What follows belongs to an exercise in optimizing a design on an open flow for small area; a production flow would make more cautious choices. Where RTL was checked, it was by simulation tests only, not by an equivalence proof against the original. Not every run is shown, and edits may drop behaviour that the tests do not exercise. Only the layout flow was run in run 3; the RTL was not checked for function there.

===== flow/design.v =====
module swap_v_layout
#(
    parameter W = 6,
    parameter H = 6,
    parameter S = 1
)
(
    input   wire[(W*H*S - 1):0] src,
    output  wire[(W*H*S - 1):0] dst
);
genvar i;
generate
    for (i = 0; i < H; i = i + 1) 
    begin : loop
        assign dst[(W*S*(i + 1) - 1):(W*S*i)] = src[(W*S*(H - i) - 1):(W*S*(H - i - 1))];
    end
endgenerate
endmodule
module swap_h_layout
#(
    parameter W = 6,
    parameter H = 6,
    parameter S = 1
)
(
    input   wire[(W*H*S - 1):0] src,
    output  wire[(W*H*S - 1):0] dst
);
genvar i, j;
generate
    for (i = 0; i < H; i = i + 1)
    begin : row_loop
        localparam line = i * W * S;
        for (j = 0; j < W; j = j + 1)
        begin : block_loop
            assign dst[line + S * (j + 1) - 1 : line + (S * j)] = 
                   src[line + S * (W - j) - 1 : line + (S * (W - j - 1))];
        end
    end
endgenerate
endmodule
module rotate_l_layout
#(
    parameter W = 6,
    parameter H = 6,
    parameter S = 1
)
(
    input   wire[(W*H*S - 1):0] src,
    output  wire[(W*H*S - 1):0] dst
);
genvar i, j;
generate
    for (i = 0; i < H; i = i + 1)
    begin : row_loop
        for (j = 0; j < W; j = j + 1)
        begin : block_loop
            localparam ij = W - j - 1;
            assign dst[(ij * H + i + 1) * S - 1 : (ij * H + i) * S] = 
                   src[(i * W + j + 1) * S - 1 : (i * W + j) * S];
        end
    end
endgenerate
endmodule
module rotate_r_layout
#(
    parameter W = 6,
    parameter H = 6,
    parameter S = 1
)
(
    input   wire[(W*H*S - 1):0] src,
    output  wire[(W*H*S - 1):0] dst
);
genvar i, j;
generate
    for (i = 0; i < H; i = i + 1)
    begin : row_loop
        for (j = 0; j < W; j = j + 1)
        begin : block_loop
            localparam ii = H - i - 1;
            assign dst[(j * H + ii + 1) * S - 1 : (j * H + ii) * S] = 
                   src[(i * W + j + 1) * S - 1 : (i * W + j) * S];
        end
    end
endgenerate
endmodule
/*verilator lint_off UNOPTFLAT*/
module wall_layout
(
    input wire[3:0] x,
    input wire[3:0] y,
    input wire left,
    input wire top,
    input wire right,
    input wire bottom,
    output wire value
);
localparam EMPTY    = 4'b0000;
localparam SINGLE   = 4'b0001;
localparam ANGLED   = 4'b0011;
localparam STRAIGHT = 4'b0101;
localparam TRIPLE   = 4'b0111;
localparam FULL     = 4'b1111;
wire[5:0] sx;
wire[5:0] sy;
wire v_line;
wire h_line;
wire[35:0] core[15:0];
assign core[EMPTY] =   {6'b000000, 
                        6'b000000,
                        6'b000000,
                        6'b000000,
                        6'b000000,
                        6'b000000};
assign core[SINGLE] =  {6'b000000,
                        6'b001100,
                        6'b010010,
                        6'b010010,
                        6'b010010,
                        6'b010010};
swap_v_layout   T(.src(core[SINGLE]), .dst(core[4'b0100]));
rotate_l_layout R(.src(core[SINGLE]), .dst(core[4'b0010]));
rotate_r_layout L(.src(core[SINGLE]), .dst(core[4'b1000]));
assign core[ANGLED] =  {6'b000000, 
                        6'b000001,
                        6'b000110,
                        6'b001000,
                        6'b001000,
                        6'b010001};
swap_h_layout   LB(.src(core[ANGLED]), .dst(core[4'b1001]));
swap_v_layout   TR(.src(core[ANGLED]), .dst(core[4'b0110]));
swap_h_layout   LT(.src(core[4'b0110]), .dst(core[4'b1100]));
assign core[STRAIGHT]= {6'b010010,
                        6'b010010,
                        6'b010010,
                        6'b010010,
                        6'b010010,
                        6'b010010};
rotate_l_layout   LR(.src(core[STRAIGHT]), .dst(core[4'b1010]));
assign core[TRIPLE] =  {6'b010001,
                        6'b010000,
                        6'b010000,
                        6'b010000,
                        6'b010000,
                        6'b010001};
swap_h_layout     TRB(.src(core[TRIPLE]), .dst(core[4'b1101]));
rotate_l_layout   LTR(.src(core[TRIPLE]), .dst(core[4'b1110]));
rotate_r_layout   LRB(.src(core[TRIPLE]), .dst(core[4'b1011]));
assign core[FULL] =    {6'b100001, 
                        6'b000000,
                        6'b001100,
                        6'b001100,
                        6'b000000,
                        6'b100001};
assign sx = 10 - x;
assign sy = 10 - y; 
assign v_line = (top & (y < 5)) | (bottom & (y > 10));
assign h_line = (left & (x < 5)) | (right & (x > 10));
assign value =  ((x > 4) & (x < 11) & (y > 4) & (y < 11)) ? 
                core[{left, top, right, bottom}][(sy << 2) + (sy << 1) + sx] :
                ((h_line & ((y == 6) | (y == 9))) | (v_line & ((x == 6) | (x == 9))));
endmodule
module food_layout
(
    input wire[3:0] x,
    input wire[3:0] y,
    input wire[1:0] ftype,
    output wire[1:0] value
);
wire[31:0] pixels[3:0];
assign pixels[0] = {8'b00000000,
                    8'b00000000,
                    8'b00000000,
                    8'b00000000};
assign pixels[1] = {8'b00000000,
                    8'b00101000,
                    8'b00101000,
                    8'b00000000};
assign pixels[2] = {8'b00101000,
                    8'b10010110,
                    8'b10010110,
                    8'b00101000};
assign pixels[3] = {8'b10101010,
                    8'b10111110,
                    8'b10111110,
                    8'b10101010};
wire[4:0] index;
wire[1:0] sx;
assign sx = 4'd9 - x;
wire[1:0] sy;
assign sy = 4'd9 - y;
assign index = {sy, sx, 1'b0};
assign value = ((x > 5) & (x < 10) & (y > 5) & (y < 10)) ? {pixels[ftype][index + 1], pixels[ftype][index]} : 0;
endmodule
module delay
(
    input wire clk,
    input wire set,
    input wire rst,
    input wire[7:0] ms,
    output wire free
);
localparam low_counter_size = $clog2(100000 / 1000) - 1;
localparam[low_counter_size:0] ticks_per_ms = 100000 / 1000;
reg[7:0] counter;
reg[low_counter_size:0] low_counter;
assign free = (counter == 0); 
always @(posedge clk)
begin
    if(rst)
        {counter, low_counter} <= 0;
    else if(set)
        {counter, low_counter} <= {ms, ticks_per_ms};
    else if(low_counter > 0)
        low_counter <= low_counter - 1;
    else if(counter > 0)
        {counter, low_counter} <= {counter - 8'd1, ticks_per_ms};
end
endmodule
module random_byte
(
    input wire clk,
    input wire rst,
    input wire[7:0] seed,
    output reg[7:0] value
);
wire[7:0] stage1;
wire[7:0] stage2;
wire[7:0] stage3;
assign stage1 = value ^ (value << 5);
assign stage2 = stage1 ^ (stage1 >> 1);
assign stage3 = stage2 ^ (stage2 << 3);
always @(posedge clk)
begin
    if (rst) 
        value <= seed ? seed : 1;
    else
        value <= stage3;
end
endmodule
module food_generator
(
    input wire clk,
    input wire rst,
    input wire[7:0] rnd,
    input wire[3:0] player_x,
    input wire[3:0] player_y,
    output reg[299:0] food,
    output wire busy
);
localparam RARE_FOOD_PROBABILITY = 21;
reg[7:0] index;
reg[2:0] crux_index;
wire main_stage;
wire second_stage;
assign busy = (crux_index < 4);
assign main_stage = (index < 150);
assign second_stage = (~main_stage) & busy;
wire[3:0] crux_x;
assign crux_x = ((rnd[2:0] < 5) ? rnd[2:0] : (rnd[2:0] - 5)) + (crux_index[0] ? 5 : 0);  
wire[3:0] crux_y;
assign crux_y = ((rnd[2:0] < 7) ? rnd[2:0] : (rnd[2:0] - 7)) + (crux_index[1] ? 8 : 0);  
wire[7:0] crux_place;
assign crux_place = ({3'h0, crux_y} << 3) + ({3'h0, crux_y} << 1) + crux_x;
wire skip;  
assign skip = (crux_index[0] == (player_x > 4)) & (crux_index[1] == (player_y > 7));
wire rare;
assign rare = (rnd < RARE_FOOD_PROBABILITY);
always @(posedge clk)
begin
    if(rst)
        index <= 0;
    else if(main_stage)
        index <= index + 1;
end
always @(posedge clk)
begin
    if(rst)
        crux_index <= 0;
    else if(second_stage)
        crux_index <= crux_index + 1;
end
always @(posedge clk)
begin
    if(main_stage)
    begin
        food[{index, 1'b1}] <= rare;
        food[{index, 1'b0}] <= ~rare;
    end
    else if(second_stage & (~skip))
    begin
        food[{crux_place, 1'b1}] <= 1;
        food[{crux_place, 1'b0}] <= 1;
    end
end
endmodule
module maze_generator
(
    input wire clk,
    input wire rst,
    input wire[7:0] rnd,
    input wire[3:0] h_expansion,
    input wire[3:0] v_expansion,
    output reg[159:0] h_walls,
    output reg[164:0] v_walls,
    output wire busy
);
localparam H_INDEX_LIMIT = 160;
localparam V_INDEX_LIMIT = 165;
localparam VISITED_INDEX_LIMIT = 150;
localparam DIR_UP = 0;
localparam DIR_RIGHT = 1;
localparam DIR_DOWN = 2;
localparam DIR_LEFT = 3;
assign busy = filling_stage | walking_stage | expansion_stage;
reg visited[149:0];
reg[7:0] filling_h_index;
reg[7:0] filling_v_index;
reg[7:0] visited_index;
wire filling_stage;
assign filling_stage = (filling_v_index < V_INDEX_LIMIT);
wire walking_stage;
assign walking_stage = (~filling_stage) & (have_valid_direction | (stack_ptr > 0));
reg[3:0] x, y;
wire[7:0] position;
assign position = ({3'h0, y} << 3) + ({3'h0, y} << 1) + x;
wire[1:0] valid_directions[0:3];
assign valid_directions[DIR_UP]    = ((y > 0)  & ~visited[position - 10]);
assign valid_directions[DIR_RIGHT] = ((x < 9)  & ~visited[position + 1]);
assign valid_directions[DIR_DOWN]  = ((y < 14) & ~visited[position + 10]);
assign valid_directions[DIR_LEFT]  = ((x > 0)  & ~visited[position - 1]);
wire have_valid_direction;
assign have_valid_direction = valid_directions[0] | valid_directions[1] | valid_directions[2] | valid_directions[3];
reg[3:0] stack_x[149:0];
reg[3:0] stack_y[149:0];
reg[7:0] stack_ptr;
wire[1:0] direction;
assign direction = valid_directions[rnd[1:0]] ? rnd & 2'b11 : 
                   valid_directions[(rnd + 1) & 2'b11] ? (rnd + 1) & 2'b11 : 
                   valid_directions[(rnd + 2) & 2'b11] ? (rnd + 2) & 2'b11 : (rnd + 3) & 2'b11;
wire[1:0] dx[3:0];
assign dx[DIR_UP]    = 2'd1;
assign dx[DIR_RIGHT] = 2'd2;
assign dx[DIR_DOWN]  = 2'd1;
assign dx[DIR_LEFT]  = 2'd0;
wire[1:0] dy[3:0];
assign dy[DIR_UP]    = 2'd0;
assign dy[DIR_RIGHT] = 2'd1;
assign dy[DIR_DOWN]  = 2'd2;
assign dy[DIR_LEFT]  = 2'd1;
reg[3:0] expansion_h_index;
reg[3:0] expansion_v_index;
wire expansion_stage;
assign expansion_stage = (~filling_stage) & (~walking_stage) & (expansion_h_index < h_expansion) & (expansion_v_index < v_expansion);
wire[3:0] rnd_9;
assign rnd_9 = (rnd[3:0] < 9) ? rnd[3:0] : (rnd[3:0] - 9);
wire[3:0] rnd_10;
assign rnd_10 = (rnd[3:0] < 10) ? rnd[3:0] : (rnd[3:0] - 10);
wire[3:0] rnd_1_14;
assign rnd_1_14 = (rnd[3:0] < 14) ? (rnd[3:0] + 1) : (rnd[3:0] - 13);
wire[3:0] rnd_15;
assign rnd_15 = (rnd[3:0] < 15) ? rnd[3:0] : 0;
always @(posedge clk)
begin
    if(rst)
        filling_h_index <= 0;
    else if(filling_h_index < H_INDEX_LIMIT)
        filling_h_index <= filling_h_index + 1;
end
always @(posedge clk)
begin
    if(rst)
        filling_v_index <= 0;
    else if(filling_v_index < V_INDEX_LIMIT)
        filling_v_index <= filling_v_index + 1;
end
always @(posedge clk)
begin
    if(rst)
        visited_index <= 0;
    else if(visited_index < VISITED_INDEX_LIMIT)
        visited_index <= visited_index + 1;
end
always @(posedge clk)
begin
    if(filling_h_index < H_INDEX_LIMIT)  
        h_walls[filling_h_index] <= 1;
    else if(walking_stage & ~direction[0] & have_valid_direction)  
        h_walls[position + (direction == DIR_DOWN ? 10 : 0)] <= 0;
    else if(expansion_stage & (expansion_h_index < h_expansion))  
        h_walls[({4'h0, rnd_1_14} << 3) + ({4'h0, rnd_1_14} << 1) + rnd_10] <= 0;
end
always @(posedge clk)
begin
    if(filling_v_index < V_INDEX_LIMIT)  
        v_walls[filling_v_index] <= 1;
    else if(walking_stage & direction[0] & have_valid_direction)  
        v_walls[position + y + (direction == DIR_RIGHT)] <= 0;
    else if(expansion_stage & (expansion_v_index < v_expansion))  
        v_walls[({4'h0, rnd_15} << 3) + ({4'h0, rnd_15} << 1) + rnd_15 + rnd_9 + 1] <= 0;
end
always @(posedge clk)
begin
    if(visited_index < VISITED_INDEX_LIMIT)  
        visited[visited_index] <= 0;
    else if(walking_stage)
        visited[position] <= 1;
end
always @(posedge clk)
begin
    if(rst)
        stack_ptr <= 0;
    else if(walking_stage)
        stack_ptr <= have_valid_direction ? (stack_ptr + 1) : (stack_ptr - 1);
end
always @(posedge clk)
begin
    if(walking_stage & have_valid_direction)
    begin
        stack_x[stack_ptr] <= x;
        stack_y[stack_ptr] <= y;
    end
end
always @(posedge clk)
begin
    if(rst)
    begin
        x <= 0;
    end
    else if(walking_stage)
    begin
        if(have_valid_direction)
            x <= x + dx[direction] - 1;
        else
            x <= stack_x[stack_ptr - 1];
    end
end
always @(posedge clk)
begin
    if(rst)
    begin
        y <= 0;
    end
    else if(walking_stage)
    begin
        if(have_valid_direction)
            y <= y + dy[direction] - 1;
        else
            y <= stack_y[stack_ptr - 1];
    end
end
always @(posedge clk)
begin
    if(rst)
        expansion_h_index <= 0;
    else if(expansion_stage & (expansion_h_index < h_expansion))
        expansion_h_index <= expansion_h_index + 1;
end
always @(posedge clk)
begin
    if(rst)
        expansion_v_index <= 0;
    else if(expansion_stage & (expansion_v_index < v_expansion))
        expansion_v_index <= expansion_v_index + 1;
end
endmodule
module tft_spi
(
    input wire rst,
    input wire clk,
    input wire [7:0]data,
    input wire dc,
    input wire transmit,
    output reg tft_mosi,
    output reg tft_cs,
    output reg tft_dc,
    output wire tft_clk,
    output reg busy
);
reg [7:0] transmiting_byte;
reg [2:0] transmit_counter;
assign tft_clk = ~tft_cs;
always @(posedge clk)
begin
    if (rst)
    begin
        transmiting_byte <= 0;
        transmit_counter <= 0;
        tft_mosi <= 1;
        busy <= 0;
        tft_cs <= 1;
    end
    else
    begin
        if (~busy)
        begin
            tft_mosi <= 1;
            tft_cs <= 1;
        end
        if (transmit && ~busy)
        begin
            transmit_counter <= 7;
            transmiting_byte <= data;
            busy <= 1;
            tft_dc <= dc;
        end
        if (busy)
        begin
            tft_mosi <= transmiting_byte[transmit_counter];
            transmit_counter <= transmit_counter - 1;
            busy <= transmit_counter != 0;
            tft_cs <= 0;
        end
    end
end
endmodule
module tft_init
(
    input wire clk,
    input wire rst,
    input wire enable,
    input wire tft_busy,
    output reg tft_dc,
    output reg[7:0] tft_data,
    output reg tft_transmit,
    output wire busy
);
localparam DC_COUNT = 46;
localparam[1:0] COMM = 2'b00;
localparam[1:0] DATA = 2'b01;
localparam[1:0] WAIT = 2'b10;
wire[9:0] init_sequence[(DC_COUNT - 1):0];
assign init_sequence[0]  = {WAIT, 8'hff};
assign init_sequence[1]  = {COMM, 8'hc0};
assign init_sequence[2]  = {DATA, 8'h17};
assign init_sequence[3]  = {DATA, 8'h15};
assign init_sequence[4]  = {COMM, 8'hc1};
assign init_sequence[5]  = {DATA, 8'h41};
assign init_sequence[6]  = {COMM, 8'hc5};
assign init_sequence[7]  = {DATA, 8'h00};
assign init_sequence[8]  = {DATA, 8'h12};
assign init_sequence[9]  = {DATA, 8'h80};
assign init_sequence[10] = {COMM, 8'h36};
assign init_sequence[11] = {DATA, 8'h48};
assign init_sequence[12] = {COMM, 8'h3a};
assign init_sequence[13] = {DATA, 8'h66};
assign init_sequence[14] = {COMM, 8'hb0};
assign init_sequence[15] = {DATA, 8'h80};
assign init_sequence[16] = {COMM, 8'hb1};
assign init_sequence[17] = {DATA, 8'ha0};
assign init_sequence[18] = {COMM, 8'hb6};
assign init_sequence[19] = {DATA, 8'h02};
assign init_sequence[20] = {DATA, 8'h02};
assign init_sequence[21] = {COMM, 8'he9};
assign init_sequence[22] = {DATA, 8'h00};
assign init_sequence[23] = {COMM, 8'hf7};
assign init_sequence[24] = {DATA, 8'ha9};
assign init_sequence[25] = {DATA, 8'h51};
assign init_sequence[26] = {DATA, 8'h2c};
assign init_sequence[27] = {DATA, 8'h82};
assign init_sequence[28] = {COMM, 8'h11};
assign init_sequence[29] = {WAIT, 8'hff};
assign init_sequence[30] = {COMM, 8'h29};
assign init_sequence[31] = {COMM, 8'h00};
assign init_sequence[32] = {COMM, 8'h34};
assign init_sequence[33] = {WAIT, 8'hff};
assign init_sequence[34] = {COMM, 8'h2a};
assign init_sequence[35] = {DATA, 8'h00};
assign init_sequence[36] = {DATA, 8'h00};
assign init_sequence[37] = {DATA, 8'h01};
assign init_sequence[38] = {DATA, 8'h3f};
assign init_sequence[39] = {COMM, 8'h2b};
assign init_sequence[40] = {DATA, 8'h00};
assign init_sequence[41] = {DATA, 8'h00};
assign init_sequence[42] = {DATA, 8'h01};
assign init_sequence[43] = {DATA, 8'hdf};
assign init_sequence[44] = {COMM, 8'h2c};
assign init_sequence[45] = {WAIT, 8'h00};
reg[7:0] index;
reg set_wait_delay;
reg[7:0] wait_delay_value;
wire not_wait;
assign busy = (index < DC_COUNT) & enable;
delay wait_delay
(
    .clk(clk),
    .set(set_wait_delay),
    .rst(rst),
    .ms(wait_delay_value),
    .free(not_wait)
);
wire ready;
assign ready = busy & (~tft_busy) & (~tft_transmit) & not_wait & (~set_wait_delay);
wire wait_bit_is_up;
assign wait_bit_is_up = init_sequence[index][9];
always @(posedge clk)
begin
    if(rst)
        index <= 0;
    else if(ready)
        index <= index + 1;
end
always @(posedge clk)
begin
    if(rst)
        set_wait_delay <= 0;
    else
        set_wait_delay <= ready & wait_bit_is_up;
end
always @(posedge clk)
begin
    if(rst)
        tft_transmit <= 0;
    else
        tft_transmit <= ready & (~wait_bit_is_up);
end
always @(posedge clk)
begin
    if(ready)
    begin
        wait_delay_value <= init_sequence[index][7:0];
        tft_dc <= init_sequence[index][8];
        tft_data <= init_sequence[index][7:0];
    end
end
endmodule
module scene_exhibitor
(
    input wire clk,
    input wire rst,
    input wire tft_busy,
    input wire enable,
    input wire[159:0] h_walls,
    input wire[164:0] v_walls,
    input wire[299:0] food,
    output wire tft_dc,
    output reg[7:0] tft_data,
    output reg tft_transmit,
    output wire busy
);
localparam HALF_TILE_SIZE = 16;
localparam WIDTH = 320;
localparam HEIGHT = 480;
reg[8:0] x_index;
reg[8:0] y_index;
reg[1:0] color_index;
wire[8:0] x_shifted;
wire[8:0] y_shifted;
assign x_shifted = x_index + HALF_TILE_SIZE;
assign y_shifted = y_index + HALF_TILE_SIZE;
wire[11:0] gradient_index;
assign gradient_index = ({1'h0, x_index} << 1) + x_index + ({1'h0, y_index} << 1);  
wire[7:0] wall_color;
assign wall_color = color_index == 0 ? 8'h78 - gradient_index[11:4] : 
                        color_index == 1 ? gradient_index[11:4] : 8'ha5;
assign tft_dc = 1;
assign busy = (y_index < HEIGHT) & enable;
wire[7:0] food_colors[11:0];  
assign food_colors[{2'd0, 2'd0}] = 8'h00;
assign food_colors[{2'd1, 2'd0}] = 8'h00;
assign food_colors[{2'd2, 2'd0}] = 8'h00;
assign food_colors[{2'd0, 2'd1}] = 8'hff;
assign food_colors[{2'd1, 2'd1}] = 8'ha5;
assign food_colors[{2'd2, 2'd1}] = 8'h00;
assign food_colors[{2'd0, 2'd2}] = 8'hff;
assign food_colors[{2'd1, 2'd2}] = 8'hc0;
assign food_colors[{2'd2, 2'd2}] = 8'hcb;
assign food_colors[{2'd0, 2'd3}] = 8'hff;
assign food_colors[{2'd1, 2'd3}] = 8'h00;
assign food_colors[{2'd2, 2'd3}] = 8'h00;
wire[7:0] line;
assign line = ({3'h0, y_index[8:5]} << 3) + ({3'h0, y_index[8:5]} << 1);
wire[7:0] line_shifted;
assign line_shifted = ({3'h0, y_shifted[8:5]} << 3) + ({3'h0, y_shifted[8:5]} << 1);
wire wall_value;
wall_layout w_layout
(
    .x(x_shifted[4:1]),  
    .y(y_shifted[4:1]),  
    .left(x_shifted[8:5] == 0 ? 0 : h_walls[line_shifted + x_shifted[8:5] - 1]),
    .top(y_shifted[8:5] == 0 ? 0 : v_walls[line_shifted + y_shifted[8:5] + x_shifted[8:5] - 11]),
    .right(x_shifted[8:5] == 10 ? 0 : h_walls[line_shifted + x_shifted[8:5]]),
    .bottom(y_shifted[8:5] == 15 ? 0 : v_walls[line_shifted + y_shifted[8:5] + x_shifted[8:5]]),
    .value(wall_value)
);
wire[1:0] food_value;
food_layout f_layout
(
    .x(x_index[4:1]),  
    .y(y_index[4:1]),  
    .ftype({food[{line + x_index[8:5], 1'b1}], food[{line + x_index[8:5], 1'b0}]}),
    .value(food_value)
);
wire exceeded_x_index;
assign exceeded_x_index = (x_index == WIDTH);
wire ready;
assign ready = busy & (~tft_busy) & (~tft_transmit) & (~exceeded_x_index);
always @(posedge clk)
begin
    if(rst)
        color_index <= 0;
    else if(ready)
        color_index <= color_index == 2 ? 0 : color_index + 1;
end
always @(posedge clk)
begin
    if(rst)
        x_index <= 0;
    else if(exceeded_x_index)
        x_index <= 0;
    else if(ready)
        x_index <= x_index + (color_index == 2 ? 1 : 0);
end
always @(posedge clk)
begin
    if(rst)
        y_index <= 0;
    else
        y_index <= y_index + exceeded_x_index;
end
always @(posedge clk)
begin
    if(rst)
        tft_transmit <= 0;
    else
        tft_transmit <= ready;
end
always @(posedge clk)
begin
    if(food_value)
        tft_data <= food_colors[{color_index, food_value}];
    else if(wall_value)
        tft_data <= wall_color;
    else
        tft_data <= 0;  
end
endmodule
module rotator
#(
    parameter size = 22
)
(
    input wire[$clog2(size)-1:0] x,
    input wire[$clog2(size)-1:0] y,
    input wire[1:0] direction,
    output wire[$clog2(size * size) - 1:0] index
);
assign index = direction == 0 ? (size - y - 1) * size + (size - x - 1) :
               direction == 1 ? x * size + (size - y - 1) :
               direction == 2 ? y * size + x :
               direction == 3 ? (size - x - 1) * size + y : 0;
endmodule
module player
#(
    parameter size = 22
)
(
    input wire rst,
    input wire clk,
    input wire enable,
    input wire tft_busy,
    output reg tft_dc,
    output reg[7:0] tft_data,
    output reg tft_transmit,
    output reg busy,
    input wire[8:0] x,
    input wire[8:0] y,
    input wire draw,
    input wire[2:0] direction
);
wire[7:0] player_color[2:0];
wire[483:0] sprite[2:0];
reg[$clog2(size) - 1 : 0] pixel_counter_x, pixel_counter_y;
reg[3:0] selection_counter;
reg[7:0] sub_pixel_counter;
reg[8:0] x_min, y_min, x_max, y_max;
reg[8:0] x_new, y_new;
reg drawing_background;
assign player_color[0] = 8'hff;
assign player_color[1] = 8'hff;
assign player_color[2] = 8'h00;
assign sprite[0] = {
22'b0000000111111110000000,
22'b0000011111111111100000,
22'b0000111111111111110000,
22'b0001111111111111111000,
22'b0011111111111111111100,
22'b0111111111111101111110,
22'b0111111111111111111110,
22'b1111111111111111111111,
22'b1111111111111111111111,
22'b1111111111111111111111,
22'b1111111111111111111111,
22'b1111111111111111111111,
22'b1111111111111111111111,
22'b1111111111111111111111,
22'b1111111111111111111111,
22'b0111111111111111111110,
22'b0111111111111111111110,
22'b0011111111111111111100,
22'b0001111111111111111000,
22'b0000111111111111110000,
22'b0000011111111111100000,
22'b0000000111111110000000
};
assign sprite[1] = {
22'b0000000000000000000000,
22'b0000010000000000100000,
22'b0000111000000001110000,
22'b0001111000000001111000,
22'b0011111100000011111100,
22'b0111111100000011111110,
22'b0111111110000111111110,
22'b1111111110000111011111,
22'b1111111111001111111111,
22'b1111111111001111111111,
22'b1111111111111111111111,
22'b1111111111111111111111,
22'b1111111111111111111111,
22'b1111111111111111111111,
22'b1111111111111111111111,
22'b0111111111111111111110,
22'b0111111111111111111110,
22'b0011111111111111111100,
22'b0001111111111111111000,
22'b0000111111111111110000,
22'b0000011111111111100000,
22'b0000000111111110000000
};
assign sprite[2] = {
22'b0000000000000000000000,
22'b0000000000000000000000,
22'b0000000000000000000000,
22'b0000000000000000000000,
22'b0011000000000000001100,
22'b0111100000000000011110,
22'b0111110000000000111110,
22'b1111111000000001111111,
22'b1111111100000011111111,
22'b1111111110000111111111,
22'b1111111111001111110111,
22'b1111111111111111111111,
22'b1111111111111111111111,
22'b1111111111111111111111,
22'b1111111111111111111111,
22'b0111111111111111111110,
22'b0111111111111111111110,
22'b0011111111111111111100,
22'b0001111111111111111000,
22'b0000111111111111110000,
22'b0000011111111111100000,
22'b0000000111111110000000
};
reg [11:0]animation_step;
wire [$clog2(size * size) - 1:0] pixel_index;
rotator #(.size(size)) rotator
(
    .x(pixel_counter_x),
    .y(pixel_counter_y),
    .direction(direction + 1),
    .index(pixel_index)
);
always @(posedge clk)
begin
    if (~rst & enable)
    begin
        if (!busy)
        begin
            if (x_new == x && y_new == y)
            begin
                x_min <= x_new;
                x_max <= x_new + size - 1;
                y_min <= y_new;
                y_max <= y_new + size - 1;
            end
            else if (x_new == x)
            begin
                x_min <= x_new;
                x_max <= x_new + size - 1;
                if (y_new < y)
                begin
                    y_min <= y_new;
                    y_max <= y - 1;
                end
                else
                begin
                    y_min <= size + y + 1;
                    y_max <= size + y_new - 1;
                end
            end
            else if (y_new == y)
            begin
                y_min <= y_new;
                y_max <= y_new + size - 1;
                if (x_new < x)
                begin
                    x_min <= x_new;
                    x_max <= x - 1;
                end
                else
                begin
                    x_min <= size + x + 1;
                    x_max <= size + x_new - 1;
                end
            end
            else
            begin
                x_min <= x_new;
                x_max <= x_new + size - 1;
                y_min <= y_new;
                y_max <= y_new + size - 1;
            end
        end
        else if (~tft_busy & ~tft_transmit)
        begin
            if (selection_counter == 12 & pixel_counter_x == 0 & pixel_counter_y == size)
            begin
                if (drawing_background)
                begin
                    x_min <= x_new;
                    y_min <= y_new;
                    x_max <= x_new + size - 1;
                    y_max <= y_new + size - 1;
                end
            end
        end
    end
end
always @(posedge clk)
begin
    if (~rst & enable & busy & ~tft_busy & ~tft_transmit)
    begin
        if (selection_counter > 0 & selection_counter < 12)
        begin
            case(selection_counter)
                1:  {tft_transmit, tft_dc, tft_data} <= {1'b1, 1'b0, 8'h2a};
                2:  {tft_transmit, tft_dc, tft_data} <= {1'b1, 1'b1, 7'b0, x_min[8:8]};
                3:  {tft_transmit, tft_dc, tft_data} <= {1'b1, 1'b1,       x_min[7:0]};
                4:  {tft_transmit, tft_dc, tft_data} <= {1'b1, 1'b1, 7'b0, x_max[8:8]};
                5:  {tft_transmit, tft_dc, tft_data} <= {1'b1, 1'b1,       x_max[7:0]};
                6:  {tft_transmit, tft_dc, tft_data} <= {1'b1, 1'b0, 8'h2b};
                7:  {tft_transmit, tft_dc, tft_data} <= {1'b1, 1'b1, 7'b0, y_min[8:8]};
                8:  {tft_transmit, tft_dc, tft_data} <= {1'b1, 1'b1,       y_min[ 7:0]};
                9:  {tft_transmit, tft_dc, tft_data} <= {1'b1, 1'b1, 7'b0, y_max[8:8]};
                10: {tft_transmit, tft_dc, tft_data} <= {1'b1, 1'b1,       y_max[ 7:0]};
                11: {tft_transmit, tft_dc, tft_data} <= {1'b1, 1'b0, 8'h2c};
            endcase
        end
        else if (selection_counter == 12 & pixel_counter_x != size & pixel_counter_y != size)
        begin
            if (drawing_background)
            begin
                {tft_transmit, tft_dc, tft_data} <= {1'b1, 1'b1, 8'h00};
            end
            else
            begin
                {tft_transmit, tft_dc, tft_data} <= {1'b1, 1'b1, sprite[animation_step[11:10] < 3 ? animation_step[11:10] : 1][pixel_index] ? player_color[sub_pixel_counter] : 8'h00};
            end
        end
    end
    else
    begin
        tft_transmit <= 0;
    end
end
always @(posedge clk)
begin
    if (rst)
    begin
        drawing_background <= 0;
        animation_step <= 0;
    end
    else if (enable)
    begin
        if (!busy)
        begin
            animation_step <= animation_step + 1;
            if (x_new == x && y_new == y)
            begin
                drawing_background <= 0;
            end
            else
            begin
                drawing_background <= 1;
            end
        end
        else if (~tft_busy & ~tft_transmit)
        begin
            if (selection_counter == 12 & pixel_counter_x == 0 & pixel_counter_y == size)
            begin
                if (drawing_background)
                begin
                    drawing_background <= 0;
                end
                else
                begin
                    drawing_background <= 1;
                end
            end
        end
    end
end
always @(posedge clk)
begin
    if (rst)
    begin
        pixel_counter_x <= 0;
        pixel_counter_y <= 0;
        sub_pixel_counter <= 0;
    end
    else if (enable)
    begin
        if (!busy)
        begin
            pixel_counter_x <= 0;
            pixel_counter_y <= 0;
        end
        else if (~tft_busy & ~tft_transmit)
        begin
            if (selection_counter == 12 & pixel_counter_x != size & pixel_counter_y != size)
            begin
                sub_pixel_counter <= sub_pixel_counter == 2 ? 0 : sub_pixel_counter + 1;
                pixel_counter_x <= sub_pixel_counter == 2 ? (pixel_counter_x == size - 1 ? 0 : pixel_counter_x + 1) : pixel_counter_x;
                pixel_counter_y <= sub_pixel_counter == 2 ? (pixel_counter_x == size - 1 ? pixel_counter_y + 1 : pixel_counter_y) : pixel_counter_y;
            end
            else if (pixel_counter_x == 0 & pixel_counter_y == size)
            begin
                if (drawing_background)
                begin
                    pixel_counter_x <= 0;
                    pixel_counter_y <= 0;
                end
            end
        end
    end
end
always @(posedge clk)
begin
    if (rst)
    begin
        busy <= 0;
    end
    else if (enable)
    begin
        if (!busy)
        begin
            busy <= 1;
        end
        else if (~tft_busy & ~tft_transmit)
        begin
            if (selection_counter == 12 & pixel_counter_x == 0 & pixel_counter_y == size & ~drawing_background)
            begin
                busy <= 0;
            end
        end
    end
end
always @(posedge clk)
begin
    if (rst)
    begin
        x_new <= 5;
        y_new <= 5;
    end
    else if (enable)
    begin
        if (!busy)
        begin
            x_new <= x;
            y_new <= y;
        end
    end
end
always @(posedge clk)
begin
    if (rst)
    begin
        selection_counter <= 0;
    end
    else if (enable)
    begin
        if (!busy)
        begin
            selection_counter <= 1;
        end
        else if (~tft_busy & ~tft_transmit)
        begin
            if (selection_counter > 0 & selection_counter < 12)
            begin
                selection_counter <= selection_counter + 1;
            end
            else if (pixel_counter_x == 0 & pixel_counter_y == size)
            begin
                if (drawing_background)
                begin
                    selection_counter <= 1;
                end
            end
        end
    end
end
endmodule
module segment_display
(
    input wire[31:0] number,
    output wire[6:0] disp
);
assign disp =
        number ==  0 ? 7'b1000000 :
        number ==  1 ? 7'b1111001 :
        number ==  2 ? 7'b0100100 :
        number ==  3 ? 7'b0110000 :
        number ==  4 ? 7'b0011001 :
        number ==  5 ? 7'b0010010 :
        number ==  6 ? 7'b0000010 :
        number ==  7 ? 7'b1111000 :
        number ==  8 ? 7'b0000000 :
        number ==  9 ? 7'b0010000 :
        number == 10 ? 7'b0001000 :
        number == 11 ? 7'b0000011 :
        number == 12 ? 7'b1000110 :
        number == 13 ? 7'b0100001 :
        number == 14 ? 7'b0000110 :
        number == 15 ? 7'b0001110 : 7'b1000000;
endmodule
module Maze
(
    input clk,                       
    input true_rst,                  
    input wire button_1,             
    input wire button_2,             
    input wire button_3,             
    input wire button_4,             
    input wire[7:0] seed,
    output wire tft_clk,             
    output wire tft_mosi,            
    output wire tft_dc,              
    output wire tft_rst,             
    output wire tft_cs,              
    output wire[6:0] hex_disp_1,     
    output wire[6:0] hex_disp_2,     
    output wire[6:0] hex_disp_3,     
    output wire[6:0] hex_disp_4      
);
localparam FOOD_0_COST = 1;
localparam FOOD_1_COST = 4;
localparam FOOD_2_COST = 16;
localparam FOOD_3_COST = 64;
wire[7:0] init_data_out, player_data_out, scene_data_out, spi_data_in;
wire init_dc_out, player_dc_out, scene_dc_out, spi_dc_in;
wire init_transmit_out, player_transmit_out, scene_transmit_out, spi_transmit_in;
wire init_busy, player_busy, scene_busy;
wire[1:0] direction_wire;
reg[$clog2(2)-1:0] player_counter;
reg init_enable, player_enable, scene_enable;
reg[149:0] visited_cells;
reg[$clog2(100000)-1:0] sub_seconds_counter;
reg[15:0] seconds_counter;
reg[15:0] score;
reg[15:0] final_score;
reg soft_rst;
reg[7:0] random_seed;
wire spi_clk;
wire spi_mosi;
wire spi_dc;
wire spi_cs;
wire spi_busy;
wire rst;
wire first_cell_step;
wire direction_1_free, direction_2_free, direction_3_free, direction_4_free;
assign first_cell_step = setting_direction & (player_pos_x[4:0] == 0) & (player_pos_y[4:0] == 0);
assign spi_cs = 0;
assign tft_rst = ~rst;
assign tft_clk = spi_clk;
assign tft_mosi = spi_mosi;
assign tft_dc = spi_dc;
assign tft_cs = spi_cs;
assign rst = ~(true_rst & soft_rst);
assign direction_1_free = v_walls[player_pos_y[8:5] * 11 + player_pos_x[8:5] + 1] == 0;
assign direction_2_free = h_walls[player_pos_y[8:5] * 10 + player_pos_x[8:5] + 10] == 0;
assign direction_3_free = v_walls[player_pos_y[8:5] * 11 + player_pos_x[8:5]] == 0;
assign direction_4_free = h_walls[player_pos_y[8:5] * 10 + player_pos_x[8:5]] == 0;
assign direction_wire = button_1_reg & direction_1_free ? 0 : 
                        button_2_reg & direction_2_free ? 1 :
                        button_3_reg & direction_3_free ? 2 :
                        button_4_reg & direction_4_free ? 3 : direction;
tft_spi spi_transmitter
(
    .rst(rst),
    .clk(clk),
    .data(spi_data_in),
    .dc(spi_dc_in),
    .transmit(spi_transmit_in),
    .tft_mosi(spi_mosi),
    .tft_dc(spi_dc),
    .tft_clk(spi_clk),
    .busy(spi_busy)
);
tft_init tft_initializer
(
    .clk(clk),
    .rst(rst),
    .tft_busy(spi_busy),
    .tft_dc(init_dc_out),
    .tft_data(init_data_out),
    .tft_transmit(init_transmit_out),
    .busy(init_busy),
    .enable(init_enable)
);
wire[7:0] rnd_value;
random_byte rnd
(
    .clk(clk),
    .rst(rst),
    .seed(random_seed),
    .value(rnd_value)
);
wire[299:0] food;
wire food_gen_busy;
food_generator food_gen
(
    .clk(clk),
    .rst(rst),
    .rnd(rnd_value),
    .player_x(player_pos_x[8:5]),
    .player_y(player_pos_y[8:5]),
    .food(food),
    .busy(food_gen_busy)
);
wire[159:0] h_walls;
wire[164:0] v_walls;
wire maze_gen_busy;
maze_generator maze_gen
(
    .clk(clk),
    .rst(rst),
    .rnd(rnd_value),
    .h_expansion(15),
    .v_expansion(15),
    .h_walls(h_walls),
    .v_walls(v_walls),
    .busy(maze_gen_busy)
);
scene_exhibitor scene
(
    .clk(clk),
    .rst(rst),
    .tft_busy(spi_busy),
    .busy(scene_busy),
    .tft_dc(scene_dc_out),
    .tft_data(scene_data_out),
    .tft_transmit(scene_transmit_out),
    .enable(scene_enable),
    .h_walls(h_walls),
    .v_walls(v_walls),
    .food(food)
);
reg[8:0] player_pos_x, player_pos_y;
reg[1:0] direction;
reg button_1_reg, button_2_reg, button_3_reg, button_4_reg;
reg setting_direction;
reg path_free;
player player
(
    .clk(clk),
    .rst(rst),
    .tft_busy(spi_busy),
    .busy(player_busy),
    .tft_dc(player_dc_out),
    .tft_data(player_data_out),
    .tft_transmit(player_transmit_out),
    .enable(player_enable),
    .x(player_pos_x[8:0] + 5),
    .y(player_pos_y[8:0] + 5),
    .direction(direction)
);
segment_display display_1
(
    .number(final_score[3:0]),
    .disp(hex_disp_1)
);
segment_display display_2
(
    .number(final_score[7:4]),
    .disp(hex_disp_2)
);
segment_display display_3
(
    .number(final_score[11:8]),
    .disp(hex_disp_3)
);
segment_display display_4
(
    .number(final_score[15:12]),
    .disp(hex_disp_4)
);
assign spi_data_in = 
    init_enable ? init_data_out :
    scene_enable ? scene_data_out :
    player_enable ? player_data_out : 
    0;
assign spi_dc_in = 
    init_enable ? init_dc_out :
    scene_enable ? scene_dc_out :
    player_enable ? player_dc_out : 
    0;
assign spi_transmit_in = 
    init_enable ? init_transmit_out :
    scene_enable ? scene_transmit_out :
    player_enable ? player_transmit_out :
    0;
always @(posedge clk)
begin
    button_1_reg <= ~button_1;
    button_2_reg <= ~button_2;
    button_3_reg <= ~button_3;
    button_4_reg <= ~button_4;
end
always @(posedge clk)
begin
    if (rst)
    begin
        soft_rst <= 1;
    end
    else if (visited_cells == {150 {1'b1}})
    begin
        soft_rst <= 0;
    end
end
always @(posedge clk)
begin
    if (rst)
    begin
        final_score <= 0;
    end
    else
    begin
        final_score <= seconds_counter > score ? 0 : score - seconds_counter;
    end
end
always @(posedge clk)
begin
    if (rst)
    begin
        init_enable <= 0;
        scene_enable <= 0;
        player_enable <= 0;
    end
    else
    begin
        if (~food_gen_busy & ~maze_gen_busy & ~init_enable & ~scene_enable & ~player_enable) 
        begin
            init_enable <= 1;
        end
        if (init_enable & ~init_busy)
        begin
            init_enable <= 0;
            scene_enable <= 1;
        end
        if (scene_enable & ~scene_busy)
        begin
            scene_enable <= 0;
            player_enable <= 1;
        end
    end
end
always @(posedge clk)
begin
    if (rst)
    begin
        setting_direction <= 1;
    end
    else
    begin
        if (player_enable & ~player_busy)
        begin
            if (first_cell_step)
            begin
                setting_direction <= 0;
            end
            else if (player_counter == 0)
            begin
                setting_direction <= 1;
            end
        end
    end
end
always @(posedge clk)
begin
    if (rst)
    begin
        direction <= 2;
    end
    else if (first_cell_step)
    begin
        direction <= direction_wire;
    end
end
always @(posedge clk)
begin
    if (rst)
    begin
        path_free <= 0;
    end
    else if (first_cell_step) 
    begin
        path_free <= ((direction_wire == 0) & (direction_1_free)) |
                     ((direction_wire == 1) & (direction_2_free)) |
                     ((direction_wire == 2) & (direction_3_free)) |
                     ((direction_wire == 3) & (direction_4_free));
    end
end
always @(posedge clk)
begin
    if (rst)
    begin
        visited_cells <= 0;
        score <= 150;
    end
    else
    begin
        if (player_enable & ~player_busy)
        begin              
            if (first_cell_step & visited_cells[player_pos_x[8:5] * 15 + player_pos_y[8:5]] == 0)
            begin
                case ({food[((player_pos_x[8:5] + player_pos_y[8:5] * 10) << 1) + 1], food[(player_pos_x[8:5] + player_pos_y[8:5] * 10) << 1]})
                    0: score <= score + FOOD_0_COST;
                    1: score <= score + FOOD_1_COST;
                    2: score <= score + FOOD_2_COST;
                    3: score <= score + FOOD_3_COST;
                endcase
                visited_cells[player_pos_x[8:5] * 15 + player_pos_y[8:5]] <= 1;
            end
        end
    end
end
always @(posedge clk)
begin
    if (rst)
    begin
        player_pos_x <= 0;
        player_pos_y <= 0;
        player_counter <= 0;
    end
    else
    begin
        if (player_enable & ~player_busy)
        begin
            if (~first_cell_step)
            begin
                player_counter <= player_counter == 0 ? 2 - 1 : player_counter - 1;
                if (player_counter == 0)
                begin
                    if (path_free)
                    begin
                        case (direction)
                            0: player_pos_x <= player_pos_x[8:5] < 9 ? player_pos_x + 1 : player_pos_x;
                            1: player_pos_y <= player_pos_y[8:5] < 14 ? player_pos_y + 1 : player_pos_y;
                            2: player_pos_x <= player_pos_x > 0 ? player_pos_x - 1 : player_pos_x;
                            3: player_pos_y <= player_pos_y > 0 ? player_pos_y - 1 : player_pos_y;
                        endcase
                    end
                end
            end
        end
    end
end
always @(posedge clk)
begin
    if (rst)
    begin
        sub_seconds_counter <= 100000 - 1;
        seconds_counter <= 0;
    end
    begin
        if (player_enable)
        begin
            sub_seconds_counter <= sub_seconds_counter == 0 ? 100000 - 1 : sub_seconds_counter - 1;
            seconds_counter <= sub_seconds_counter == 0 ? seconds_counter + 1 : seconds_counter;
        end
    end
end
always @(posedge clk)
begin
    if (~true_rst)
    begin
        random_seed <= seed;
    end
    else if (rst)
    begin
        random_seed <= random_seed + 1;
    end
end
endmodule

===== flow/run.sh =====
#!/bin/bash
# synth_recipe.tcl (not shown) runs the flow's synth.tcl, then flattens the netlist and writes it again
# the make line also repeats each setting of config.mk as NAME=value (left out here)
make -C /OpenROAD-flow-scripts/flow DESIGN_CONFIG=/design/flow/config.mk WORK_HOME=/design/flow/orfs CLKGATE_MAP_FILE= SYNTH_SCRIPT=/design/flow/synth_recipe.tcl finish

===== flow/config.mk =====
export PLATFORM = sky130hd
export DESIGN_NAME = Maze
export DESIGN_NICKNAME = Maze
export VERILOG_FILES = /design/flow/design.v
export SDC_FILE = /design/flow/constraint.sdc
export NUM_CORES = 4
export LEC_CHECK = 0
export CAP_MARGIN = 20
export CORE_MARGIN = 2
export CORE_UTILIZATION = 40
export PLACE_DENSITY = 0.6
export SLEW_MARGIN = 20

===== flow/constraint.sdc =====
create_clock -name core_clock -period 12.0 [get_ports {clk}]
set_input_delay 2.4000 -clock core_clock [delete_from_list [all_inputs] [get_ports {clk}]]
set_output_delay 2.4000 -clock core_clock [all_outputs]
set_load 0.01 [all_outputs]

Run 1, placement density heat map:
Bar = 200 µm. 30 x 30 tiles, from black (low) to pale yellow (high), 0 to 100% covered.
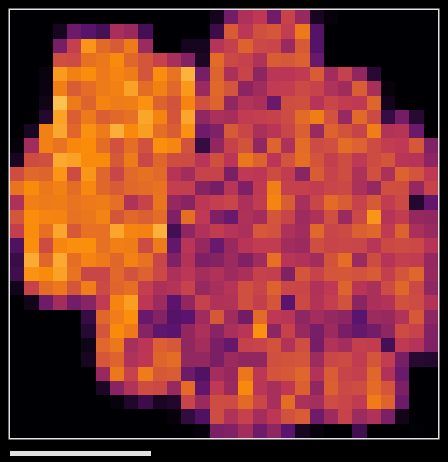
tiles over 75% full: 4.2%
densest ninth of the die: left middle
emptiest ninth of the die: bottom left
nearly empty tiles: 18%
fullest tile: 87%
mean over tiles: 42%

Run 1, clock wiring as the flow saved it:
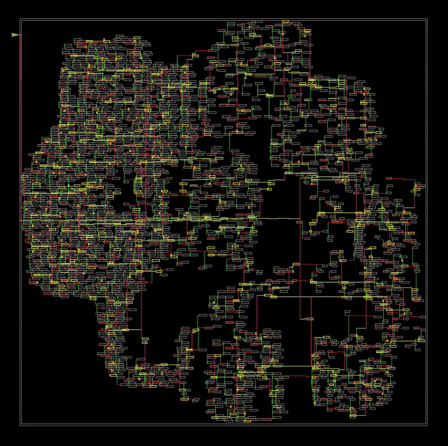
number of buffers added by the clock tree synthesis step: 287
source-to-sink clock delay at the later pin of the worst-skew pair: 0.93 ns

Run 1, nets reached from selected ports:
Bar = 200 µm.
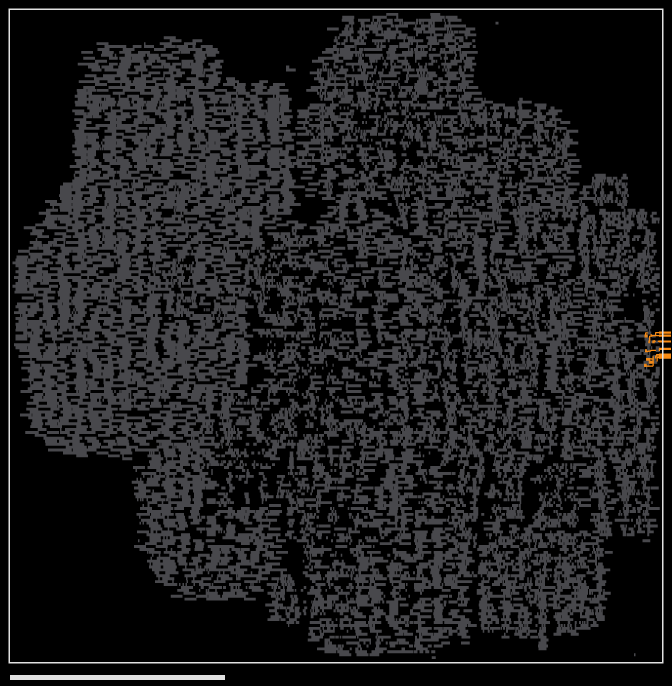
[hex_disp_3] orange | direction: output | edge: right | end cells: 7 | buffers: 7 | wire: 96.5 µm
number of buffer cells added on primary ports: 45
top-level I/O count: 47

==> run summary, run 1 <==
The flow ran to the end and the layout has no timing, DRC or antenna violations. The area occupied by registers came out at approximately 70000 µm². The first-pass GRT wire length came out at 701000 µm. The global routing stage identified its most utilized layer as met2.

The synthesized netlist devotes 4.18% of its cell area to adder and majority cells. The post-route worst hold slack came out at roughly 0.48 ns. The total count of hold-check failures in the final report is 0.

The maximum cell stage delay along the critical path came out at 0.80 ns. The worst hold path begins at player.animation_step[1]. The routed layout has between 100k and 150k vias. The overall routing resource usage is 25.1%. Buffers added to address setup during post-CTS repair amount to 0. Global routing used 33.4% of the available met1 tracks. sky130_fd_sc_hd__edfxtp_1 takes more of the synthesized area than any other cell. The filler cells instantiated in the layout total roughly 33000. The final clock period utilization by the worst path came out at 88.0%.

By area, the combinational part of the netlist is dominated by multiplexers. The via count normalized by instance count came out at roughly 6.5. The transition time at the pin with the least slew margin came out at 1.24 ns. The number of core rows is 221.

The count of maximum capacitance violations came out at 0. The HPWL after detailed placement came out at 324000 µm. Setup repair after global routing left no endpoint under its margin. The async set or reset register ratio after synthesis came out at 0%. The final core utilization is 44.3%. In the synthesized netlist, the cells that appear most often are 2071 x sky130_fd_sc_hd__edfxtp_1, 1448 x sky130_fd_sc_hd__nor2_1, 1105 x sky130_fd_sc_hd__mux4_2.

The number of antenna violations at the first check in global routing is 5. The critical-path maximum fanout came out at 60. The total length of routed met3 wires is approximately 45000 µm. The number of cell instances on the worst register-to-register path is 33. The final sum of negative setup slack is 0 ns.

The die covers around 370000 µm². TritonCTS built the clock tree.

The synthesized-area fraction occupied by ao, oa, aoi and oai cells is about an eighth. The synthesized netlist devotes between 10% and 20% of its cell area to simple gates. The horizontal extent of the die is between 600 and 700 µm.
--- run 2: outline of the changes from run 1 ---
flow/design.v: 1495 -> 1445 lines; modules unchanged: 8
  tft_spi: edited, 50 -> 44 lines
  tft_init: edited, 110 -> 100 lines
  scene_exhibitor: edited, 111 -> 104 lines
  player: edited, 350 -> 300 lines
  Maze: edited, 369 -> 654 lines
  removed: random_byte, food_generator, maze_generator, rotator
==> module scene_exhibitor as of run 2 <==
module scene_exhibitor
(
    input wire clk,
    input wire rst,
    input wire tft_busy,
    input wire tft_transmit,
    input wire enable,
    input wire left,
    input wire top,
    input wire right,
    input wire bottom,
    input wire[1:0] ftype,
    output reg[8:0] x_index,
    output reg[8:0] y_index,
    output wire cell_next,       
    output wire cell_back,       
    output wire scene_end,       
    output wire ready,
    output reg[7:0] data,
    output wire busy
);
localparam HEIGHT = 480;
reg[1:0] color_index;
wire[8:0] x_shifted;
wire[8:0] y_shifted;
assign x_shifted = x_index + 9'd16;
assign y_shifted = y_index + 9'd16;
wire[11:0] gradient_index;
assign gradient_index = ({1'h0, x_index} << 1) + x_index + ({1'h0, y_index} << 1);  
wire[7:0] wall_color;
assign wall_color = color_index == 0 ? 8'h78 - gradient_index[11:4] :
                        color_index == 1 ? gradient_index[11:4] : 8'ha5;
assign busy = (y_index < HEIGHT) & enable;
reg[7:0] food_color;
always @(*)
begin
    case ({color_index, food_value})
        {2'd0, 2'd1}: food_color = 8'hff;
        {2'd1, 2'd1}: food_color = 8'ha5;
        {2'd0, 2'd2}: food_color = 8'hff;
        {2'd1, 2'd2}: food_color = 8'hc0;
        {2'd2, 2'd2}: food_color = 8'hcb;
        {2'd0, 2'd3}: food_color = 8'hff;
        default: food_color = 8'h00;
    endcase
end
wire wall_value;
wall_layout w_layout
(
    .x(x_shifted[4:1]),
    .y(y_shifted[4:1]),
    .left(left),
    .top(top),
    .right(right),
    .bottom(bottom),
    .value(wall_value)
);
wire[1:0] food_value;
food_layout f_layout
(
    .x(x_index[4:1]),
    .y(y_index[4:1]),
    .ftype(ftype),
    .value(food_value)
);
always @(*)
begin
    if(food_value != 0)
        data = food_color;
    else if(wall_value)
        data = wall_color;
    else
        data = 0;  
end
wire exceeded_x_index;
assign exceeded_x_index = (x_index == 320);
assign ready = busy & (~tft_busy) & (~tft_transmit) & (~exceeded_x_index);
assign cell_next = ready & (color_index == 2) & (x_index[4:0] == 5'd31);
assign cell_back = exceeded_x_index & (y_index[4:0] != 5'd31);
assign scene_end = exceeded_x_index & (y_index == 9'd479);
always @(posedge clk)
begin
    if(rst)
        color_index <= 0;
    else if(ready)
        color_index <= color_index == 2 ? 2'd0 : color_index + 2'd1;
end
always @(posedge clk)
begin
    if(rst)
        x_index <= 0;
    else if(exceeded_x_index)
        x_index <= 0;
    else if(ready)
        x_index <= x_index + (color_index == 2 ? 9'd1 : 9'd0);
end
always @(posedge clk)
begin
    if(rst)
        y_index <= 0;
    else
        y_index <= y_index + exceeded_x_index;
end
endmodule
==> module player as of run 2 <==
module player
#(
    parameter size = 22
)
(
    input wire rst,
    input wire clk,
    input wire enable,
    input wire tft_busy,
    input wire tft_transmit,
    output reg tft_dc,
    output reg[7:0] tft_data,
    output wire send,
    output reg busy,
    input wire[8:0] x,
    input wire[8:0] y,
    input wire[1:0] direction
);
    function [21:0] sprite_row;
        input [1:0] anim;
        input [4:0] r;
        begin
            case ({anim, r})
                {2'd0, 5'd0}: sprite_row = 22'b0000000111111110000000;
                {2'd0, 5'd1}: sprite_row = 22'b0000011111111111100000;
                {2'd0, 5'd2}: sprite_row = 22'b0000111111111111110000;
                {2'd0, 5'd3}: sprite_row = 22'b0001111111111111111000;
                {2'd0, 5'd4}: sprite_row = 22'b0011111111111111111100;
                {2'd0, 5'd5}: sprite_row = 22'b0111111111111101111110;
                {2'd0, 5'd6}: sprite_row = 22'b0111111111111111111110;
                {2'd0, 5'd7}: sprite_row = 22'b1111111111111111111111;
                {2'd0, 5'd8}: sprite_row = 22'b1111111111111111111111;
                {2'd0, 5'd9}: sprite_row = 22'b1111111111111111111111;
                {2'd0, 5'd10}: sprite_row = 22'b1111111111111111111111;
                {2'd0, 5'd11}: sprite_row = 22'b1111111111111111111111;
                {2'd0, 5'd12}: sprite_row = 22'b1111111111111111111111;
                {2'd0, 5'd13}: sprite_row = 22'b1111111111111111111111;
                {2'd0, 5'd14}: sprite_row = 22'b1111111111111111111111;
                {2'd0, 5'd15}: sprite_row = 22'b0111111111111111111110;
                {2'd0, 5'd16}: sprite_row = 22'b0111111111111111111110;
                {2'd0, 5'd17}: sprite_row = 22'b0011111111111111111100;
                {2'd0, 5'd18}: sprite_row = 22'b0001111111111111111000;
                {2'd0, 5'd19}: sprite_row = 22'b0000111111111111110000;
                {2'd0, 5'd20}: sprite_row = 22'b0000011111111111100000;
                {2'd0, 5'd21}: sprite_row = 22'b0000000111111110000000;
                {2'd1, 5'd0}: sprite_row = 22'b0000000000000000000000;
                {2'd1, 5'd1}: sprite_row = 22'b0000010000000000100000;
                {2'd1, 5'd2}: sprite_row = 22'b0000111000000001110000;
                {2'd1, 5'd3}: sprite_row = 22'b0001111000000001111000;
                {2'd1, 5'd4}: sprite_row = 22'b0011111100000011111100;
                {2'd1, 5'd5}: sprite_row = 22'b0111111100000011111110;
                {2'd1, 5'd6}: sprite_row = 22'b0111111110000111111110;
                {2'd1, 5'd7}: sprite_row = 22'b1111111110000111011111;
                {2'd1, 5'd8}: sprite_row = 22'b1111111111001111111111;
                {2'd1, 5'd9}: sprite_row = 22'b1111111111001111111111;
                {2'd1, 5'd10}: sprite_row = 22'b1111111111111111111111;
                {2'd1, 5'd11}: sprite_row = 22'b1111111111111111111111;
                {2'd1, 5'd12}: sprite_row = 22'b1111111111111111111111;
                {2'd1, 5'd13}: sprite_row = 22'b1111111111111111111111;
                {2'd1, 5'd14}: sprite_row = 22'b1111111111111111111111;
                {2'd1, 5'd15}: sprite_row = 22'b0111111111111111111110;
                {2'd1, 5'd16}: sprite_row = 22'b0111111111111111111110;
                {2'd1, 5'd17}: sprite_row = 22'b0011111111111111111100;
                {2'd1, 5'd18}: sprite_row = 22'b0001111111111111111000;
                {2'd1, 5'd19}: sprite_row = 22'b0000111111111111110000;
                {2'd1, 5'd20}: sprite_row = 22'b0000011111111111100000;
                {2'd1, 5'd21}: sprite_row = 22'b0000000111111110000000;
                {2'd2, 5'd0}: sprite_row = 22'b0000000000000000000000;
                {2'd2, 5'd1}: sprite_row = 22'b0000000000000000000000;
                {2'd2, 5'd2}: sprite_row = 22'b0000000000000000000000;
                {2'd2, 5'd3}: sprite_row = 22'b0000000000000000000000;
                {2'd2, 5'd4}: sprite_row = 22'b0011000000000000001100;
                {2'd2, 5'd5}: sprite_row = 22'b0111100000000000011110;
                {2'd2, 5'd6}: sprite_row = 22'b0111110000000000111110;
                {2'd2, 5'd7}: sprite_row = 22'b1111111000000001111111;
                {2'd2, 5'd8}: sprite_row = 22'b1111111100000011111111;
                {2'd2, 5'd9}: sprite_row = 22'b1111111110000111111111;
                {2'd2, 5'd10}: sprite_row = 22'b1111111111001111110111;
                {2'd2, 5'd11}: sprite_row = 22'b1111111111111111111111;
                {2'd2, 5'd12}: sprite_row = 22'b1111111111111111111111;
                {2'd2, 5'd13}: sprite_row = 22'b1111111111111111111111;
                {2'd2, 5'd14}: sprite_row = 22'b1111111111111111111111;
                {2'd2, 5'd15}: sprite_row = 22'b0111111111111111111110;
                {2'd2, 5'd16}: sprite_row = 22'b0111111111111111111110;
                {2'd2, 5'd17}: sprite_row = 22'b0011111111111111111100;
                {2'd2, 5'd18}: sprite_row = 22'b0001111111111111111000;
                {2'd2, 5'd19}: sprite_row = 22'b0000111111111111110000;
                {2'd2, 5'd20}: sprite_row = 22'b0000011111111111100000;
                {2'd2, 5'd21}: sprite_row = 22'b0000000111111110000000;
                default: sprite_row = 22'b0;
            endcase
        end
    endfunction
reg[4:0] pixel_counter_x, pixel_counter_y;
reg[3:0] selection_counter;
reg[1:0] sub_pixel_counter;
reg[8:0] x_min, y_min, x_max, y_max;
reg[8:0] x_new, y_new;
reg drawing_background;
reg[11:0] animation_step;
wire[1:0] anim = (animation_step[11:10] == 2'd3) ? 2'd1 : animation_step[11:10];
reg[4:0] rot_r, rot_c;
always @(*)
begin
    case (direction)
        2'd3: begin rot_r = pixel_counter_y;       rot_c = pixel_counter_x;       end
        2'd0: begin rot_r = 5'd21 - pixel_counter_x; rot_c = pixel_counter_y;     end
        2'd1: begin rot_r = 5'd21 - pixel_counter_y; rot_c = 5'd21 - pixel_counter_x; end
        default: begin rot_r = pixel_counter_x;    rot_c = 5'd21 - pixel_counter_y; end
    endcase
end
wire[21:0] srow = sprite_row(anim, rot_r);
wire sprite_bit = srow[5'd21 - rot_c];
wire at_end = (pixel_counter_x == 0) & (pixel_counter_y == size);
wire in_sprite = (pixel_counter_x != size) & (pixel_counter_y != size);
wire step = ~tft_busy & ~tft_transmit;
always @(posedge clk)
begin
    if (~rst & enable)
    begin
        if (!busy)
        begin
            if (x_new == x && y_new == y)
            begin
                x_min <= x_new;
                x_max <= x_new + size - 1;
                y_min <= y_new;
                y_max <= y_new + size - 1;
            end
            else if (x_new == x)
            begin
                x_min <= x_new;
                x_max <= x_new + size - 1;
                if (y_new < y)
                begin
                    y_min <= y_new;
                    y_max <= y - 1;
                end
                else
                begin
                    y_min <= size + y + 1;
                    y_max <= size + y_new - 1;
                end
            end
            else if (y_new == y)
            begin
                y_min <= y_new;
                y_max <= y_new + size - 1;
                if (x_new < x)
                begin
                    x_min <= x_new;
                    x_max <= x - 1;
                end
                else
                begin
                    x_min <= size + x + 1;
                    x_max <= size + x_new - 1;
                end
            end
            else
            begin
                x_min <= x_new;
                x_max <= x_new + size - 1;
                y_min <= y_new;
                y_max <= y_new + size - 1;
            end
        end
        else if (step)
        begin
            if (selection_counter == 12 & at_end & drawing_background)
            begin
                x_min <= x_new;
                y_min <= y_new;
                x_max <= x_new + size - 1;
                y_max <= y_new + size - 1;
            end
        end
    end
end
wire send_command = (selection_counter > 0) & (selection_counter < 12);
wire send_pixel = (selection_counter == 12) & in_sprite;
assign send = ~rst & enable & busy & step & (send_command | send_pixel);
always @(*)
begin
    if (send_command)
    begin
        case(selection_counter)
            1:  {tft_dc, tft_data} = {1'b0, 8'h2a};
            2:  {tft_dc, tft_data} = {1'b1, 7'b0, x_min[8:8]};
            3:  {tft_dc, tft_data} = {1'b1,       x_min[7:0]};
            4:  {tft_dc, tft_data} = {1'b1, 7'b0, x_max[8:8]};
            5:  {tft_dc, tft_data} = {1'b1,       x_max[7:0]};
            6:  {tft_dc, tft_data} = {1'b0, 8'h2b};
            7:  {tft_dc, tft_data} = {1'b1, 7'b0, y_min[8:8]};
            8:  {tft_dc, tft_data} = {1'b1,       y_min[ 7:0]};
            9:  {tft_dc, tft_data} = {1'b1, 7'b0, y_max[8:8]};
            10: {tft_dc, tft_data} = {1'b1,       y_max[ 7:0]};
            default: {tft_dc, tft_data} = {1'b0, 8'h2c};
        endcase
    end
    else
        {tft_dc, tft_data} = {1'b1, (~drawing_background & sprite_bit & (sub_pixel_counter != 2)) ? 8'hff : 8'h00};
end
always @(posedge clk)
begin
    if (rst)
    begin
        drawing_background <= 0;
        animation_step <= 0;
    end
    else if (enable)
    begin
        if (!busy)
        begin
            animation_step <= animation_step + 1;
            drawing_background <= ~(x_new == x && y_new == y);
        end
        else if (step & selection_counter == 12 & at_end)
        begin
            drawing_background <= ~drawing_background;
        end
    end
end
always @(posedge clk)
begin
    if (rst)
    begin
        pixel_counter_x <= 0;
        pixel_counter_y <= 0;
        sub_pixel_counter <= 0;
    end
    else if (enable)
    begin
        if (!busy)
        begin
            pixel_counter_x <= 0;
            pixel_counter_y <= 0;
        end
        else if (step)
        begin
            if (selection_counter == 12 & in_sprite)
            begin
                sub_pixel_counter <= sub_pixel_counter == 2 ? 2'd0 : sub_pixel_counter + 2'd1;
                if (sub_pixel_counter == 2)
                begin
                    pixel_counter_x <= pixel_counter_x == size - 1 ? 5'd0 : pixel_counter_x + 5'd1;
                    pixel_counter_y <= pixel_counter_x == size - 1 ? pixel_counter_y + 5'd1 : pixel_counter_y;
                end
            end
            else if (at_end & drawing_background)
            begin
                pixel_counter_x <= 0;
                pixel_counter_y <= 0;
            end
        end
    end
end
always @(posedge clk)
begin
    if (rst)
        busy <= 0;
    else if (enable)
    begin
        if (!busy)
            busy <= 1;
        else if (step & selection_counter == 12 & at_end & ~drawing_background)
            busy <= 0;
    end
end
always @(posedge clk)
begin
    if (rst)
    begin
        x_new <= 5;
        y_new <= 5;
    end
    else if (enable & !busy)
    begin
        x_new <= x;
        y_new <= y;
    end
end
always @(posedge clk)
begin
    if (rst)
        selection_counter <= 0;
    else if (enable)
    begin
        if (!busy)
            selection_counter <= 1;
        else if (step)
        begin
            if (selection_counter > 0 & selection_counter < 12)
                selection_counter <= selection_counter + 1;
            else if (at_end & drawing_background)
                selection_counter <= 1;
        end
    end
end
endmodule
==> module tft_init as of run 2 <==
module tft_init
(
    input wire clk,
    input wire rst,
    input wire enable,
    input wire tft_busy,
    input wire tft_transmit,
    input wire[7:0] wait_ms,
    output wire ready,
    output wire[7:0] data,
    output wire dc,
    output wire send,
    output wire busy
);
localparam DC_COUNT = 46;
reg[9:0] entry;
always @(*)
begin
    case (index)
        0:  entry = {2'b10, 8'hff};
        1:  entry = {2'b00, 8'hc0};
        2:  entry = {2'b01, 8'h17};
        3:  entry = {2'b01, 8'h15};
        4:  entry = {2'b00, 8'hc1};
        5:  entry = {2'b01, 8'h41};
        6:  entry = {2'b00, 8'hc5};
        7:  entry = {2'b01, 8'h00};
        8:  entry = {2'b01, 8'h12};
        9:  entry = {2'b01, 8'h80};
        10: entry = {2'b00, 8'h36};
        11: entry = {2'b01, 8'h48};
        12: entry = {2'b00, 8'h3a};
        13: entry = {2'b01, 8'h66};
        14: entry = {2'b00, 8'hb0};
        15: entry = {2'b01, 8'h80};
        16: entry = {2'b00, 8'hb1};
        17: entry = {2'b01, 8'ha0};
        18: entry = {2'b00, 8'hb6};
        19: entry = {2'b01, 8'h02};
        20: entry = {2'b01, 8'h02};
        21: entry = {2'b00, 8'he9};
        22: entry = {2'b01, 8'h00};
        23: entry = {2'b00, 8'hf7};
        24: entry = {2'b01, 8'ha9};
        25: entry = {2'b01, 8'h51};
        26: entry = {2'b01, 8'h2c};
        27: entry = {2'b01, 8'h82};
        28: entry = {2'b00, 8'h11};
        29: entry = {2'b10, 8'hff};
        30: entry = {2'b00, 8'h29};
        31: entry = {2'b00, 8'h00};
        32: entry = {2'b00, 8'h34};
        33: entry = {2'b10, 8'hff};
        34: entry = {2'b00, 8'h2a};
        35: entry = {2'b01, 8'h00};
        36: entry = {2'b01, 8'h00};
        37: entry = {2'b01, 8'h01};
        38: entry = {2'b01, 8'h3f};
        39: entry = {2'b00, 8'h2b};
        40: entry = {2'b01, 8'h00};
        41: entry = {2'b01, 8'h00};
        42: entry = {2'b01, 8'h01};
        43: entry = {2'b01, 8'hdf};
        44: entry = {2'b00, 8'h2c};
        45: entry = {2'b10, 8'h00};
        default: entry = 10'bxxxxxxxxxx;
    endcase
end
reg[5:0] index;
reg set_wait_delay;
wire not_wait;
assign busy = (index < DC_COUNT) & enable;
delay wait_delay
(
    .clk(clk),
    .set(set_wait_delay),
    .rst(rst),
    .ms(wait_ms),
    .free(not_wait)
);
assign ready = busy & (~tft_busy) & (~tft_transmit) & not_wait & (~set_wait_delay);
wire wait_bit_is_up = entry[9];
assign data = entry[7:0];
assign dc = entry[8];
assign send = ~wait_bit_is_up;
always @(posedge clk)
begin
    if(rst)
        index <= 0;
    else if(ready)
        index <= index + 1;
end
always @(posedge clk)
begin
    if(rst)
        set_wait_delay <= 0;
    else
        set_wait_delay <= ready & wait_bit_is_up;
end
endmodule
==> module tft_spi as of run 2 <==
module tft_spi
(
    input wire rst,
    input wire clk,
    input wire [7:0]data,
    input wire transmit,
    output reg tft_mosi,
    output wire tft_clk,
    output reg busy
);
reg [2:0] transmit_counter;
reg tft_cs;
assign tft_clk = ~tft_cs;
always @(posedge clk)
begin
    if (rst)
    begin
        transmit_counter <= 0;
        tft_mosi <= 1;
        busy <= 0;
        tft_cs <= 1;
    end
    else
    begin
        if (~busy)
        begin
            tft_mosi <= 1;
            tft_cs <= 1;
        end
        if (transmit && ~busy)
        begin
            transmit_counter <= 7;
            busy <= 1;
        end
        if (busy)
        begin
            tft_mosi <= data[transmit_counter];
            transmit_counter <= transmit_counter - 1;
            busy <= transmit_counter != 0;
            tft_cs <= 0;
        end
    end
end
endmodule
==> run summary, run 2 <==
The CTS tree was done (unchanged). The area occupied by registers was 15300 µm² (was 70300 µm²). The fill cell instance count of the final layout came to 12200 (was 32600). The number of nets in the layout came out at 6148 (was 12300).

Outcome: no timing/DRC/antenna violations (unchanged). The total length of routed met3 wires is 22200 µm (was 45300 µm).

The number of combinational gates with multiple inputs came out at 4860 (was 8407). The number of port buffers is 44 (was 45). The post-synthesis adder-cell area fraction came out at 3.98% (was 4.18%). The normalized max-slew margin was 14.5% (was 17.3%).

The count of synthesis-stage warnings from yosys came to 12 (was 25). The H-tree depth reported by CTS came to 3 (was 5). The critical-path maximum fanout is 33 (was 60). The count of pins on the block boundary came to 47 (unchanged). The post-route worst hold slack is 0.480 ns (was 0.478 ns).

The horizontal extent of the die was 355 µm (was 607 µm). The cell class contributing the biggest share of worst-path delay is compound AO/OA/AOI/OAI gates (was simple AND/OR/NAND/NOR gates). The number of core rows is 128 (was 221). The maximum cell stage delay along the critical path is 1.01 ns (was 0.80 ns). The number of enable-type register cells in the synthesized netlist came out at 103 (was 2071).

The hold path startpoint is player.animation_step[1] (unchanged). The synthesized-area fraction occupied by ao, oa, aoi and oai cells came out at 30.8% (was 12.6%). The HPWL after detailed placement came out at 140000 µm (was 324000 µm).

The non-clock buffering overhead in the final layout came out at 2.84% (was 1.45%). Biggest regs: flags (150), hw (140), vw (135) (was maze_gen.stack_x (600), maze_gen.stack_y (600), food_gen.food (300)). The synthesized area came to 49300 µm² (was 145000 µm²). The clock latency on the worst-skew pair came to 0.74 ns (was 0.93 ns). The number of cell instances on the worst register-to-register path came to 19 (was 33). The number of antenna violations at the first check in global routing is 2 (was 5). The peak clock frequency supported by timing came out at 0.118 GHz (was 0.0947 GHz). The transition time at the pin with the least slew margin was 1.27 ns (was 1.24 ns). The most congested layer reported by global routing is met2 (unchanged).

The post-synthesis simple-gate area fraction came out at 19.8% (was 10.0%). The number of buffers inserted by post-CTS setup repair came out at 0 (unchanged). The total count of hold-check failures in the final report came out at 0 (unchanged). The startpoint of the worst setup timing path is scene.y_index[6] (was maze_gen.y[1]). The critical path depth in cells is 19 (was 33). The final clock period utilization by the worst path is 70.9% (was 88.0%). The proportion of cell area occupied by multi-input gates came to 58.6% (was 44.3%). The first-pass GRT wire length is 308000 µm (was 701000 µm).

List of most frequent post-synthesis cells: 644 x sky130_fd_sc_hd__a21oi_1, 609 x sky130_fd_sc_hd__dfxtp_1, 558 x sky130_fd_sc_hd__nand2_1 (was 2071 x sky130_fd_sc_hd__edfxtp_1, 1448 x sky130_fd_sc_hd__nor2_1, 1105 x sky130_fd_sc_hd__mux4_2). The die footprint is 126000 µm² (was 368000 µm²). RSZ-0062 raised after global routing: false (unchanged). The final worst clock skew came out at 0.0381 ns (was 0.0676 ns).

The count of maximum capacitance violations is 0 (unchanged). The violation count after the first detailed-route iteration came out at 8406 (was 13900). The main combinational cell family by area after synthesis is compound AO/OA/AOI/OAI gates (was multiplexers). The via count normalized by instance count came out at 6.73 (was 6.49).

The final sum of negative setup slack came out at 0 ns (unchanged).
Run 2, met1 routing:
Bar = 100 µm.
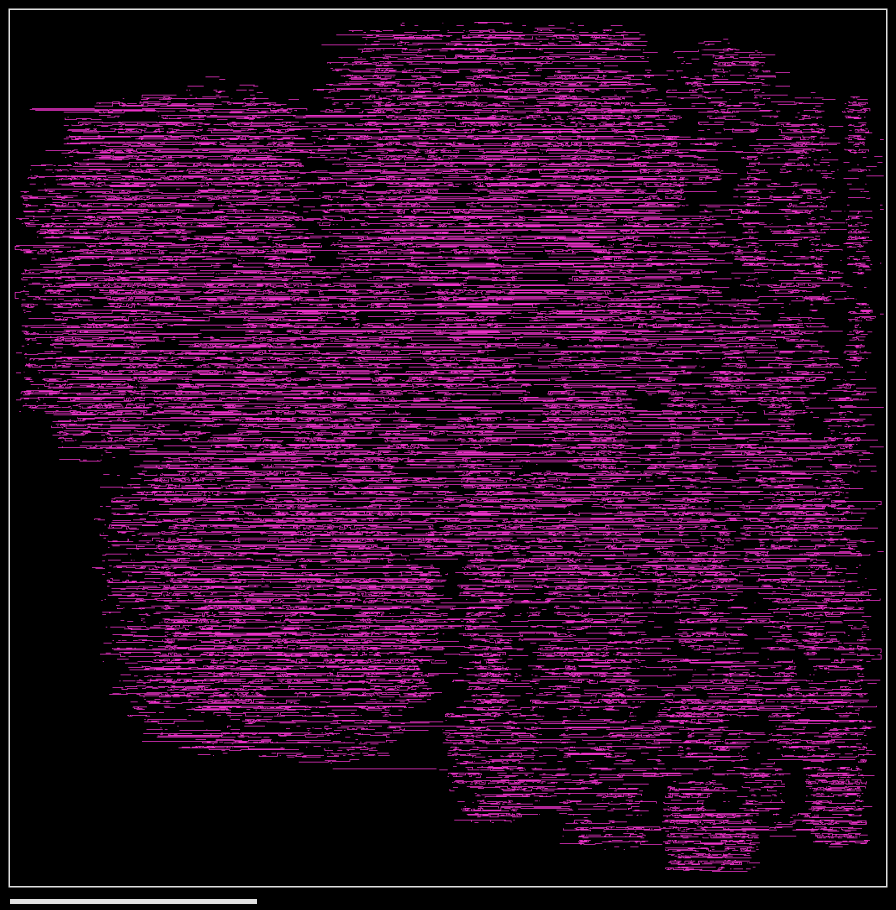
wire length on this layer: 84.5 mm
main direction: horizontal
met1 usage: 42.4%
aggregate routed wire length: 207000 µm
total via count after detailed routing: 51700

Run 2, sequential cells grouped by signal name:
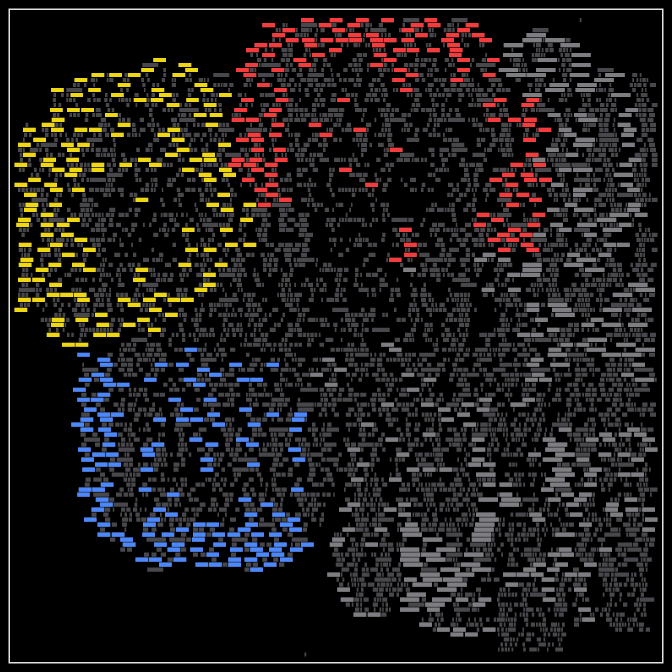
[flags] yellow | placed flops: 150
[hw] red | placed flops: 140
[vw] blue | placed flops: 135
not coloured: 287

Run 2, placement density heat map:
Bar = 100 µm. 35 x 35 tiles, from black (low) to pale yellow (high), 0 to 100% covered.
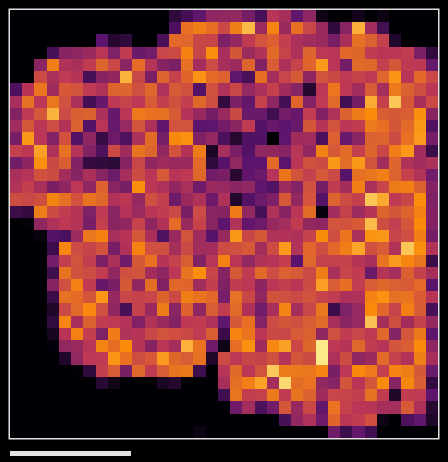
mean over tiles: 41%
fullest tile: 96%
tiles over 75% full: 3.9%
core region area: 122000 µm²
initial core utilization: 40.4%
fin util: 44.1%

==> run 3, diff against run 2 <==
--- a/flow/design.v
+++ b/flow/design.v
@@ -482,4 +482,5 @@
     output reg busy,
-    input wire[8:0] x,
-    input wire[8:0] y,
+    input wire[8:0] pos_x,           
+    input wire[8:0] pos_y,
+    input wire[2:0] move,            
     input wire[1:0] direction
@@ -564,4 +565,4 @@
 reg[1:0] sub_pixel_counter;
-reg[8:0] x_min, y_min, x_max, y_max;
-reg[8:0] x_new, y_new;
+reg[2:0] move_last;      
+reg[2:0] move_prev;      
 reg drawing_background;
@@ -584,65 +585,20 @@
 wire step = ~tft_busy & ~tft_transmit;
-always @(posedge clk)
+wire y_axis = (selection_counter > 5);
+wire is_max = y_axis ? (selection_counter > 8) : (selection_counter > 3);
+wire[8:0] base = y_axis ? pos_y : pos_x;
+wire last_inc = move_last[2] & (move_last[1:0] == (y_axis ? 2'd1 : 2'd0));
+wire last_dec = move_last[2] & (move_last[1:0] == (y_axis ? 2'd3 : 2'd2));
+wire prev_inc = drawing_background & move_prev[2] & (move_prev[1:0] == (y_axis ? 2'd1 : 2'd0));
+wire prev_dec = drawing_background & move_prev[2] & (move_prev[1:0] == (y_axis ? 2'd3 : 2'd2));
+reg[8:0] offset;
+always @(*)
 begin
-    if (~rst & enable)
-    begin
-        if (!busy)
-        begin
-            if (x_new == x && y_new == y)
-            begin
-                x_min <= x_new;
-                x_max <= x_new + size - 1;
-                y_min <= y_new;
-                y_max <= y_new + size - 1;
-            end
-            else if (x_new == x)
-            begin
-                x_min <= x_new;
-                x_max <= x_new + size - 1;
-                if (y_new < y)
-                begin
-                    y_min <= y_new;
-                    y_max <= y - 1;
-                end
-                else
-                begin
-                    y_min <= size + y + 1;
-                    y_max <= size + y_new - 1;
-                end
-            end
-            else if (y_new == y)
-            begin
-                y_min <= y_new;
-                y_max <= y_new + size - 1;
-                if (x_new < x)
-                begin
-                    x_min <= x_new;
-                    x_max <= x - 1;
-                end
-                else
-                begin
-                    x_min <= size + x + 1;
-                    x_max <= size + x_new - 1;
-                end
-            end
-            else
-            begin
-                x_min <= x_new;
-                x_max <= x_new + size - 1;
-                y_min <= y_new;
-                y_max <= y_new + size - 1;
-            end
-        end
-        else if (step)
-        begin
-            if (selection_counter == 12 & at_end & drawing_background)
-            begin
-                x_min <= x_new;
-                y_min <= y_new;
-                x_max <= x_new + size - 1;
-                y_max <= y_new + size - 1;
-            end
-        end
-    end
+    if (prev_inc)
+        offset = 9'd4;                           
+    else if (prev_dec)
+        offset = is_max ? 9'd27 : 9'd28;         
+    else
+        offset = is_max ? 9'd26 : 9'd5;          
 end
+wire[8:0] corner = base + offset - {8'd0, last_inc} + {8'd0, last_dec};
 wire send_command = (selection_counter > 0) & (selection_counter < 12);
@@ -656,12 +612,6 @@
             1:  {tft_dc, tft_data} = {1'b0, 8'h2a};
-            2:  {tft_dc, tft_data} = {1'b1, 7'b0, x_min[8:8]};
-            3:  {tft_dc, tft_data} = {1'b1,       x_min[7:0]};
-            4:  {tft_dc, tft_data} = {1'b1, 7'b0, x_max[8:8]};
-            5:  {tft_dc, tft_data} = {1'b1,       x_max[7:0]};
             6:  {tft_dc, tft_data} = {1'b0, 8'h2b};
-            7:  {tft_dc, tft_data} = {1'b1, 7'b0, y_min[8:8]};
-            8:  {tft_dc, tft_data} = {1'b1,       y_min[ 7:0]};
-            9:  {tft_dc, tft_data} = {1'b1, 7'b0, y_max[8:8]};
-            10: {tft_dc, tft_data} = {1'b1,       y_max[ 7:0]};
-            default: {tft_dc, tft_data} = {1'b0, 8'h2c};
+            11: {tft_dc, tft_data} = {1'b0, 8'h2c};
+            2, 4, 7, 9: {tft_dc, tft_data} = {1'b1, 7'b0, corner[8]};
+            default: {tft_dc, tft_data} = {1'b1, corner[7:0]};
         endcase
@@ -675,2 +625,15 @@
     begin
+        move_last <= 0;
+        move_prev <= 0;
+    end
+    else if (enable & !busy)
+    begin
+        move_last <= move;
+        move_prev <= move_last;
+    end
+end
+always @(posedge clk)
+begin
+    if (rst)
+    begin
         drawing_background <= 0;
@@ -683,3 +646,3 @@
             animation_step <= animation_step + 1;
-            drawing_background <= ~(x_new == x && y_new == y);
+            drawing_background <= move_last[2];
         end
@@ -740,15 +703,2 @@
     if (rst)
-    begin
-        x_new <= 5;
-        y_new <= 5;
-    end
-    else if (enable & !busy)
-    begin
-        x_new <= x;
-        y_new <= y;
-    end
-end
-always @(posedge clk)
-begin
-    if (rst)
         selection_counter <= 0;
@@ -1186,2 +1136,7 @@
 wire move = play_step & ~first_cell_step & (player_counter == 0) & path_free;
+wire move_x_inc = move & (direction == 0) & (player_pos_x[8:5] < 9);
+wire move_y_inc = move & (direction == 1) & (player_pos_y[8:5] < 14);
+wire move_x_dec = move & (direction == 2) & (player_pos_x > 0);
+wire move_y_dec = move & (direction == 3) & (player_pos_y > 0);
+wire[2:0] player_move = {move_x_inc | move_y_inc | move_x_dec | move_y_dec, direction};
 always @(posedge clk)
@@ -1289,4 +1244,5 @@
     .enable(player_enable),
-    .x(player_pos_x + 9'd5),
-    .y(player_pos_y + 9'd5),
+    .pos_x(player_pos_x),
+    .pos_y(player_pos_y),
+    .move(player_move),
     .direction(direction)
==> flow/flow/run.sh (new file) <==
#!/bin/bash
# Layout flow: the standard synthesis, its combinational logic mapped again
# with an area-oriented ABC script (registers untouched), then the standard flow's
# standard floorplan-to-finish steps.  Each tool's output goes to its own log.
set -euo pipefail
W=$(pwd)
ORFS_WORK=$(grep -o 'WORK_HOME=[^ ]*' standard.sh | head -1 | cut -d= -f2- | tr -d "'")
R=$ORFS_WORK/results/$FLOW_PLATFORM/Maze/base
YOSYS=$FLOW_HOME/../tools/install/yosys/bin/yosys
[ -x "$YOSYS" ] || YOSYS=yosys
LIB=$FLOW_HOME/platforms/$FLOW_PLATFORM/lib/sky130_fd_sc_hd__tt_025C_1v80.lib

# 1. standard synthesis (stops at the synthesized netlist)
bash standard.sh "$R/1_2_yosys.v" > "$W/synth_standard.log" 2>&1
cp "$R/1_2_yosys.v" "$W/netlist_standard.v"

# 2. remap the combinational logic
SEQ=$(awk '/^[ \t]*cell[ \t]*\(/ { gsub(/[()" \t{]/, "", $0); sub(/^cell/, "", $0); name=$0 }
           /^[ \t]*(ff|latch|statetable)[ \t]*\(/ { if (name != "") { print name; name="" } }' "$LIB" | sort -u | tr '\n' ' ')
sed -e "s|@LIB@|$LIB|g" -e "s|@SEQ@|$SEQ|" -e "s|@IN@|$W/netlist_standard.v|" \
    -e "s|@OUT@|$W/netlist_remapped.v|" -e "s|@SCRIPT@|$W/flow/area.abc|" -e "s|@TOP@|$FLOW_TOP|" \
    "$W/flow/remap.ys" > "$W/remap.ys"
"$YOSYS" -l "$W/remap.log" -q -s "$W/remap.ys" > /dev/null 2>&1
# keep the standard netlist if the remap lost any register
n_std=$(grep -c '_DFF\|sky130_fd_sc_hd__[a-z]*df[a-z]*_[0-9]' "$W/netlist_standard.v" || true)
n_new=$(grep -c '_DFF\|sky130_fd_sc_hd__[a-z]*df[a-z]*_[0-9]' "$W/netlist_remapped.v" || true)
if [ "$n_std" = "$n_new" ] && [ "$n_new" -gt 0 ]; then
  cp "$W/netlist_remapped.v" "$R/1_2_yosys.v"
  touch "$R/1_2_yosys.v"
fi

# 3. standard floorplan, placement, clock tree, routing and finish
bash standard.sh finish > "$W/layout_standard.log" 2>&1
==> flow/flow/area.abc (new file) <==
strash
&get -n
&st
&dch
&nf -a
&put
mfs2
strash
&get -n
&st
&syn2
&dch
&nf -a
&put
mfs2
strash
&get -n
&st
&syn2
&dch
&nf -a
&put
==> flow/flow/remap.ys (new file) <==
# Maps the standard synthesis's combinational logic again; registers (and their
# names and cell types) are kept as they are.
read_liberty -ignore_miss_func @LIB@
blackbox @SEQ@
read_verilog @IN@
hierarchy -top @TOP@
flatten
opt_clean -purge
techmap
opt -fast
abc -script @SCRIPT@ -liberty @LIB@ -dont_use sky130_fd_sc_hd__probe_p_8 -dont_use sky130_fd_sc_hd__probec_p_8 -dont_use sky130_fd_sc_hd__lpflow_*
opt_clean -purge
splitnets
opt_clean -purge
hilomap -singleton -hicell sky130_fd_sc_hd__conb_1 HI -locell sky130_fd_sc_hd__conb_1 LO
insbuf -buf sky130_fd_sc_hd__buf_4 A X
check
stat -liberty @LIB@
write_verilog -noattr -nohex -nodec @OUT@
==> flow/standard.sh (new file) <==
#!/bin/bash
# synth_recipe.tcl (not shown) runs the flow's synth.tcl, then flattens the netlist and writes it again
# the make line also repeats each setting of config.mk as NAME=value (left out here)
make -C /OpenROAD-flow-scripts/flow DESIGN_CONFIG=/design/flow/config.mk WORK_HOME=/design/flow/orfs CLKGATE_MAP_FILE= SYNTH_SCRIPT=/design/flow/synth_recipe.tcl "${@:-finish}"
removed: flow/run.sh
Run 3, placed standard cells:
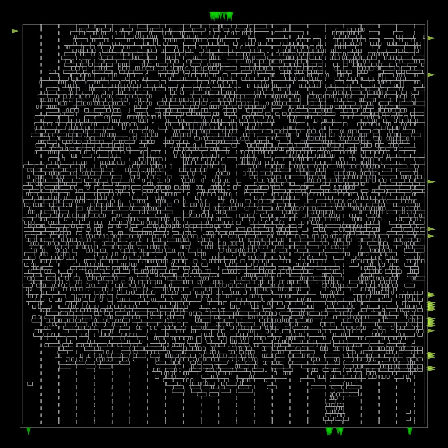
number of tap cells added at floorplan: 1276
Cell Count, Final, Fillers Out: 6635

Run 3, sequential cells grouped by signal name:
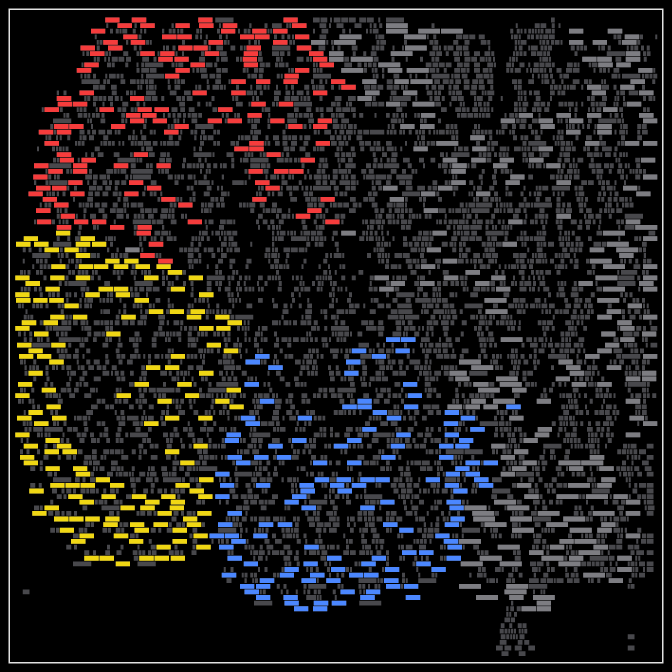
[vw] blue | placed flops: 135
[hw] red | placed flops: 140
[flags] yellow | placed flops: 150
not coloured: 239
sequential fraction of total cell area: 31.1%
fin util: 46.5%

Run 3, clock wiring as the flow saved it:
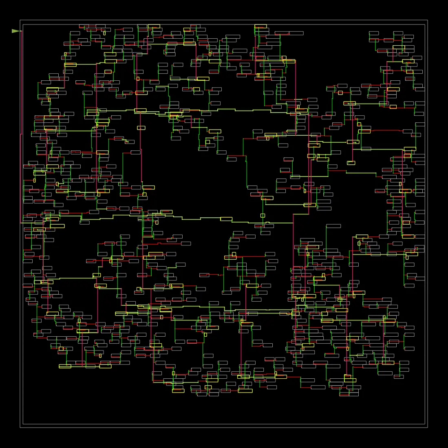
source-to-sink clock delay at the later pin of the worst-skew pair: 0.69 ns
worst setup skew after layout: 0.0303 ns
number of buffers added by the clock tree synthesis step: 78

==> run summary, run 3 <==
The post-route worst hold slack came out at 0.460 ns (was 0.480 ns). The CTS tree was done (unchanged). The cell class contributing the biggest share of worst-path delay is simple AND/OR/NAND/NOR gates (was compound AO/OA/AOI/OAI gates). The maximum cell stage delay along the critical path is 1.00 ns (was 1.01 ns). The overall routing resource usage came out at 34.6% (was 31.5%). The number of core rows came out at 114 (was 128). The placeable core region is 96700 µm² (was 122000 µm²). The non-clock buffering overhead in the final layout is 3.24% (was 2.84%). The fill cell instance count of the final layout is 9665 (was 12200). The total count of hold-check failures in the final report is 0 (unchanged).

The die footprint came to 100000 µm² (was 126000 µm²). Biggest regs: flags (150), hw (140), vw (135) (unchanged). The synthesized area came to 39000 µm² (was 49300 µm²). The total length of routed met3 wires is 22500 µm (was 22200 µm).

The startpoint of the worst setup timing path is scene_enable (was scene.y_index[6]). The final sum of negative setup slack came out at 0 ns (unchanged). The most congested layer reported by global routing was met2 (unchanged). The met1 global-route usage is 44.0% (was 42.4%). The critical path depth in cells came out at 18 (was 19). The count of maximum capacitance violations came out at 0 (unchanged). The wire length after detailed routing is 180000 µm (was 207000 µm). The peak clock frequency supported by timing came out at 0.104 GHz (was 0.118 GHz). The number of buffers inserted by post-CTS setup repair came out at 0 (unchanged). The footprint of the multi-input gates came out at 25100 µm² (was 31500 µm²). The violation count after the first detailed-route iteration is 7774 (was 8406). The normalized max-slew margin is 11.2% (was 14.5%). The first-pass GRT wire length is 267000 µm (was 308000 µm). The count of synthesis-stage warnings from yosys is 12 (unchanged). The number of combinational gates with multiple inputs is 4297 (was 4860).

Outcome: no timing/DRC/antenna violations (unchanged). The number of nets in the layout came out at 5305 (was 6148). The number of port buffers came out at 44 (unchanged).

The critical-path maximum fanout is 52 (was 33). The area occupied by registers came out at 14000 µm² (was 15300 µm²). The transition time at the pin with the least slew margin is 1.32 ns (was 1.27 ns). The number of vias in the routed layout is 45500 (was 51700). The largest net degree at the start of global routing came to 88 (was 93). The initial cell density of the core is 40.3% (was 40.4%).

The count of pins on the block boundary was 47 (unchanged). The number of cell instances on the worst register-to-register path came out at 18 (was 19).

The via count normalized by instance count is 6.86 (was 6.73). The HPWL after detailed placement came to 120000 µm (was 140000 µm).
==> run 4, diff against run 3 <==
--- a/flow/design.v
+++ b/flow/design.v
@@ -203,7 +203,6 @@
 );
-localparam low_counter_size = $clog2(100000 / 1000) - 1;
-localparam[low_counter_size:0] ticks_per_ms = 100000 / 1000;
-reg[7:0] counter;
-reg[low_counter_size:0] low_counter;
-assign free = (counter == 0); 
+localparam ticks_per_ms = 100000 / 1000 + 1;
+localparam counter_size = $clog2(255 * ticks_per_ms + 1);
+reg[counter_size - 1:0] counter;
+assign free = (counter == 0);
 always @(posedge clk)
@@ -211,9 +210,7 @@
     if(rst)
-        {counter, low_counter} <= 0;
+        counter <= 0;
     else if(set)
-        {counter, low_counter} <= {ms, ticks_per_ms};
-    else if(low_counter > 0)
-        low_counter <= low_counter - 1;
+        counter <= ms[0] ? 255 * ticks_per_ms : 0;
     else if(counter > 0)
-        {counter, low_counter} <= {counter - 8'd1, ticks_per_ms};
+        counter <= counter - 1;
 end
@@ -1112,8 +1109,4 @@
         always @(posedge clk)
-        begin
-            if (rst)
-                flags[i] <= 1'b0;
-            else if (sel)
+            if (sel)
                 flags[i] <= flag_wd;
-        end
     end
--- a/flow/config.mk
+++ b/flow/config.mk
@@ -10,2 +10,4 @@
 export CORE_UTILIZATION = 40
+export CTS_CLUSTER_DIAMETER = 100
+export CTS_CLUSTER_SIZE = 20
 export PLACE_DENSITY = 0.6
Run 4, placement density heat map:
Bar = 100 µm. 32 x 32 tiles, from black (low) to pale yellow (high), 0 to 100% covered.
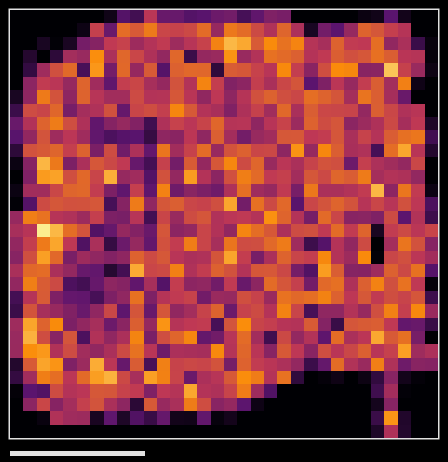
nearly empty tiles: 11%
emptiest ninth of the die: bottom right
tiles over 75% full: 3.9%
mean over tiles: 42%
fullest tile: 96%
initial core utilization: 40.4%
fin util: 45.2%
core region area: 96700 µm²

Run 4, clock wiring as the flow saved it:
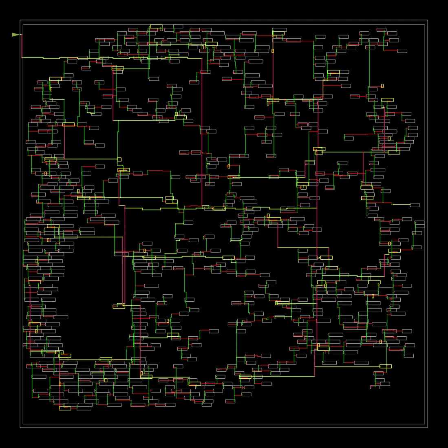
worst setup skew after layout: 0.0662 ns
sequential cell count of the final layout: 664

Run 4, placed standard cells:
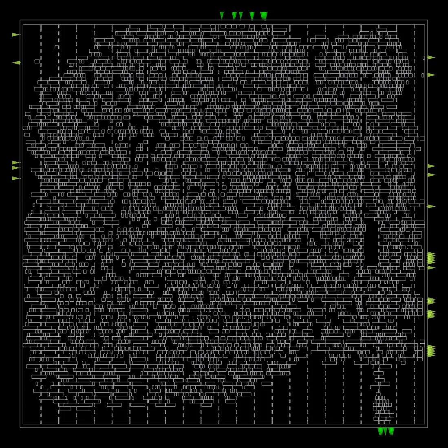
number of filler cells placed in the layout: 9677
Cell Count, Final, Fillers Out: 6243

==> run summary, run 4 <==
The number of port buffers is 44 (unchanged). The proportion of cell area occupied by registers came to 35.4% (was 31.1%). The number of cell instances on the worst register-to-register path is 17 (was 18). The startpoint of the worst setup timing path was scene.x_index[5] (was scene_enable). The overall routing resource usage is 33.4% (was 34.6%).

The cell class contributing the biggest share of worst-path delay is simple AND/OR/NAND/NOR gates (unchanged). The largest net degree at the start of global routing is 95 (was 88). The clock latency on the worst-skew pair is 0.67 ns (was 0.69 ns).

The H-tree depth reported by CTS is 2 (was 3). The met1 global-route usage was 43.8% (was 44.0%). The count of pins on the block boundary is 47 (unchanged). The critical-path maximum fanout came out at 73 (was 52).

The total length of routed met3 wires is 20100 µm (was 22500 µm). The hold path startpoint was player.move_prev[2] (was player_counter). The normalized max-slew margin came out at 17.7% (was 11.2%).

The wire length after detailed routing came out at 173000 µm (was 180000 µm). The number of tap cells added at floorplan is 1276 (unchanged). The number of antenna violations at the first check in global routing is 4 (was 7). The synthesized area came out at 39000 µm² (about the same).

The final clock period utilization by the worst path is 73.1% (was 80.4%). The horizontal extent of the die came out at 316 µm (about the same). The antenna violation net count after detailed routing came to 0 (unchanged). The CTS tree was done (unchanged). The proportion of cell area occupied by multi-input gates came to 54.2% (was 55.8%). The count of maximum capacitance violations is 0 (unchanged). The critical path depth in cells is 17 (was 18). The number of buffers inserted by post-CTS setup repair is 0 (unchanged).

The via count normalized by instance count was 6.87 (was 6.86). The cell type taking the most area is multi-input gates (unchanged). The number of vias in the routed layout is 42900 (was 45500). The number of buffers created by CTS came out at 41 (was 78). Outcome: no timing/DRC/antenna violations (unchanged). The non-clock buffering overhead in the final layout is 3.40% (was 3.24%). RSZ-0062 raised after global routing: false (unchanged). The die footprint is 100000 µm² (about the same).

The number of combinational gates with multiple inputs came to 3986 (was 4297). The area occupied by registers was 15500 µm² (was 14000 µm²). The footprint of the multi-input gates came out at 23700 µm² (was 25100 µm²).

The final sum of negative setup slack is 0 ns (unchanged). The most congested layer reported by global routing is met2 (unchanged). The total count of hold-check failures in the final report came out at 0 (unchanged).

The number of nets in the layout came out at 4951 (was 5305). The first-pass GRT wire length is 256000 µm (was 267000 µm). The maximum cell stage delay along the critical path came out at 0.99 ns (was 1.00 ns).

The HPWL after detailed placement is 117000 µm (was 120000 µm). The post-route worst hold slack came to 0.462 ns (was 0.460 ns).
==> run 5, diff against run 4 <==
--- a/flow/design.v
+++ b/flow/design.v
@@ -851,2 +851,3 @@
 wire filling_stage = (g < 165);
+wire expansion_stage;
 always @(posedge clk)
@@ -855,3 +856,3 @@
         g <= 0;
-    else if (filling_stage)
+    else if (filling_stage | expansion_stage)
         g <= g + 1;
@@ -865,4 +866,3 @@
 end
-reg[3:0] expansion_index;
-wire expansion_done = (expansion_index == 15);
+wire expansion_done = (g == 180);
 reg[8:0] player_pos_x, player_pos_y;     
@@ -987,3 +987,3 @@
 wire walking_stage = gen_active & (have_valid_direction | (px != 0) | (py != 0));
-wire expansion_stage = gen_active & ~walking_stage;
+assign expansion_stage = gen_active & ~walking_stage;
 wire maze_gen_busy = filling_stage | gen_active;
@@ -994,9 +994,2 @@
 wire back_down  = ~h_0_p1 & f_down;
-always @(posedge clk)
-begin
-    if (rst)
-        expansion_index <= 0;
-    else if (expansion_stage)
-        expansion_index <= expansion_index + 1;
-end
 wire[3:0] e = rnd[3:0];
==> flow/flow/area.abc (replaced) <==
strash
&get -n
&deepsyn -T 240
&put
strash
&get -n
&st
&dch
&nf -a
&put
strash
&get -n
&st
&syn2
&dch
&nf -a
&put
Run 5, placed standard cells:
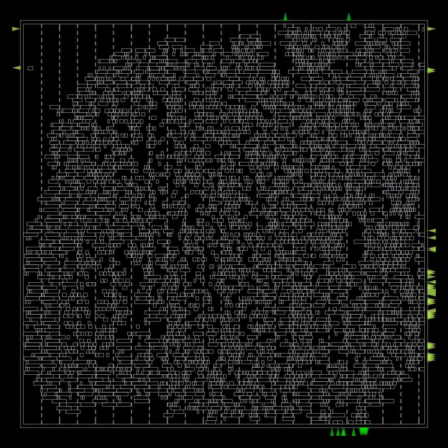
number of tap cells added at floorplan: 1265
sequential fraction of total cell area: 35.9%

Run 5, placement density heat map:
Bar = 100 µm. 31 x 31 tiles, from black (low) to pale yellow (high), 0 to 100% covered.
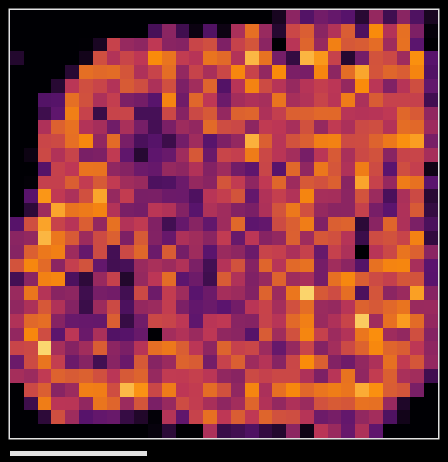
fullest tile: 91%
tiles over 75% full: 2.5%
nearly empty tiles: 9.6%
emptiest ninth of the die: top left
mean over tiles: 42%

==> run summary, run 5 <==
The non-clock buffering overhead in the final layout is 3.54% (was 3.40%). The CTS tree is done (unchanged). The number of standard cells in the final layout excluding fillers came to 6085 (was 6243). The fill cell instance count of the final layout was 9431 (was 9677).

The number of antenna violations at the first check in global routing came out at 5 (was 4). The final core utilization is 45.2% (about the same). The maximum cell stage delay along the critical path is 1.03 ns (was 0.99 ns).

The horizontal extent of the die came out at 313 µm (was 316 µm). The total count of hold-check failures in the final report is 0 (unchanged). The via count normalized by instance count came to 6.85 (was 6.87). Biggest regs: flags (150), hw (140), vw (135) (unchanged).

The placeable core region is 94700 µm² (was 96700 µm²). The area occupied by registers came out at 15400 µm² (was 15500 µm²). The antenna violation net count after detailed routing is 0 (unchanged). The number of cell instances on the worst register-to-register path is 18 (was 17). The total length of routed met3 wires is 20000 µm (was 20100 µm). The final clock period utilization by the worst path came to 76.0% (was 73.1%). The initial cell density of the core is 40.3% (was 40.4%). The post-route worst hold slack came out at 0.465 ns (was 0.462 ns). Outcome: no timing/DRC/antenna violations (unchanged). The wire length after detailed routing is 175000 µm (was 173000 µm). The number of buffers created by CTS came out at 42 (was 41).

The critical-path maximum fanout came out at 23 (was 73). The number of buffers inserted by post-CTS setup repair came to 0 (unchanged). RSZ-0062 raised after global routing: false (unchanged).

The cell class contributing the biggest share of worst-path delay is compound AO/OA/AOI/OAI gates (was simple AND/OR/NAND/NOR gates). The die footprint was 97900 µm² (was 100000 µm²). The first-pass GRT wire length came to 258000 µm (was 256000 µm). The proportion of cell area occupied by multi-input gates is 53.1% (was 54.2%). The HPWL after detailed placement came out at 120000 µm (was 117000 µm). The peak clock frequency supported by timing came out at 0.110 GHz (was 0.114 GHz).

The startpoint of the worst setup timing path is scene.y_index[5] (was scene.x_index[5]). The cell type taking the most area is multi-input gates (unchanged). The violation count after the first detailed-route iteration came out at 6743 (was 6935). The footprint of the multi-input gates is 22700 µm² (was 23700 µm²). The number of core rows was 113 (was 114). The critical path depth in cells is 18 (was 17). The count of synthesis-stage warnings from yosys came out at 12 (unchanged).

The clock latency on the worst-skew pair is 0.66 ns (was 0.67 ns). The number of sequential cells in the layout is 660 (was 664).

The number of nets in the layout is 4802 (was 4951). The number of port buffers is 44 (unchanged). The number of combinational gates with multiple inputs came out at 3808 (was 3986). The H-tree depth reported by CTS was 2 (unchanged). The count of pins on the block boundary came to 47 (unchanged).
Run 5, sequential cells grouped by signal name:
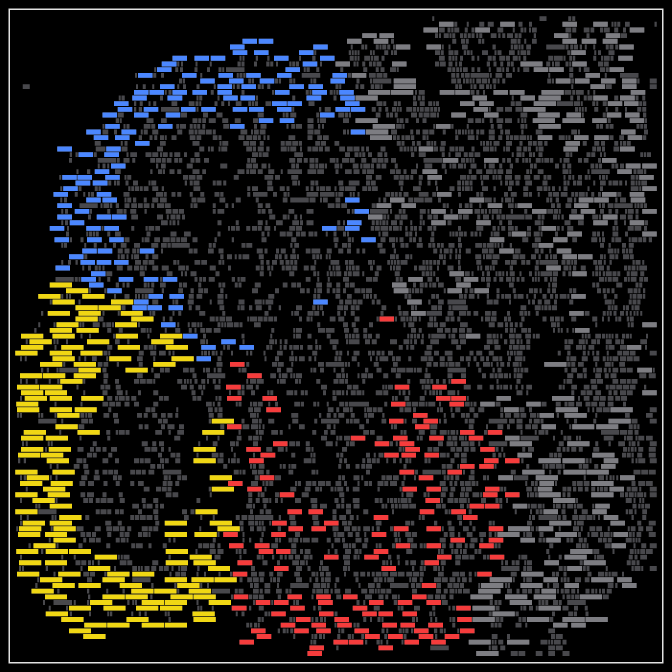
[hw] red | placed flops: 140
[vw] blue | placed flops: 135
[flags] yellow | placed flops: 150

==> run 6, diff against run 5 <==
--- a/flow/design.v
+++ b/flow/design.v
@@ -87,3 +87,2 @@
 endmodule
-/*verilator lint_off UNOPTFLAT*/
 module wall_layout
@@ -98,66 +97,21 @@
 );
-localparam EMPTY    = 4'b0000;
-localparam SINGLE   = 4'b0001;
-localparam ANGLED   = 4'b0011;
-localparam STRAIGHT = 4'b0101;
-localparam TRIPLE   = 4'b0111;
-localparam FULL     = 4'b1111;
-wire[5:0] sx;
-wire[5:0] sy;
-wire v_line;
-wire h_line;
-wire[35:0] core[15:0];
-assign core[EMPTY] =   {6'b000000, 
-                        6'b000000,
-                        6'b000000,
-                        6'b000000,
-                        6'b000000,
-                        6'b000000};
-assign core[SINGLE] =  {6'b000000,
-                        6'b001100,
-                        6'b010010,
-                        6'b010010,
-                        6'b010010,
-                        6'b010010};
-swap_v_layout   T(.src(core[SINGLE]), .dst(core[4'b0100]));
-rotate_l_layout R(.src(core[SINGLE]), .dst(core[4'b0010]));
-rotate_r_layout L(.src(core[SINGLE]), .dst(core[4'b1000]));
-assign core[ANGLED] =  {6'b000000, 
-                        6'b000001,
-                        6'b000110,
-                        6'b001000,
-                        6'b001000,
-                        6'b010001};
-swap_h_layout   LB(.src(core[ANGLED]), .dst(core[4'b1001]));
-swap_v_layout   TR(.src(core[ANGLED]), .dst(core[4'b0110]));
-swap_h_layout   LT(.src(core[4'b0110]), .dst(core[4'b1100]));
-assign core[STRAIGHT]= {6'b010010,
-                        6'b010010,
-                        6'b010010,
-                        6'b010010,
-                        6'b010010,
-                        6'b010010};
-rotate_l_layout   LR(.src(core[STRAIGHT]), .dst(core[4'b1010]));
-assign core[TRIPLE] =  {6'b010001,
-                        6'b010000,
-                        6'b010000,
-                        6'b010000,
-                        6'b010000,
-                        6'b010001};
-swap_h_layout     TRB(.src(core[TRIPLE]), .dst(core[4'b1101]));
-rotate_l_layout   LTR(.src(core[TRIPLE]), .dst(core[4'b1110]));
-rotate_r_layout   LRB(.src(core[TRIPLE]), .dst(core[4'b1011]));
-assign core[FULL] =    {6'b100001, 
-                        6'b000000,
-                        6'b001100,
-                        6'b001100,
-                        6'b000000,
-                        6'b100001};
-assign sx = 10 - x;
-assign sy = 10 - y; 
-assign v_line = (top & (y < 5)) | (bottom & (y > 10));
-assign h_line = (left & (x < 5)) | (right & (x > 10));
-assign value =  ((x > 4) & (x < 11) & (y > 4) & (y < 11)) ? 
-                core[{left, top, right, bottom}][(sy << 2) + (sy << 1) + sx] :
-                ((h_line & ((y == 6) | (y == 9))) | (v_line & ((x == 6) | (x == 9))));
+localparam[4095:0] PATTERN = {
+    256'b0000001001000000000000100100000000000010010000000000001001000000000000100100000000000100001000001111100000011111000000011000000000000001100000001111100000011111000001000010000000000010010000000000001001000000000000100100000000000010010000000000001001000000,
+    256'b0000000000000000000000000000000000000000000000000000000000000000000000000000000000000000000000001111111111111111000000000000000000000000000000001111100000011111000001000010000000000010010000000000001001000000000000100100000000000010010000000000001001000000,
+    256'b0000001001000000000000100100000000000010010000000000001001000000000000100100000000000010001000000000001000011111000000100000000000000010000000000000001000011111000000100010000000000010010000000000001001000000000000100100000000000010010000000000001001000000,
+    256'b0000000000000000000000000000000000000000000000000000000000000000000000000000000000000000000000000000000000111111000000001100000000000001000000000000000100011111000000100010000000000010010000000000001001000000000000100100000000000010010000000000001001000000,
+    256'b0000001001000000000000100100000000000010010000000000001001000000000000100100000000000100001000001111100000011111000000000000000000000000000000001111111111111111000000000000000000000000000000000000000000000000000000000000000000000000000000000000000000000000,
+    256'b0000000000000000000000000000000000000000000000000000000000000000000000000000000000000000000000001111111111111111000000000000000000000000000000001111111111111111000000000000000000000000000000000000000000000000000000000000000000000000000000000000000000000000,
+    256'b0000001001000000000000100100000000000010010000000000001001000000000000100100000000000010001000000000000100011111000000010000000000000000110000000000000000111111000000000000000000000000000000000000000000000000000000000000000000000000000000000000000000000000,
+    256'b0000000000000000000000000000000000000000000000000000000000000000000000000000000000000000000000000000000111111111000000100000000000000010000000000000000111111111000000000000000000000000000000000000000000000000000000000000000000000000000000000000000000000000,
+    256'b0000001001000000000000100100000000000010010000000000001001000000000000100100000000000100010000001111100001000000000000000100000000000000010000001111100001000000000001000100000000000010010000000000001001000000000000100100000000000010010000000000001001000000,
+    256'b0000000000000000000000000000000000000000000000000000000000000000000000000000000000000000000000001111110000000000000000110000000000000000100000001111100010000000000001000100000000000010010000000000001001000000000000100100000000000010010000000000001001000000,
+    256'b0000001001000000000000100100000000000010010000000000001001000000000000100100000000000010010000000000001001000000000000100100000000000010010000000000001001000000000000100100000000000010010000000000001001000000000000100100000000000010010000000000001001000000,
+    256'b0000000000000000000000000000000000000000000000000000000000000000000000000000000000000000000000000000000110000000000000100100000000000010010000000000001001000000000000100100000000000010010000000000001001000000000000100100000000000010010000000000001001000000,
+    256'b0000001001000000000000100100000000000010010000000000001001000000000000100100000000000100010000001111100010000000000000001000000000000011000000001111110000000000000000000000000000000000000000000000000000000000000000000000000000000000000000000000000000000000,
+    256'b0000000000000000000000000000000000000000000000000000000000000000000000000000000000000000000000001111111110000000000000000100000000000000010000001111111110000000000000000000000000000000000000000000000000000000000000000000000000000000000000000000000000000000,
+    256'b0000001001000000000000100100000000000010010000000000001001000000000000100100000000000010010000000000001001000000000000100100000000000010010000000000000110000000000000000000000000000000000000000000000000000000000000000000000000000000000000000000000000000000,
+    256'b0000000000000000000000000000000000000000000000000000000000000000000000000000000000000000000000000000000000000000000000000000000000000000000000000000000000000000000000000000000000000000000000000000000000000000000000000000000000000000000000000000000000000000
+};
+assign value = PATTERN[{left, top, right, bottom, y, x}];
 endmodule
Run 6, placement density heat map:
Bar = 100 µm. 31 x 31 tiles, from black (low) to pale yellow (high), 0 to 100% covered.
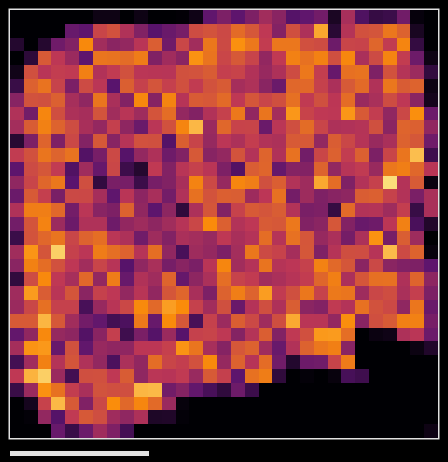
fullest tile: 93%
nearly empty tiles: 12%
mean over tiles: 42%
core region area: 91800 µm²
initial core utilization: 40.4%
fin util: 45.5%

Run 6, sequential cells grouped by signal name:
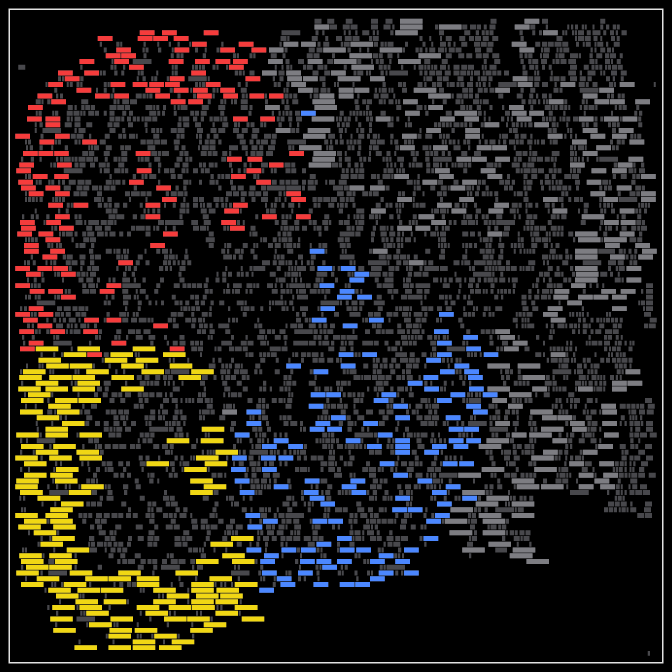
[hw] red | placed flops: 140
[flags] yellow | placed flops: 150
[vw] blue | placed flops: 135
sequential fraction of total cell area: 36.8%
Sequential Area: 15400 µm²

==> run summary, run 6 <==
The CTS tree was done (unchanged). The footprint of the multi-input gates came out at 21800 µm² (was 22700 µm²). The horizontal extent of the die is 309 µm (was 313 µm). The normalized max-slew margin came out at 19.6% (was 16.9%). The critical-path maximum fanout is 35 (was 23). The number of clock-tree buffers in the layout was 62 (was 63). The final sum of negative setup slack is 0 ns (unchanged).

The cell that appears most often on the critical path is sky130_fd_sc_hd__nand2_1. The number of buffers created by CTS came out at 42 (unchanged). The count of pins on the block boundary is 47 (unchanged). The number of port buffers came out at 44 (unchanged). The wire length after detailed routing was 160000 µm (was 175000 µm). The largest net degree at the start of global routing is 92 (was 107). The maximum cell stage delay along the critical path came to 0.85 ns (was 1.03 ns). The startpoint of the worst setup timing path was scene_enable (was scene.y_index[5]). The transition time at the pin with the least slew margin came to 1.20 ns (was 1.24 ns). The first-pass GRT wire length came out at 239000 µm (was 258000 µm). The antenna violation net count after detailed routing was 0 (unchanged). The synthesized area came to 37100 µm² (was 38200 µm²). The met1 global-route usage is 42.8% (was 45.0%). The proportion of cell area occupied by multi-input gates came out at 52.2% (was 53.1%). The overall routing resource usage came out at 32.7% (was 34.5%).

The count of maximum capacitance violations came out at 0 (unchanged). The number of antenna violations at the first check in global routing is 6 (was 5). The number of cell instances on the worst register-to-register path is 20 (was 18). The number of core rows is 111 (was 113). The critical path depth in cells is 20 (was 18). Outcome: no timing/DRC/antenna violations (unchanged). The number of vias in the routed layout came out at 40100 (was 41700). The total length of routed met3 wires is 18700 µm (was 20000 µm). The H-tree depth reported by CTS was 2 (unchanged). The number of standard cells in the final layout excluding fillers is 5928 (was 6085). The clock latency on the worst-skew pair came out at 0.67 ns (was 0.66 ns). The die footprint is 95300 µm² (was 97900 µm²).

The peak clock frequency supported by timing is 0.105 GHz (was 0.110 GHz). The final worst clock skew is 0.0788 ns (was 0.0428 ns). The relative area of clock buffers and inverters in the final design was 3.01% (was 2.98%). The number of combinational gates with multiple inputs is 3689 (was 3808). RSZ-0062 raised after global routing: false (unchanged). The number of nets in the layout is 4667 (was 4802). The number of buffers inserted by post-CTS setup repair is 0 (unchanged). The buffer and inverter count on the worst path came out at 2 (was 3). The post-route worst hold slack came out at 0.467 ns (was 0.465 ns). The hold path startpoint is hw[126] (was player_counter). The final clock period utilization by the worst path was 79.0% (was 76.0%).

The most congested layer reported by global routing is met2 (unchanged). Biggest regs: flags (150), hw (140), vw (135) (unchanged).
Run 6, placed standard cells:
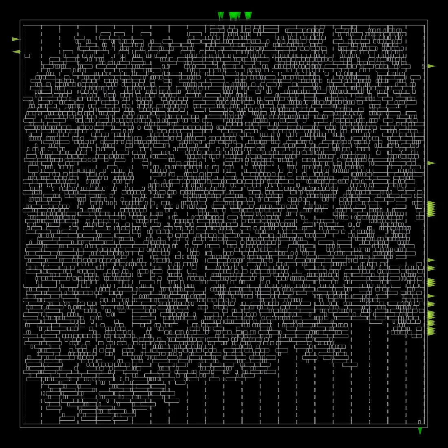
number of filler cells placed in the layout: 9150
number of tap cells added at floorplan: 1243
sequential cell count of the final layout: 660

==> run 7, diff against run 6 <==
==> flow/flow/area.abc (replaced) <==
strash
&get -n
&deepsyn -T 480
&put
strash
&get -n
&st
&dch
&nf -a
&put
strash
&get -n
&st
&syn2
&dch
&nf -a
&put
--- a/flow/config.mk
+++ b/flow/config.mk
@@ -9,6 +9,6 @@
 export CORE_MARGIN = 2
-export CORE_UTILIZATION = 40
+export CORE_UTILIZATION = 60
 export CTS_CLUSTER_DIAMETER = 100
 export CTS_CLUSTER_SIZE = 20
-export PLACE_DENSITY = 0.6
+export PLACE_DENSITY = 0.75
 export SLEW_MARGIN = 20
Run 7, placed standard cells:
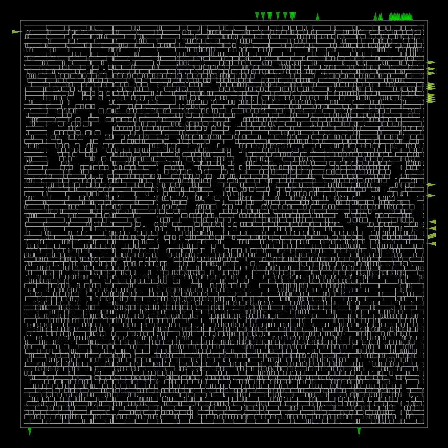
number of tap cells added at floorplan: 837
Cell Count, Final, Fillers Out: 5580

Run 7, nets reached from selected ports:
Bar = 100 µm.
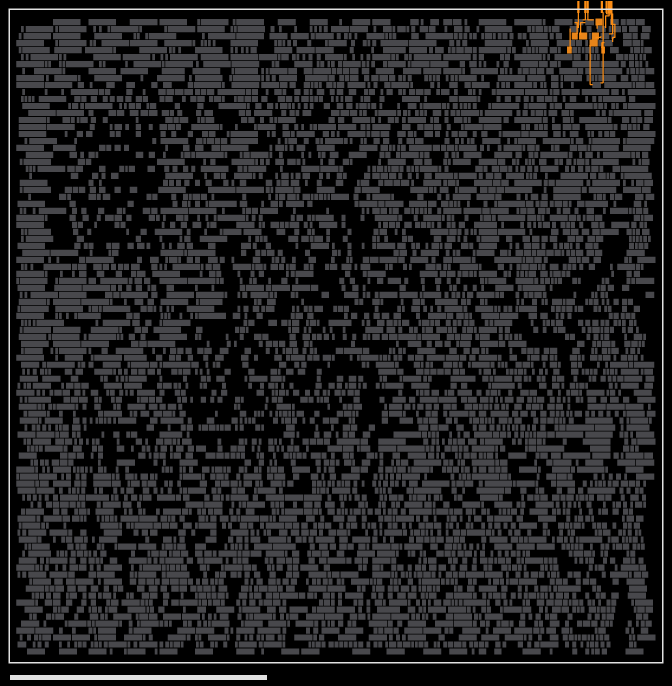
[hex_disp_3] orange | direction: output | edge: top | end cells: 7 | buffers: 7 | wire: 126 µm

==> run summary, run 7 <==
The transition time at the pin with the least slew margin is 1.27 ns (was 1.20 ns). The non-clock buffering overhead in the final layout came to 3.52% (was 3.63%). The most congested layer reported by global routing was met2 (unchanged). The count of pins on the block boundary is 47 (unchanged). The number of nets in the layout is 4732 (was 4667). The first-pass GRT wire length is 236000 µm (was 239000 µm). The footprint of the multi-input gates came out at 22100 µm² (was 21800 µm²).

Outcome: no timing/DRC/antenna violations (unchanged). The number of clock-tree buffers in the layout came out at 62 (unchanged). The largest net degree at the start of global routing is 81 (was 92). The cell class contributing the biggest share of worst-path delay is simple AND/OR/NAND/NOR gates (unchanged). The H-tree depth reported by CTS came out at 2 (unchanged). The number of sequential cells in the layout came out at 660 (unchanged). The fill cell instance count of the final layout is 5269 (was 9150).

The area occupied by registers was 15400 µm² (unchanged). The final sum of negative setup slack came to 0 ns (unchanged). The number of buffers created by CTS is 39 (was 42).

The hold path startpoint is vw[56] (was hw[126]). The relative area of clock buffers and inverters in the final design came out at 2.73% (was 3.01%). The overall routing resource usage was 48.1% (was 32.7%). The wire length after detailed routing was 159000 µm (was 160000 µm). The maximum cell stage delay along the critical path is 0.88 ns (was 0.85 ns).

The total count of hold-check failures in the final report was 0 (unchanged). The antenna violation net count after detailed routing is 0 (unchanged). The final worst clock skew came out at 0.0342 ns (was 0.0788 ns). The number of core rows is 91 (was 111). The number of port buffers came out at 44 (unchanged). The buffer and inverter count on the worst path was 5 (was 2). The synthesized area is 37400 µm² (was 37100 µm²).

The violation count after the first detailed-route iteration was 8005 (was 6301). The startpoint of the worst setup timing path was scene_enable (unchanged). The number of buffers inserted by post-CTS setup repair is 0 (unchanged).

The post-route worst hold slack is 0.470 ns (was 0.467 ns). Biggest regs: flags (150), hw (140), vw (135) (unchanged). The CTS tree was done (unchanged).

The cell type taking the most area is multi-input gates (unchanged). The total length of routed met3 wires came to 24300 µm (was 18700 µm). The number of cell instances on the worst register-to-register path is 20 (unchanged).

The proportion of cell area occupied by multi-input gates came out at 53.4% (was 52.2%). The number of vias in the routed layout is 41800 (was 40100). The peak clock frequency supported by timing came out at 0.115 GHz (was 0.105 GHz). The count of synthesis-stage warnings from yosys is 11 (unchanged).
Run 7, sequential cells grouped by signal name:
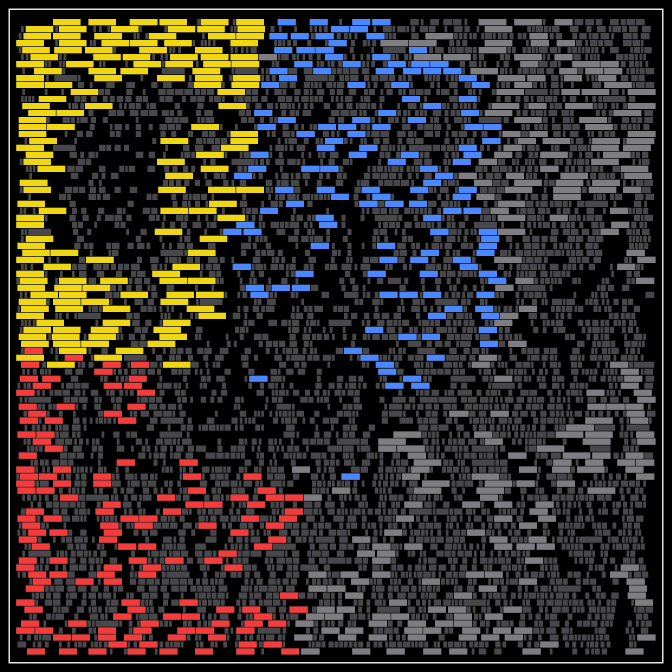
[flags] yellow | placed flops: 150
[vw] blue | placed flops: 135
[hw] red | placed flops: 140 | where: bottom left
not coloured: 235

==> run 8, diff against run 7 <==
==> flow/run.sh (new file) <==
#!/bin/bash
# synth_recipe.tcl (not shown) runs the flow's synth.tcl, then flattens the netlist and writes it again
# the make line also repeats each setting of config.mk as NAME=value (left out here)
make -C /OpenROAD-flow-scripts/flow DESIGN_CONFIG=/design/flow/config.mk WORK_HOME=/design/flow/orfs CLKGATE_MAP_FILE= SYNTH_SCRIPT=/design/flow/synth_recipe.tcl finish
--- a/flow/config.mk
+++ b/flow/config.mk
@@ -9,6 +9,6 @@
 export CORE_MARGIN = 2
-export CORE_UTILIZATION = 60
+export CORE_UTILIZATION = 40
 export CTS_CLUSTER_DIAMETER = 100
 export CTS_CLUSTER_SIZE = 20
-export PLACE_DENSITY = 0.75
+export PLACE_DENSITY = 0.6
 export SLEW_MARGIN = 20
removed: flow/flow/run.sh
removed: flow/flow/area.abc
removed: flow/flow/remap.ys
removed: flow/standard.sh
Run 8, met1 routing:
Bar = 100 µm.
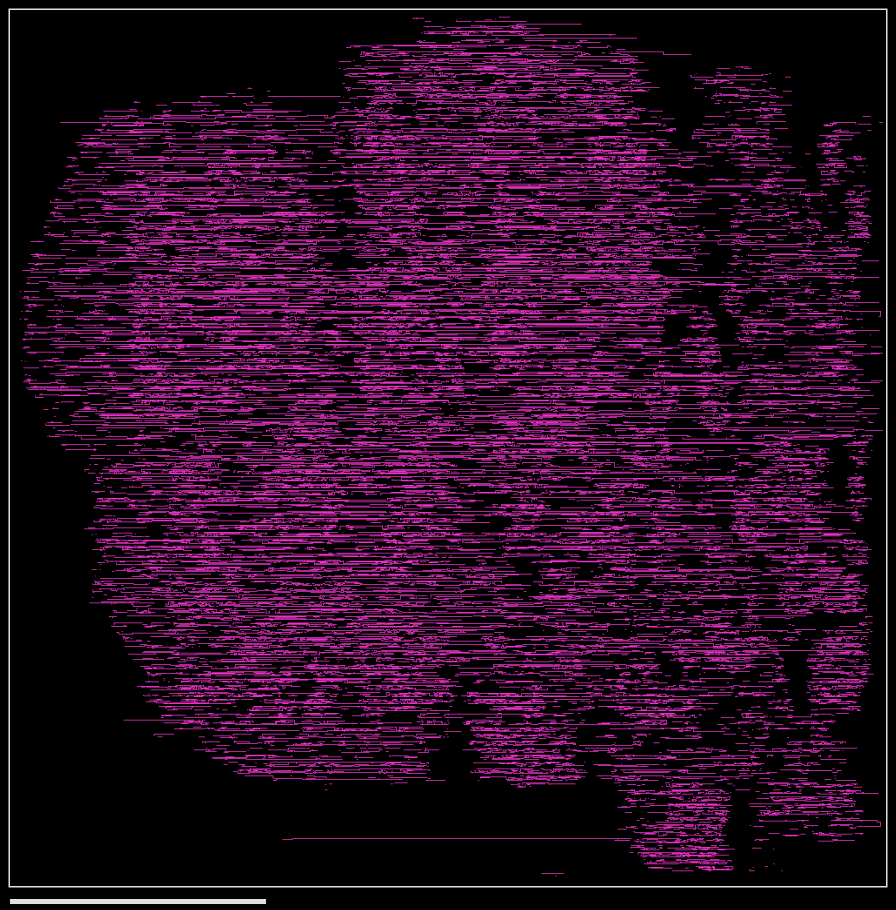
share of all routed wire: 40%
longest straight run: 132 µm

Run 8, placement density heat map:
Bar = 100 µm. 34 x 34 tiles, from black (low) to pale yellow (high), 0 to 100% covered.
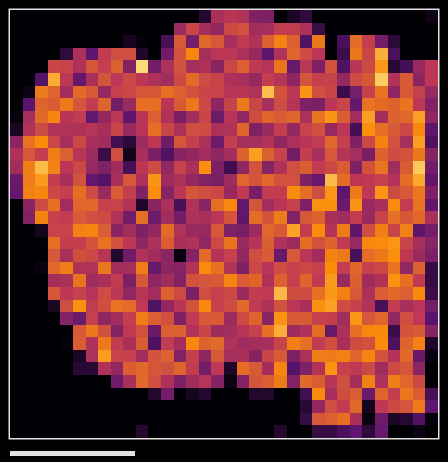
fullest tile: 92%
tiles over 75% full: 3.7%
nearly empty tiles: 19%
initial core utilization: 40.2%
core region area: 114000 µm²

==> run summary, run 8 <==
The overall routing resource usage was 29.9% (was 48.1%). The total length of routed met3 wires was 20800 µm (was 24300 µm). The final worst clock skew is 0.0456 ns (was 0.0342 ns). Biggest regs: flags (150), hw (140), vw (135) (unchanged). The die footprint came out at 117000 µm² (was 64300 µm²).

The via count normalized by instance count came out at 6.60 (was 7.49). The antenna violation net count after detailed routing came out at 0 (unchanged).

The number of sequential cells in the layout is 660 (unchanged). The CTS tree is done (unchanged). The critical-path maximum fanout came out at 24 (was 51). The number of tap cells added at floorplan came out at 1512 (was 837). The number of port buffers is 44 (unchanged).

The wire length after detailed routing is 183000 µm (was 159000 µm). After synthesis, the largest family of logic cells by area is compound AO/OA/AOI/OAI gates.

The cell class contributing the biggest share of worst-path delay is compound AO/OA/AOI/OAI gates (was simple AND/OR/NAND/NOR gates). Outcome: no timing/DRC/antenna violations (unchanged). The number of clock-tree buffers in the layout is 61 (was 62). RSZ-0062 raised after global routing: false (unchanged).

The cell type taking the most area is multi-input gates (unchanged). The count of pins on the block boundary was 47 (unchanged). The buffer and inverter count on the worst path was 2 (was 5). The count of synthesis-stage warnings from yosys is 11 (unchanged). The violation count after the first detailed-route iteration is 6634 (was 8005). The maximum cell stage delay along the critical path is 0.92 ns (was 0.88 ns).

The post-synthesis simple-gate area fraction came out at 20.8%. The cell repeated most along the worst path is sky130_fd_sc_hd__a21o_1 (was sky130_fd_sc_hd__buf_4). The post-synthesis adder-cell area fraction is 3.67%. Summed over all instances, the cell type with the most area after synthesis is sky130_fd_sc_hd__dfxtp_1. The HPWL after detailed placement came out at 125000 µm (was 105000 µm).

The final core utilization came out at 42.8% (was 67.2%). The non-clock buffering overhead in the final layout is 3.30% (was 3.52%). The critical path depth in cells came out at 20 (unchanged). Yosys mapped a number of flops with a built-in enable equal to 217.

The relative area of clock buffers and inverters in the final design came out at 2.68% (was 2.73%). The number of antenna violations at the first check in global routing is 2 (was 3). The number of standard cells in the final layout excluding fillers is 6994 (was 5580). The synthesized-area fraction occupied by ao, oa, aoi and oai cells came out at 26.6%. The async set or reset register ratio after synthesis came out at 0%.

The count of maximum capacitance violations is 0 (unchanged). The hold path startpoint is player.move_prev[2] (was vw[56]). The fill cell instance count of the final layout came out at 11600 (was 5269). The startpoint of the worst setup timing path was scene.x_index[4] (was scene_enable). The number of combinational gates with multiple inputs is 4418 (was 3771). The number of buffers created by CTS came out at 42 (was 39).

The synthesized area is 45800 µm² (was 37400 µm²).
Run 8, nets reached from selected ports:
Bar = 100 µm.
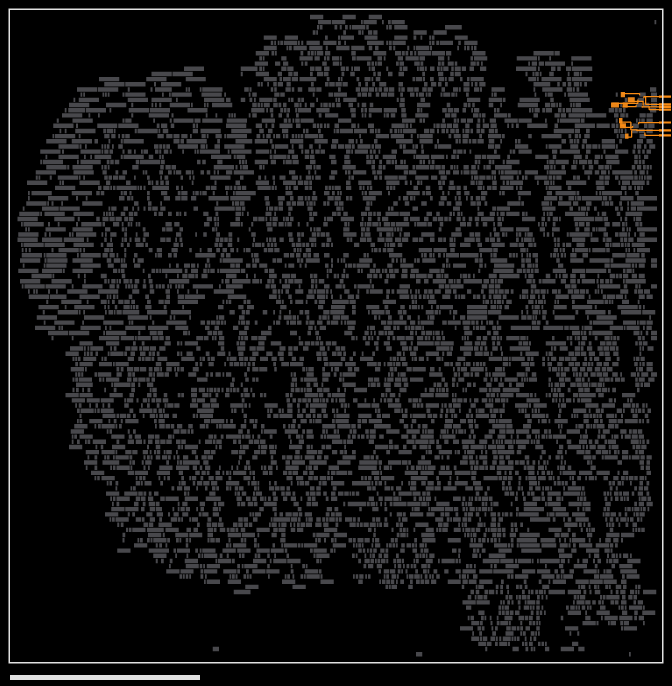
[hex_disp_3] orange | direction: output | edge: right | end cells: 7 | buffers: 7 | wire: 145 µm

what the ideal ports hide:
No port has a modelled driver above. Below, the same layouts with a new extraction and two added sets of constraints. Step 1 assumes that a clkbuf_16 drives the clock port and a buf_2 every other input. Step 2 times the ports against the registers' clock, not the clock port: input delays grow and output delays shrink by t, the midpoint of the rising clock arrivals with the driver on. Three values: ideal, step 1, step 2; two values: the first two.
| run | t (ns) | setup slack, ns | worst setup path at the end | pins driven straight from the clock port |
|---|---|---|---|---|
| run 1 | 0.992 | 1.445 / 1.445 / 1.445 | register to register | 1 |
| run 2 | 0.796 | 3.496 / 3.496 / 3.496 | register to register | 1 |
| run 3 | 0.750 | 2.354 / 2.354 / 2.354 | register to register | 1 |
| run 4 | 0.710 | 3.224 / 3.224 / 3.224 | register to register | 1 |
| run 5 | 0.710 | 2.878 / 2.878 / 2.878 | register to register | 1 |
| run 6 | 0.702 | 2.515 / 2.515 / 2.515 | register to register | 1 |
| run 7 | 0.676 | 3.321 / 3.321 / 3.321 | register to register | 1 |
| run 8 | 0.726 | 3.007 / 3.007 / 3.007 | register to register | 1 |
After both steps setup and hold are still met in every run listed.
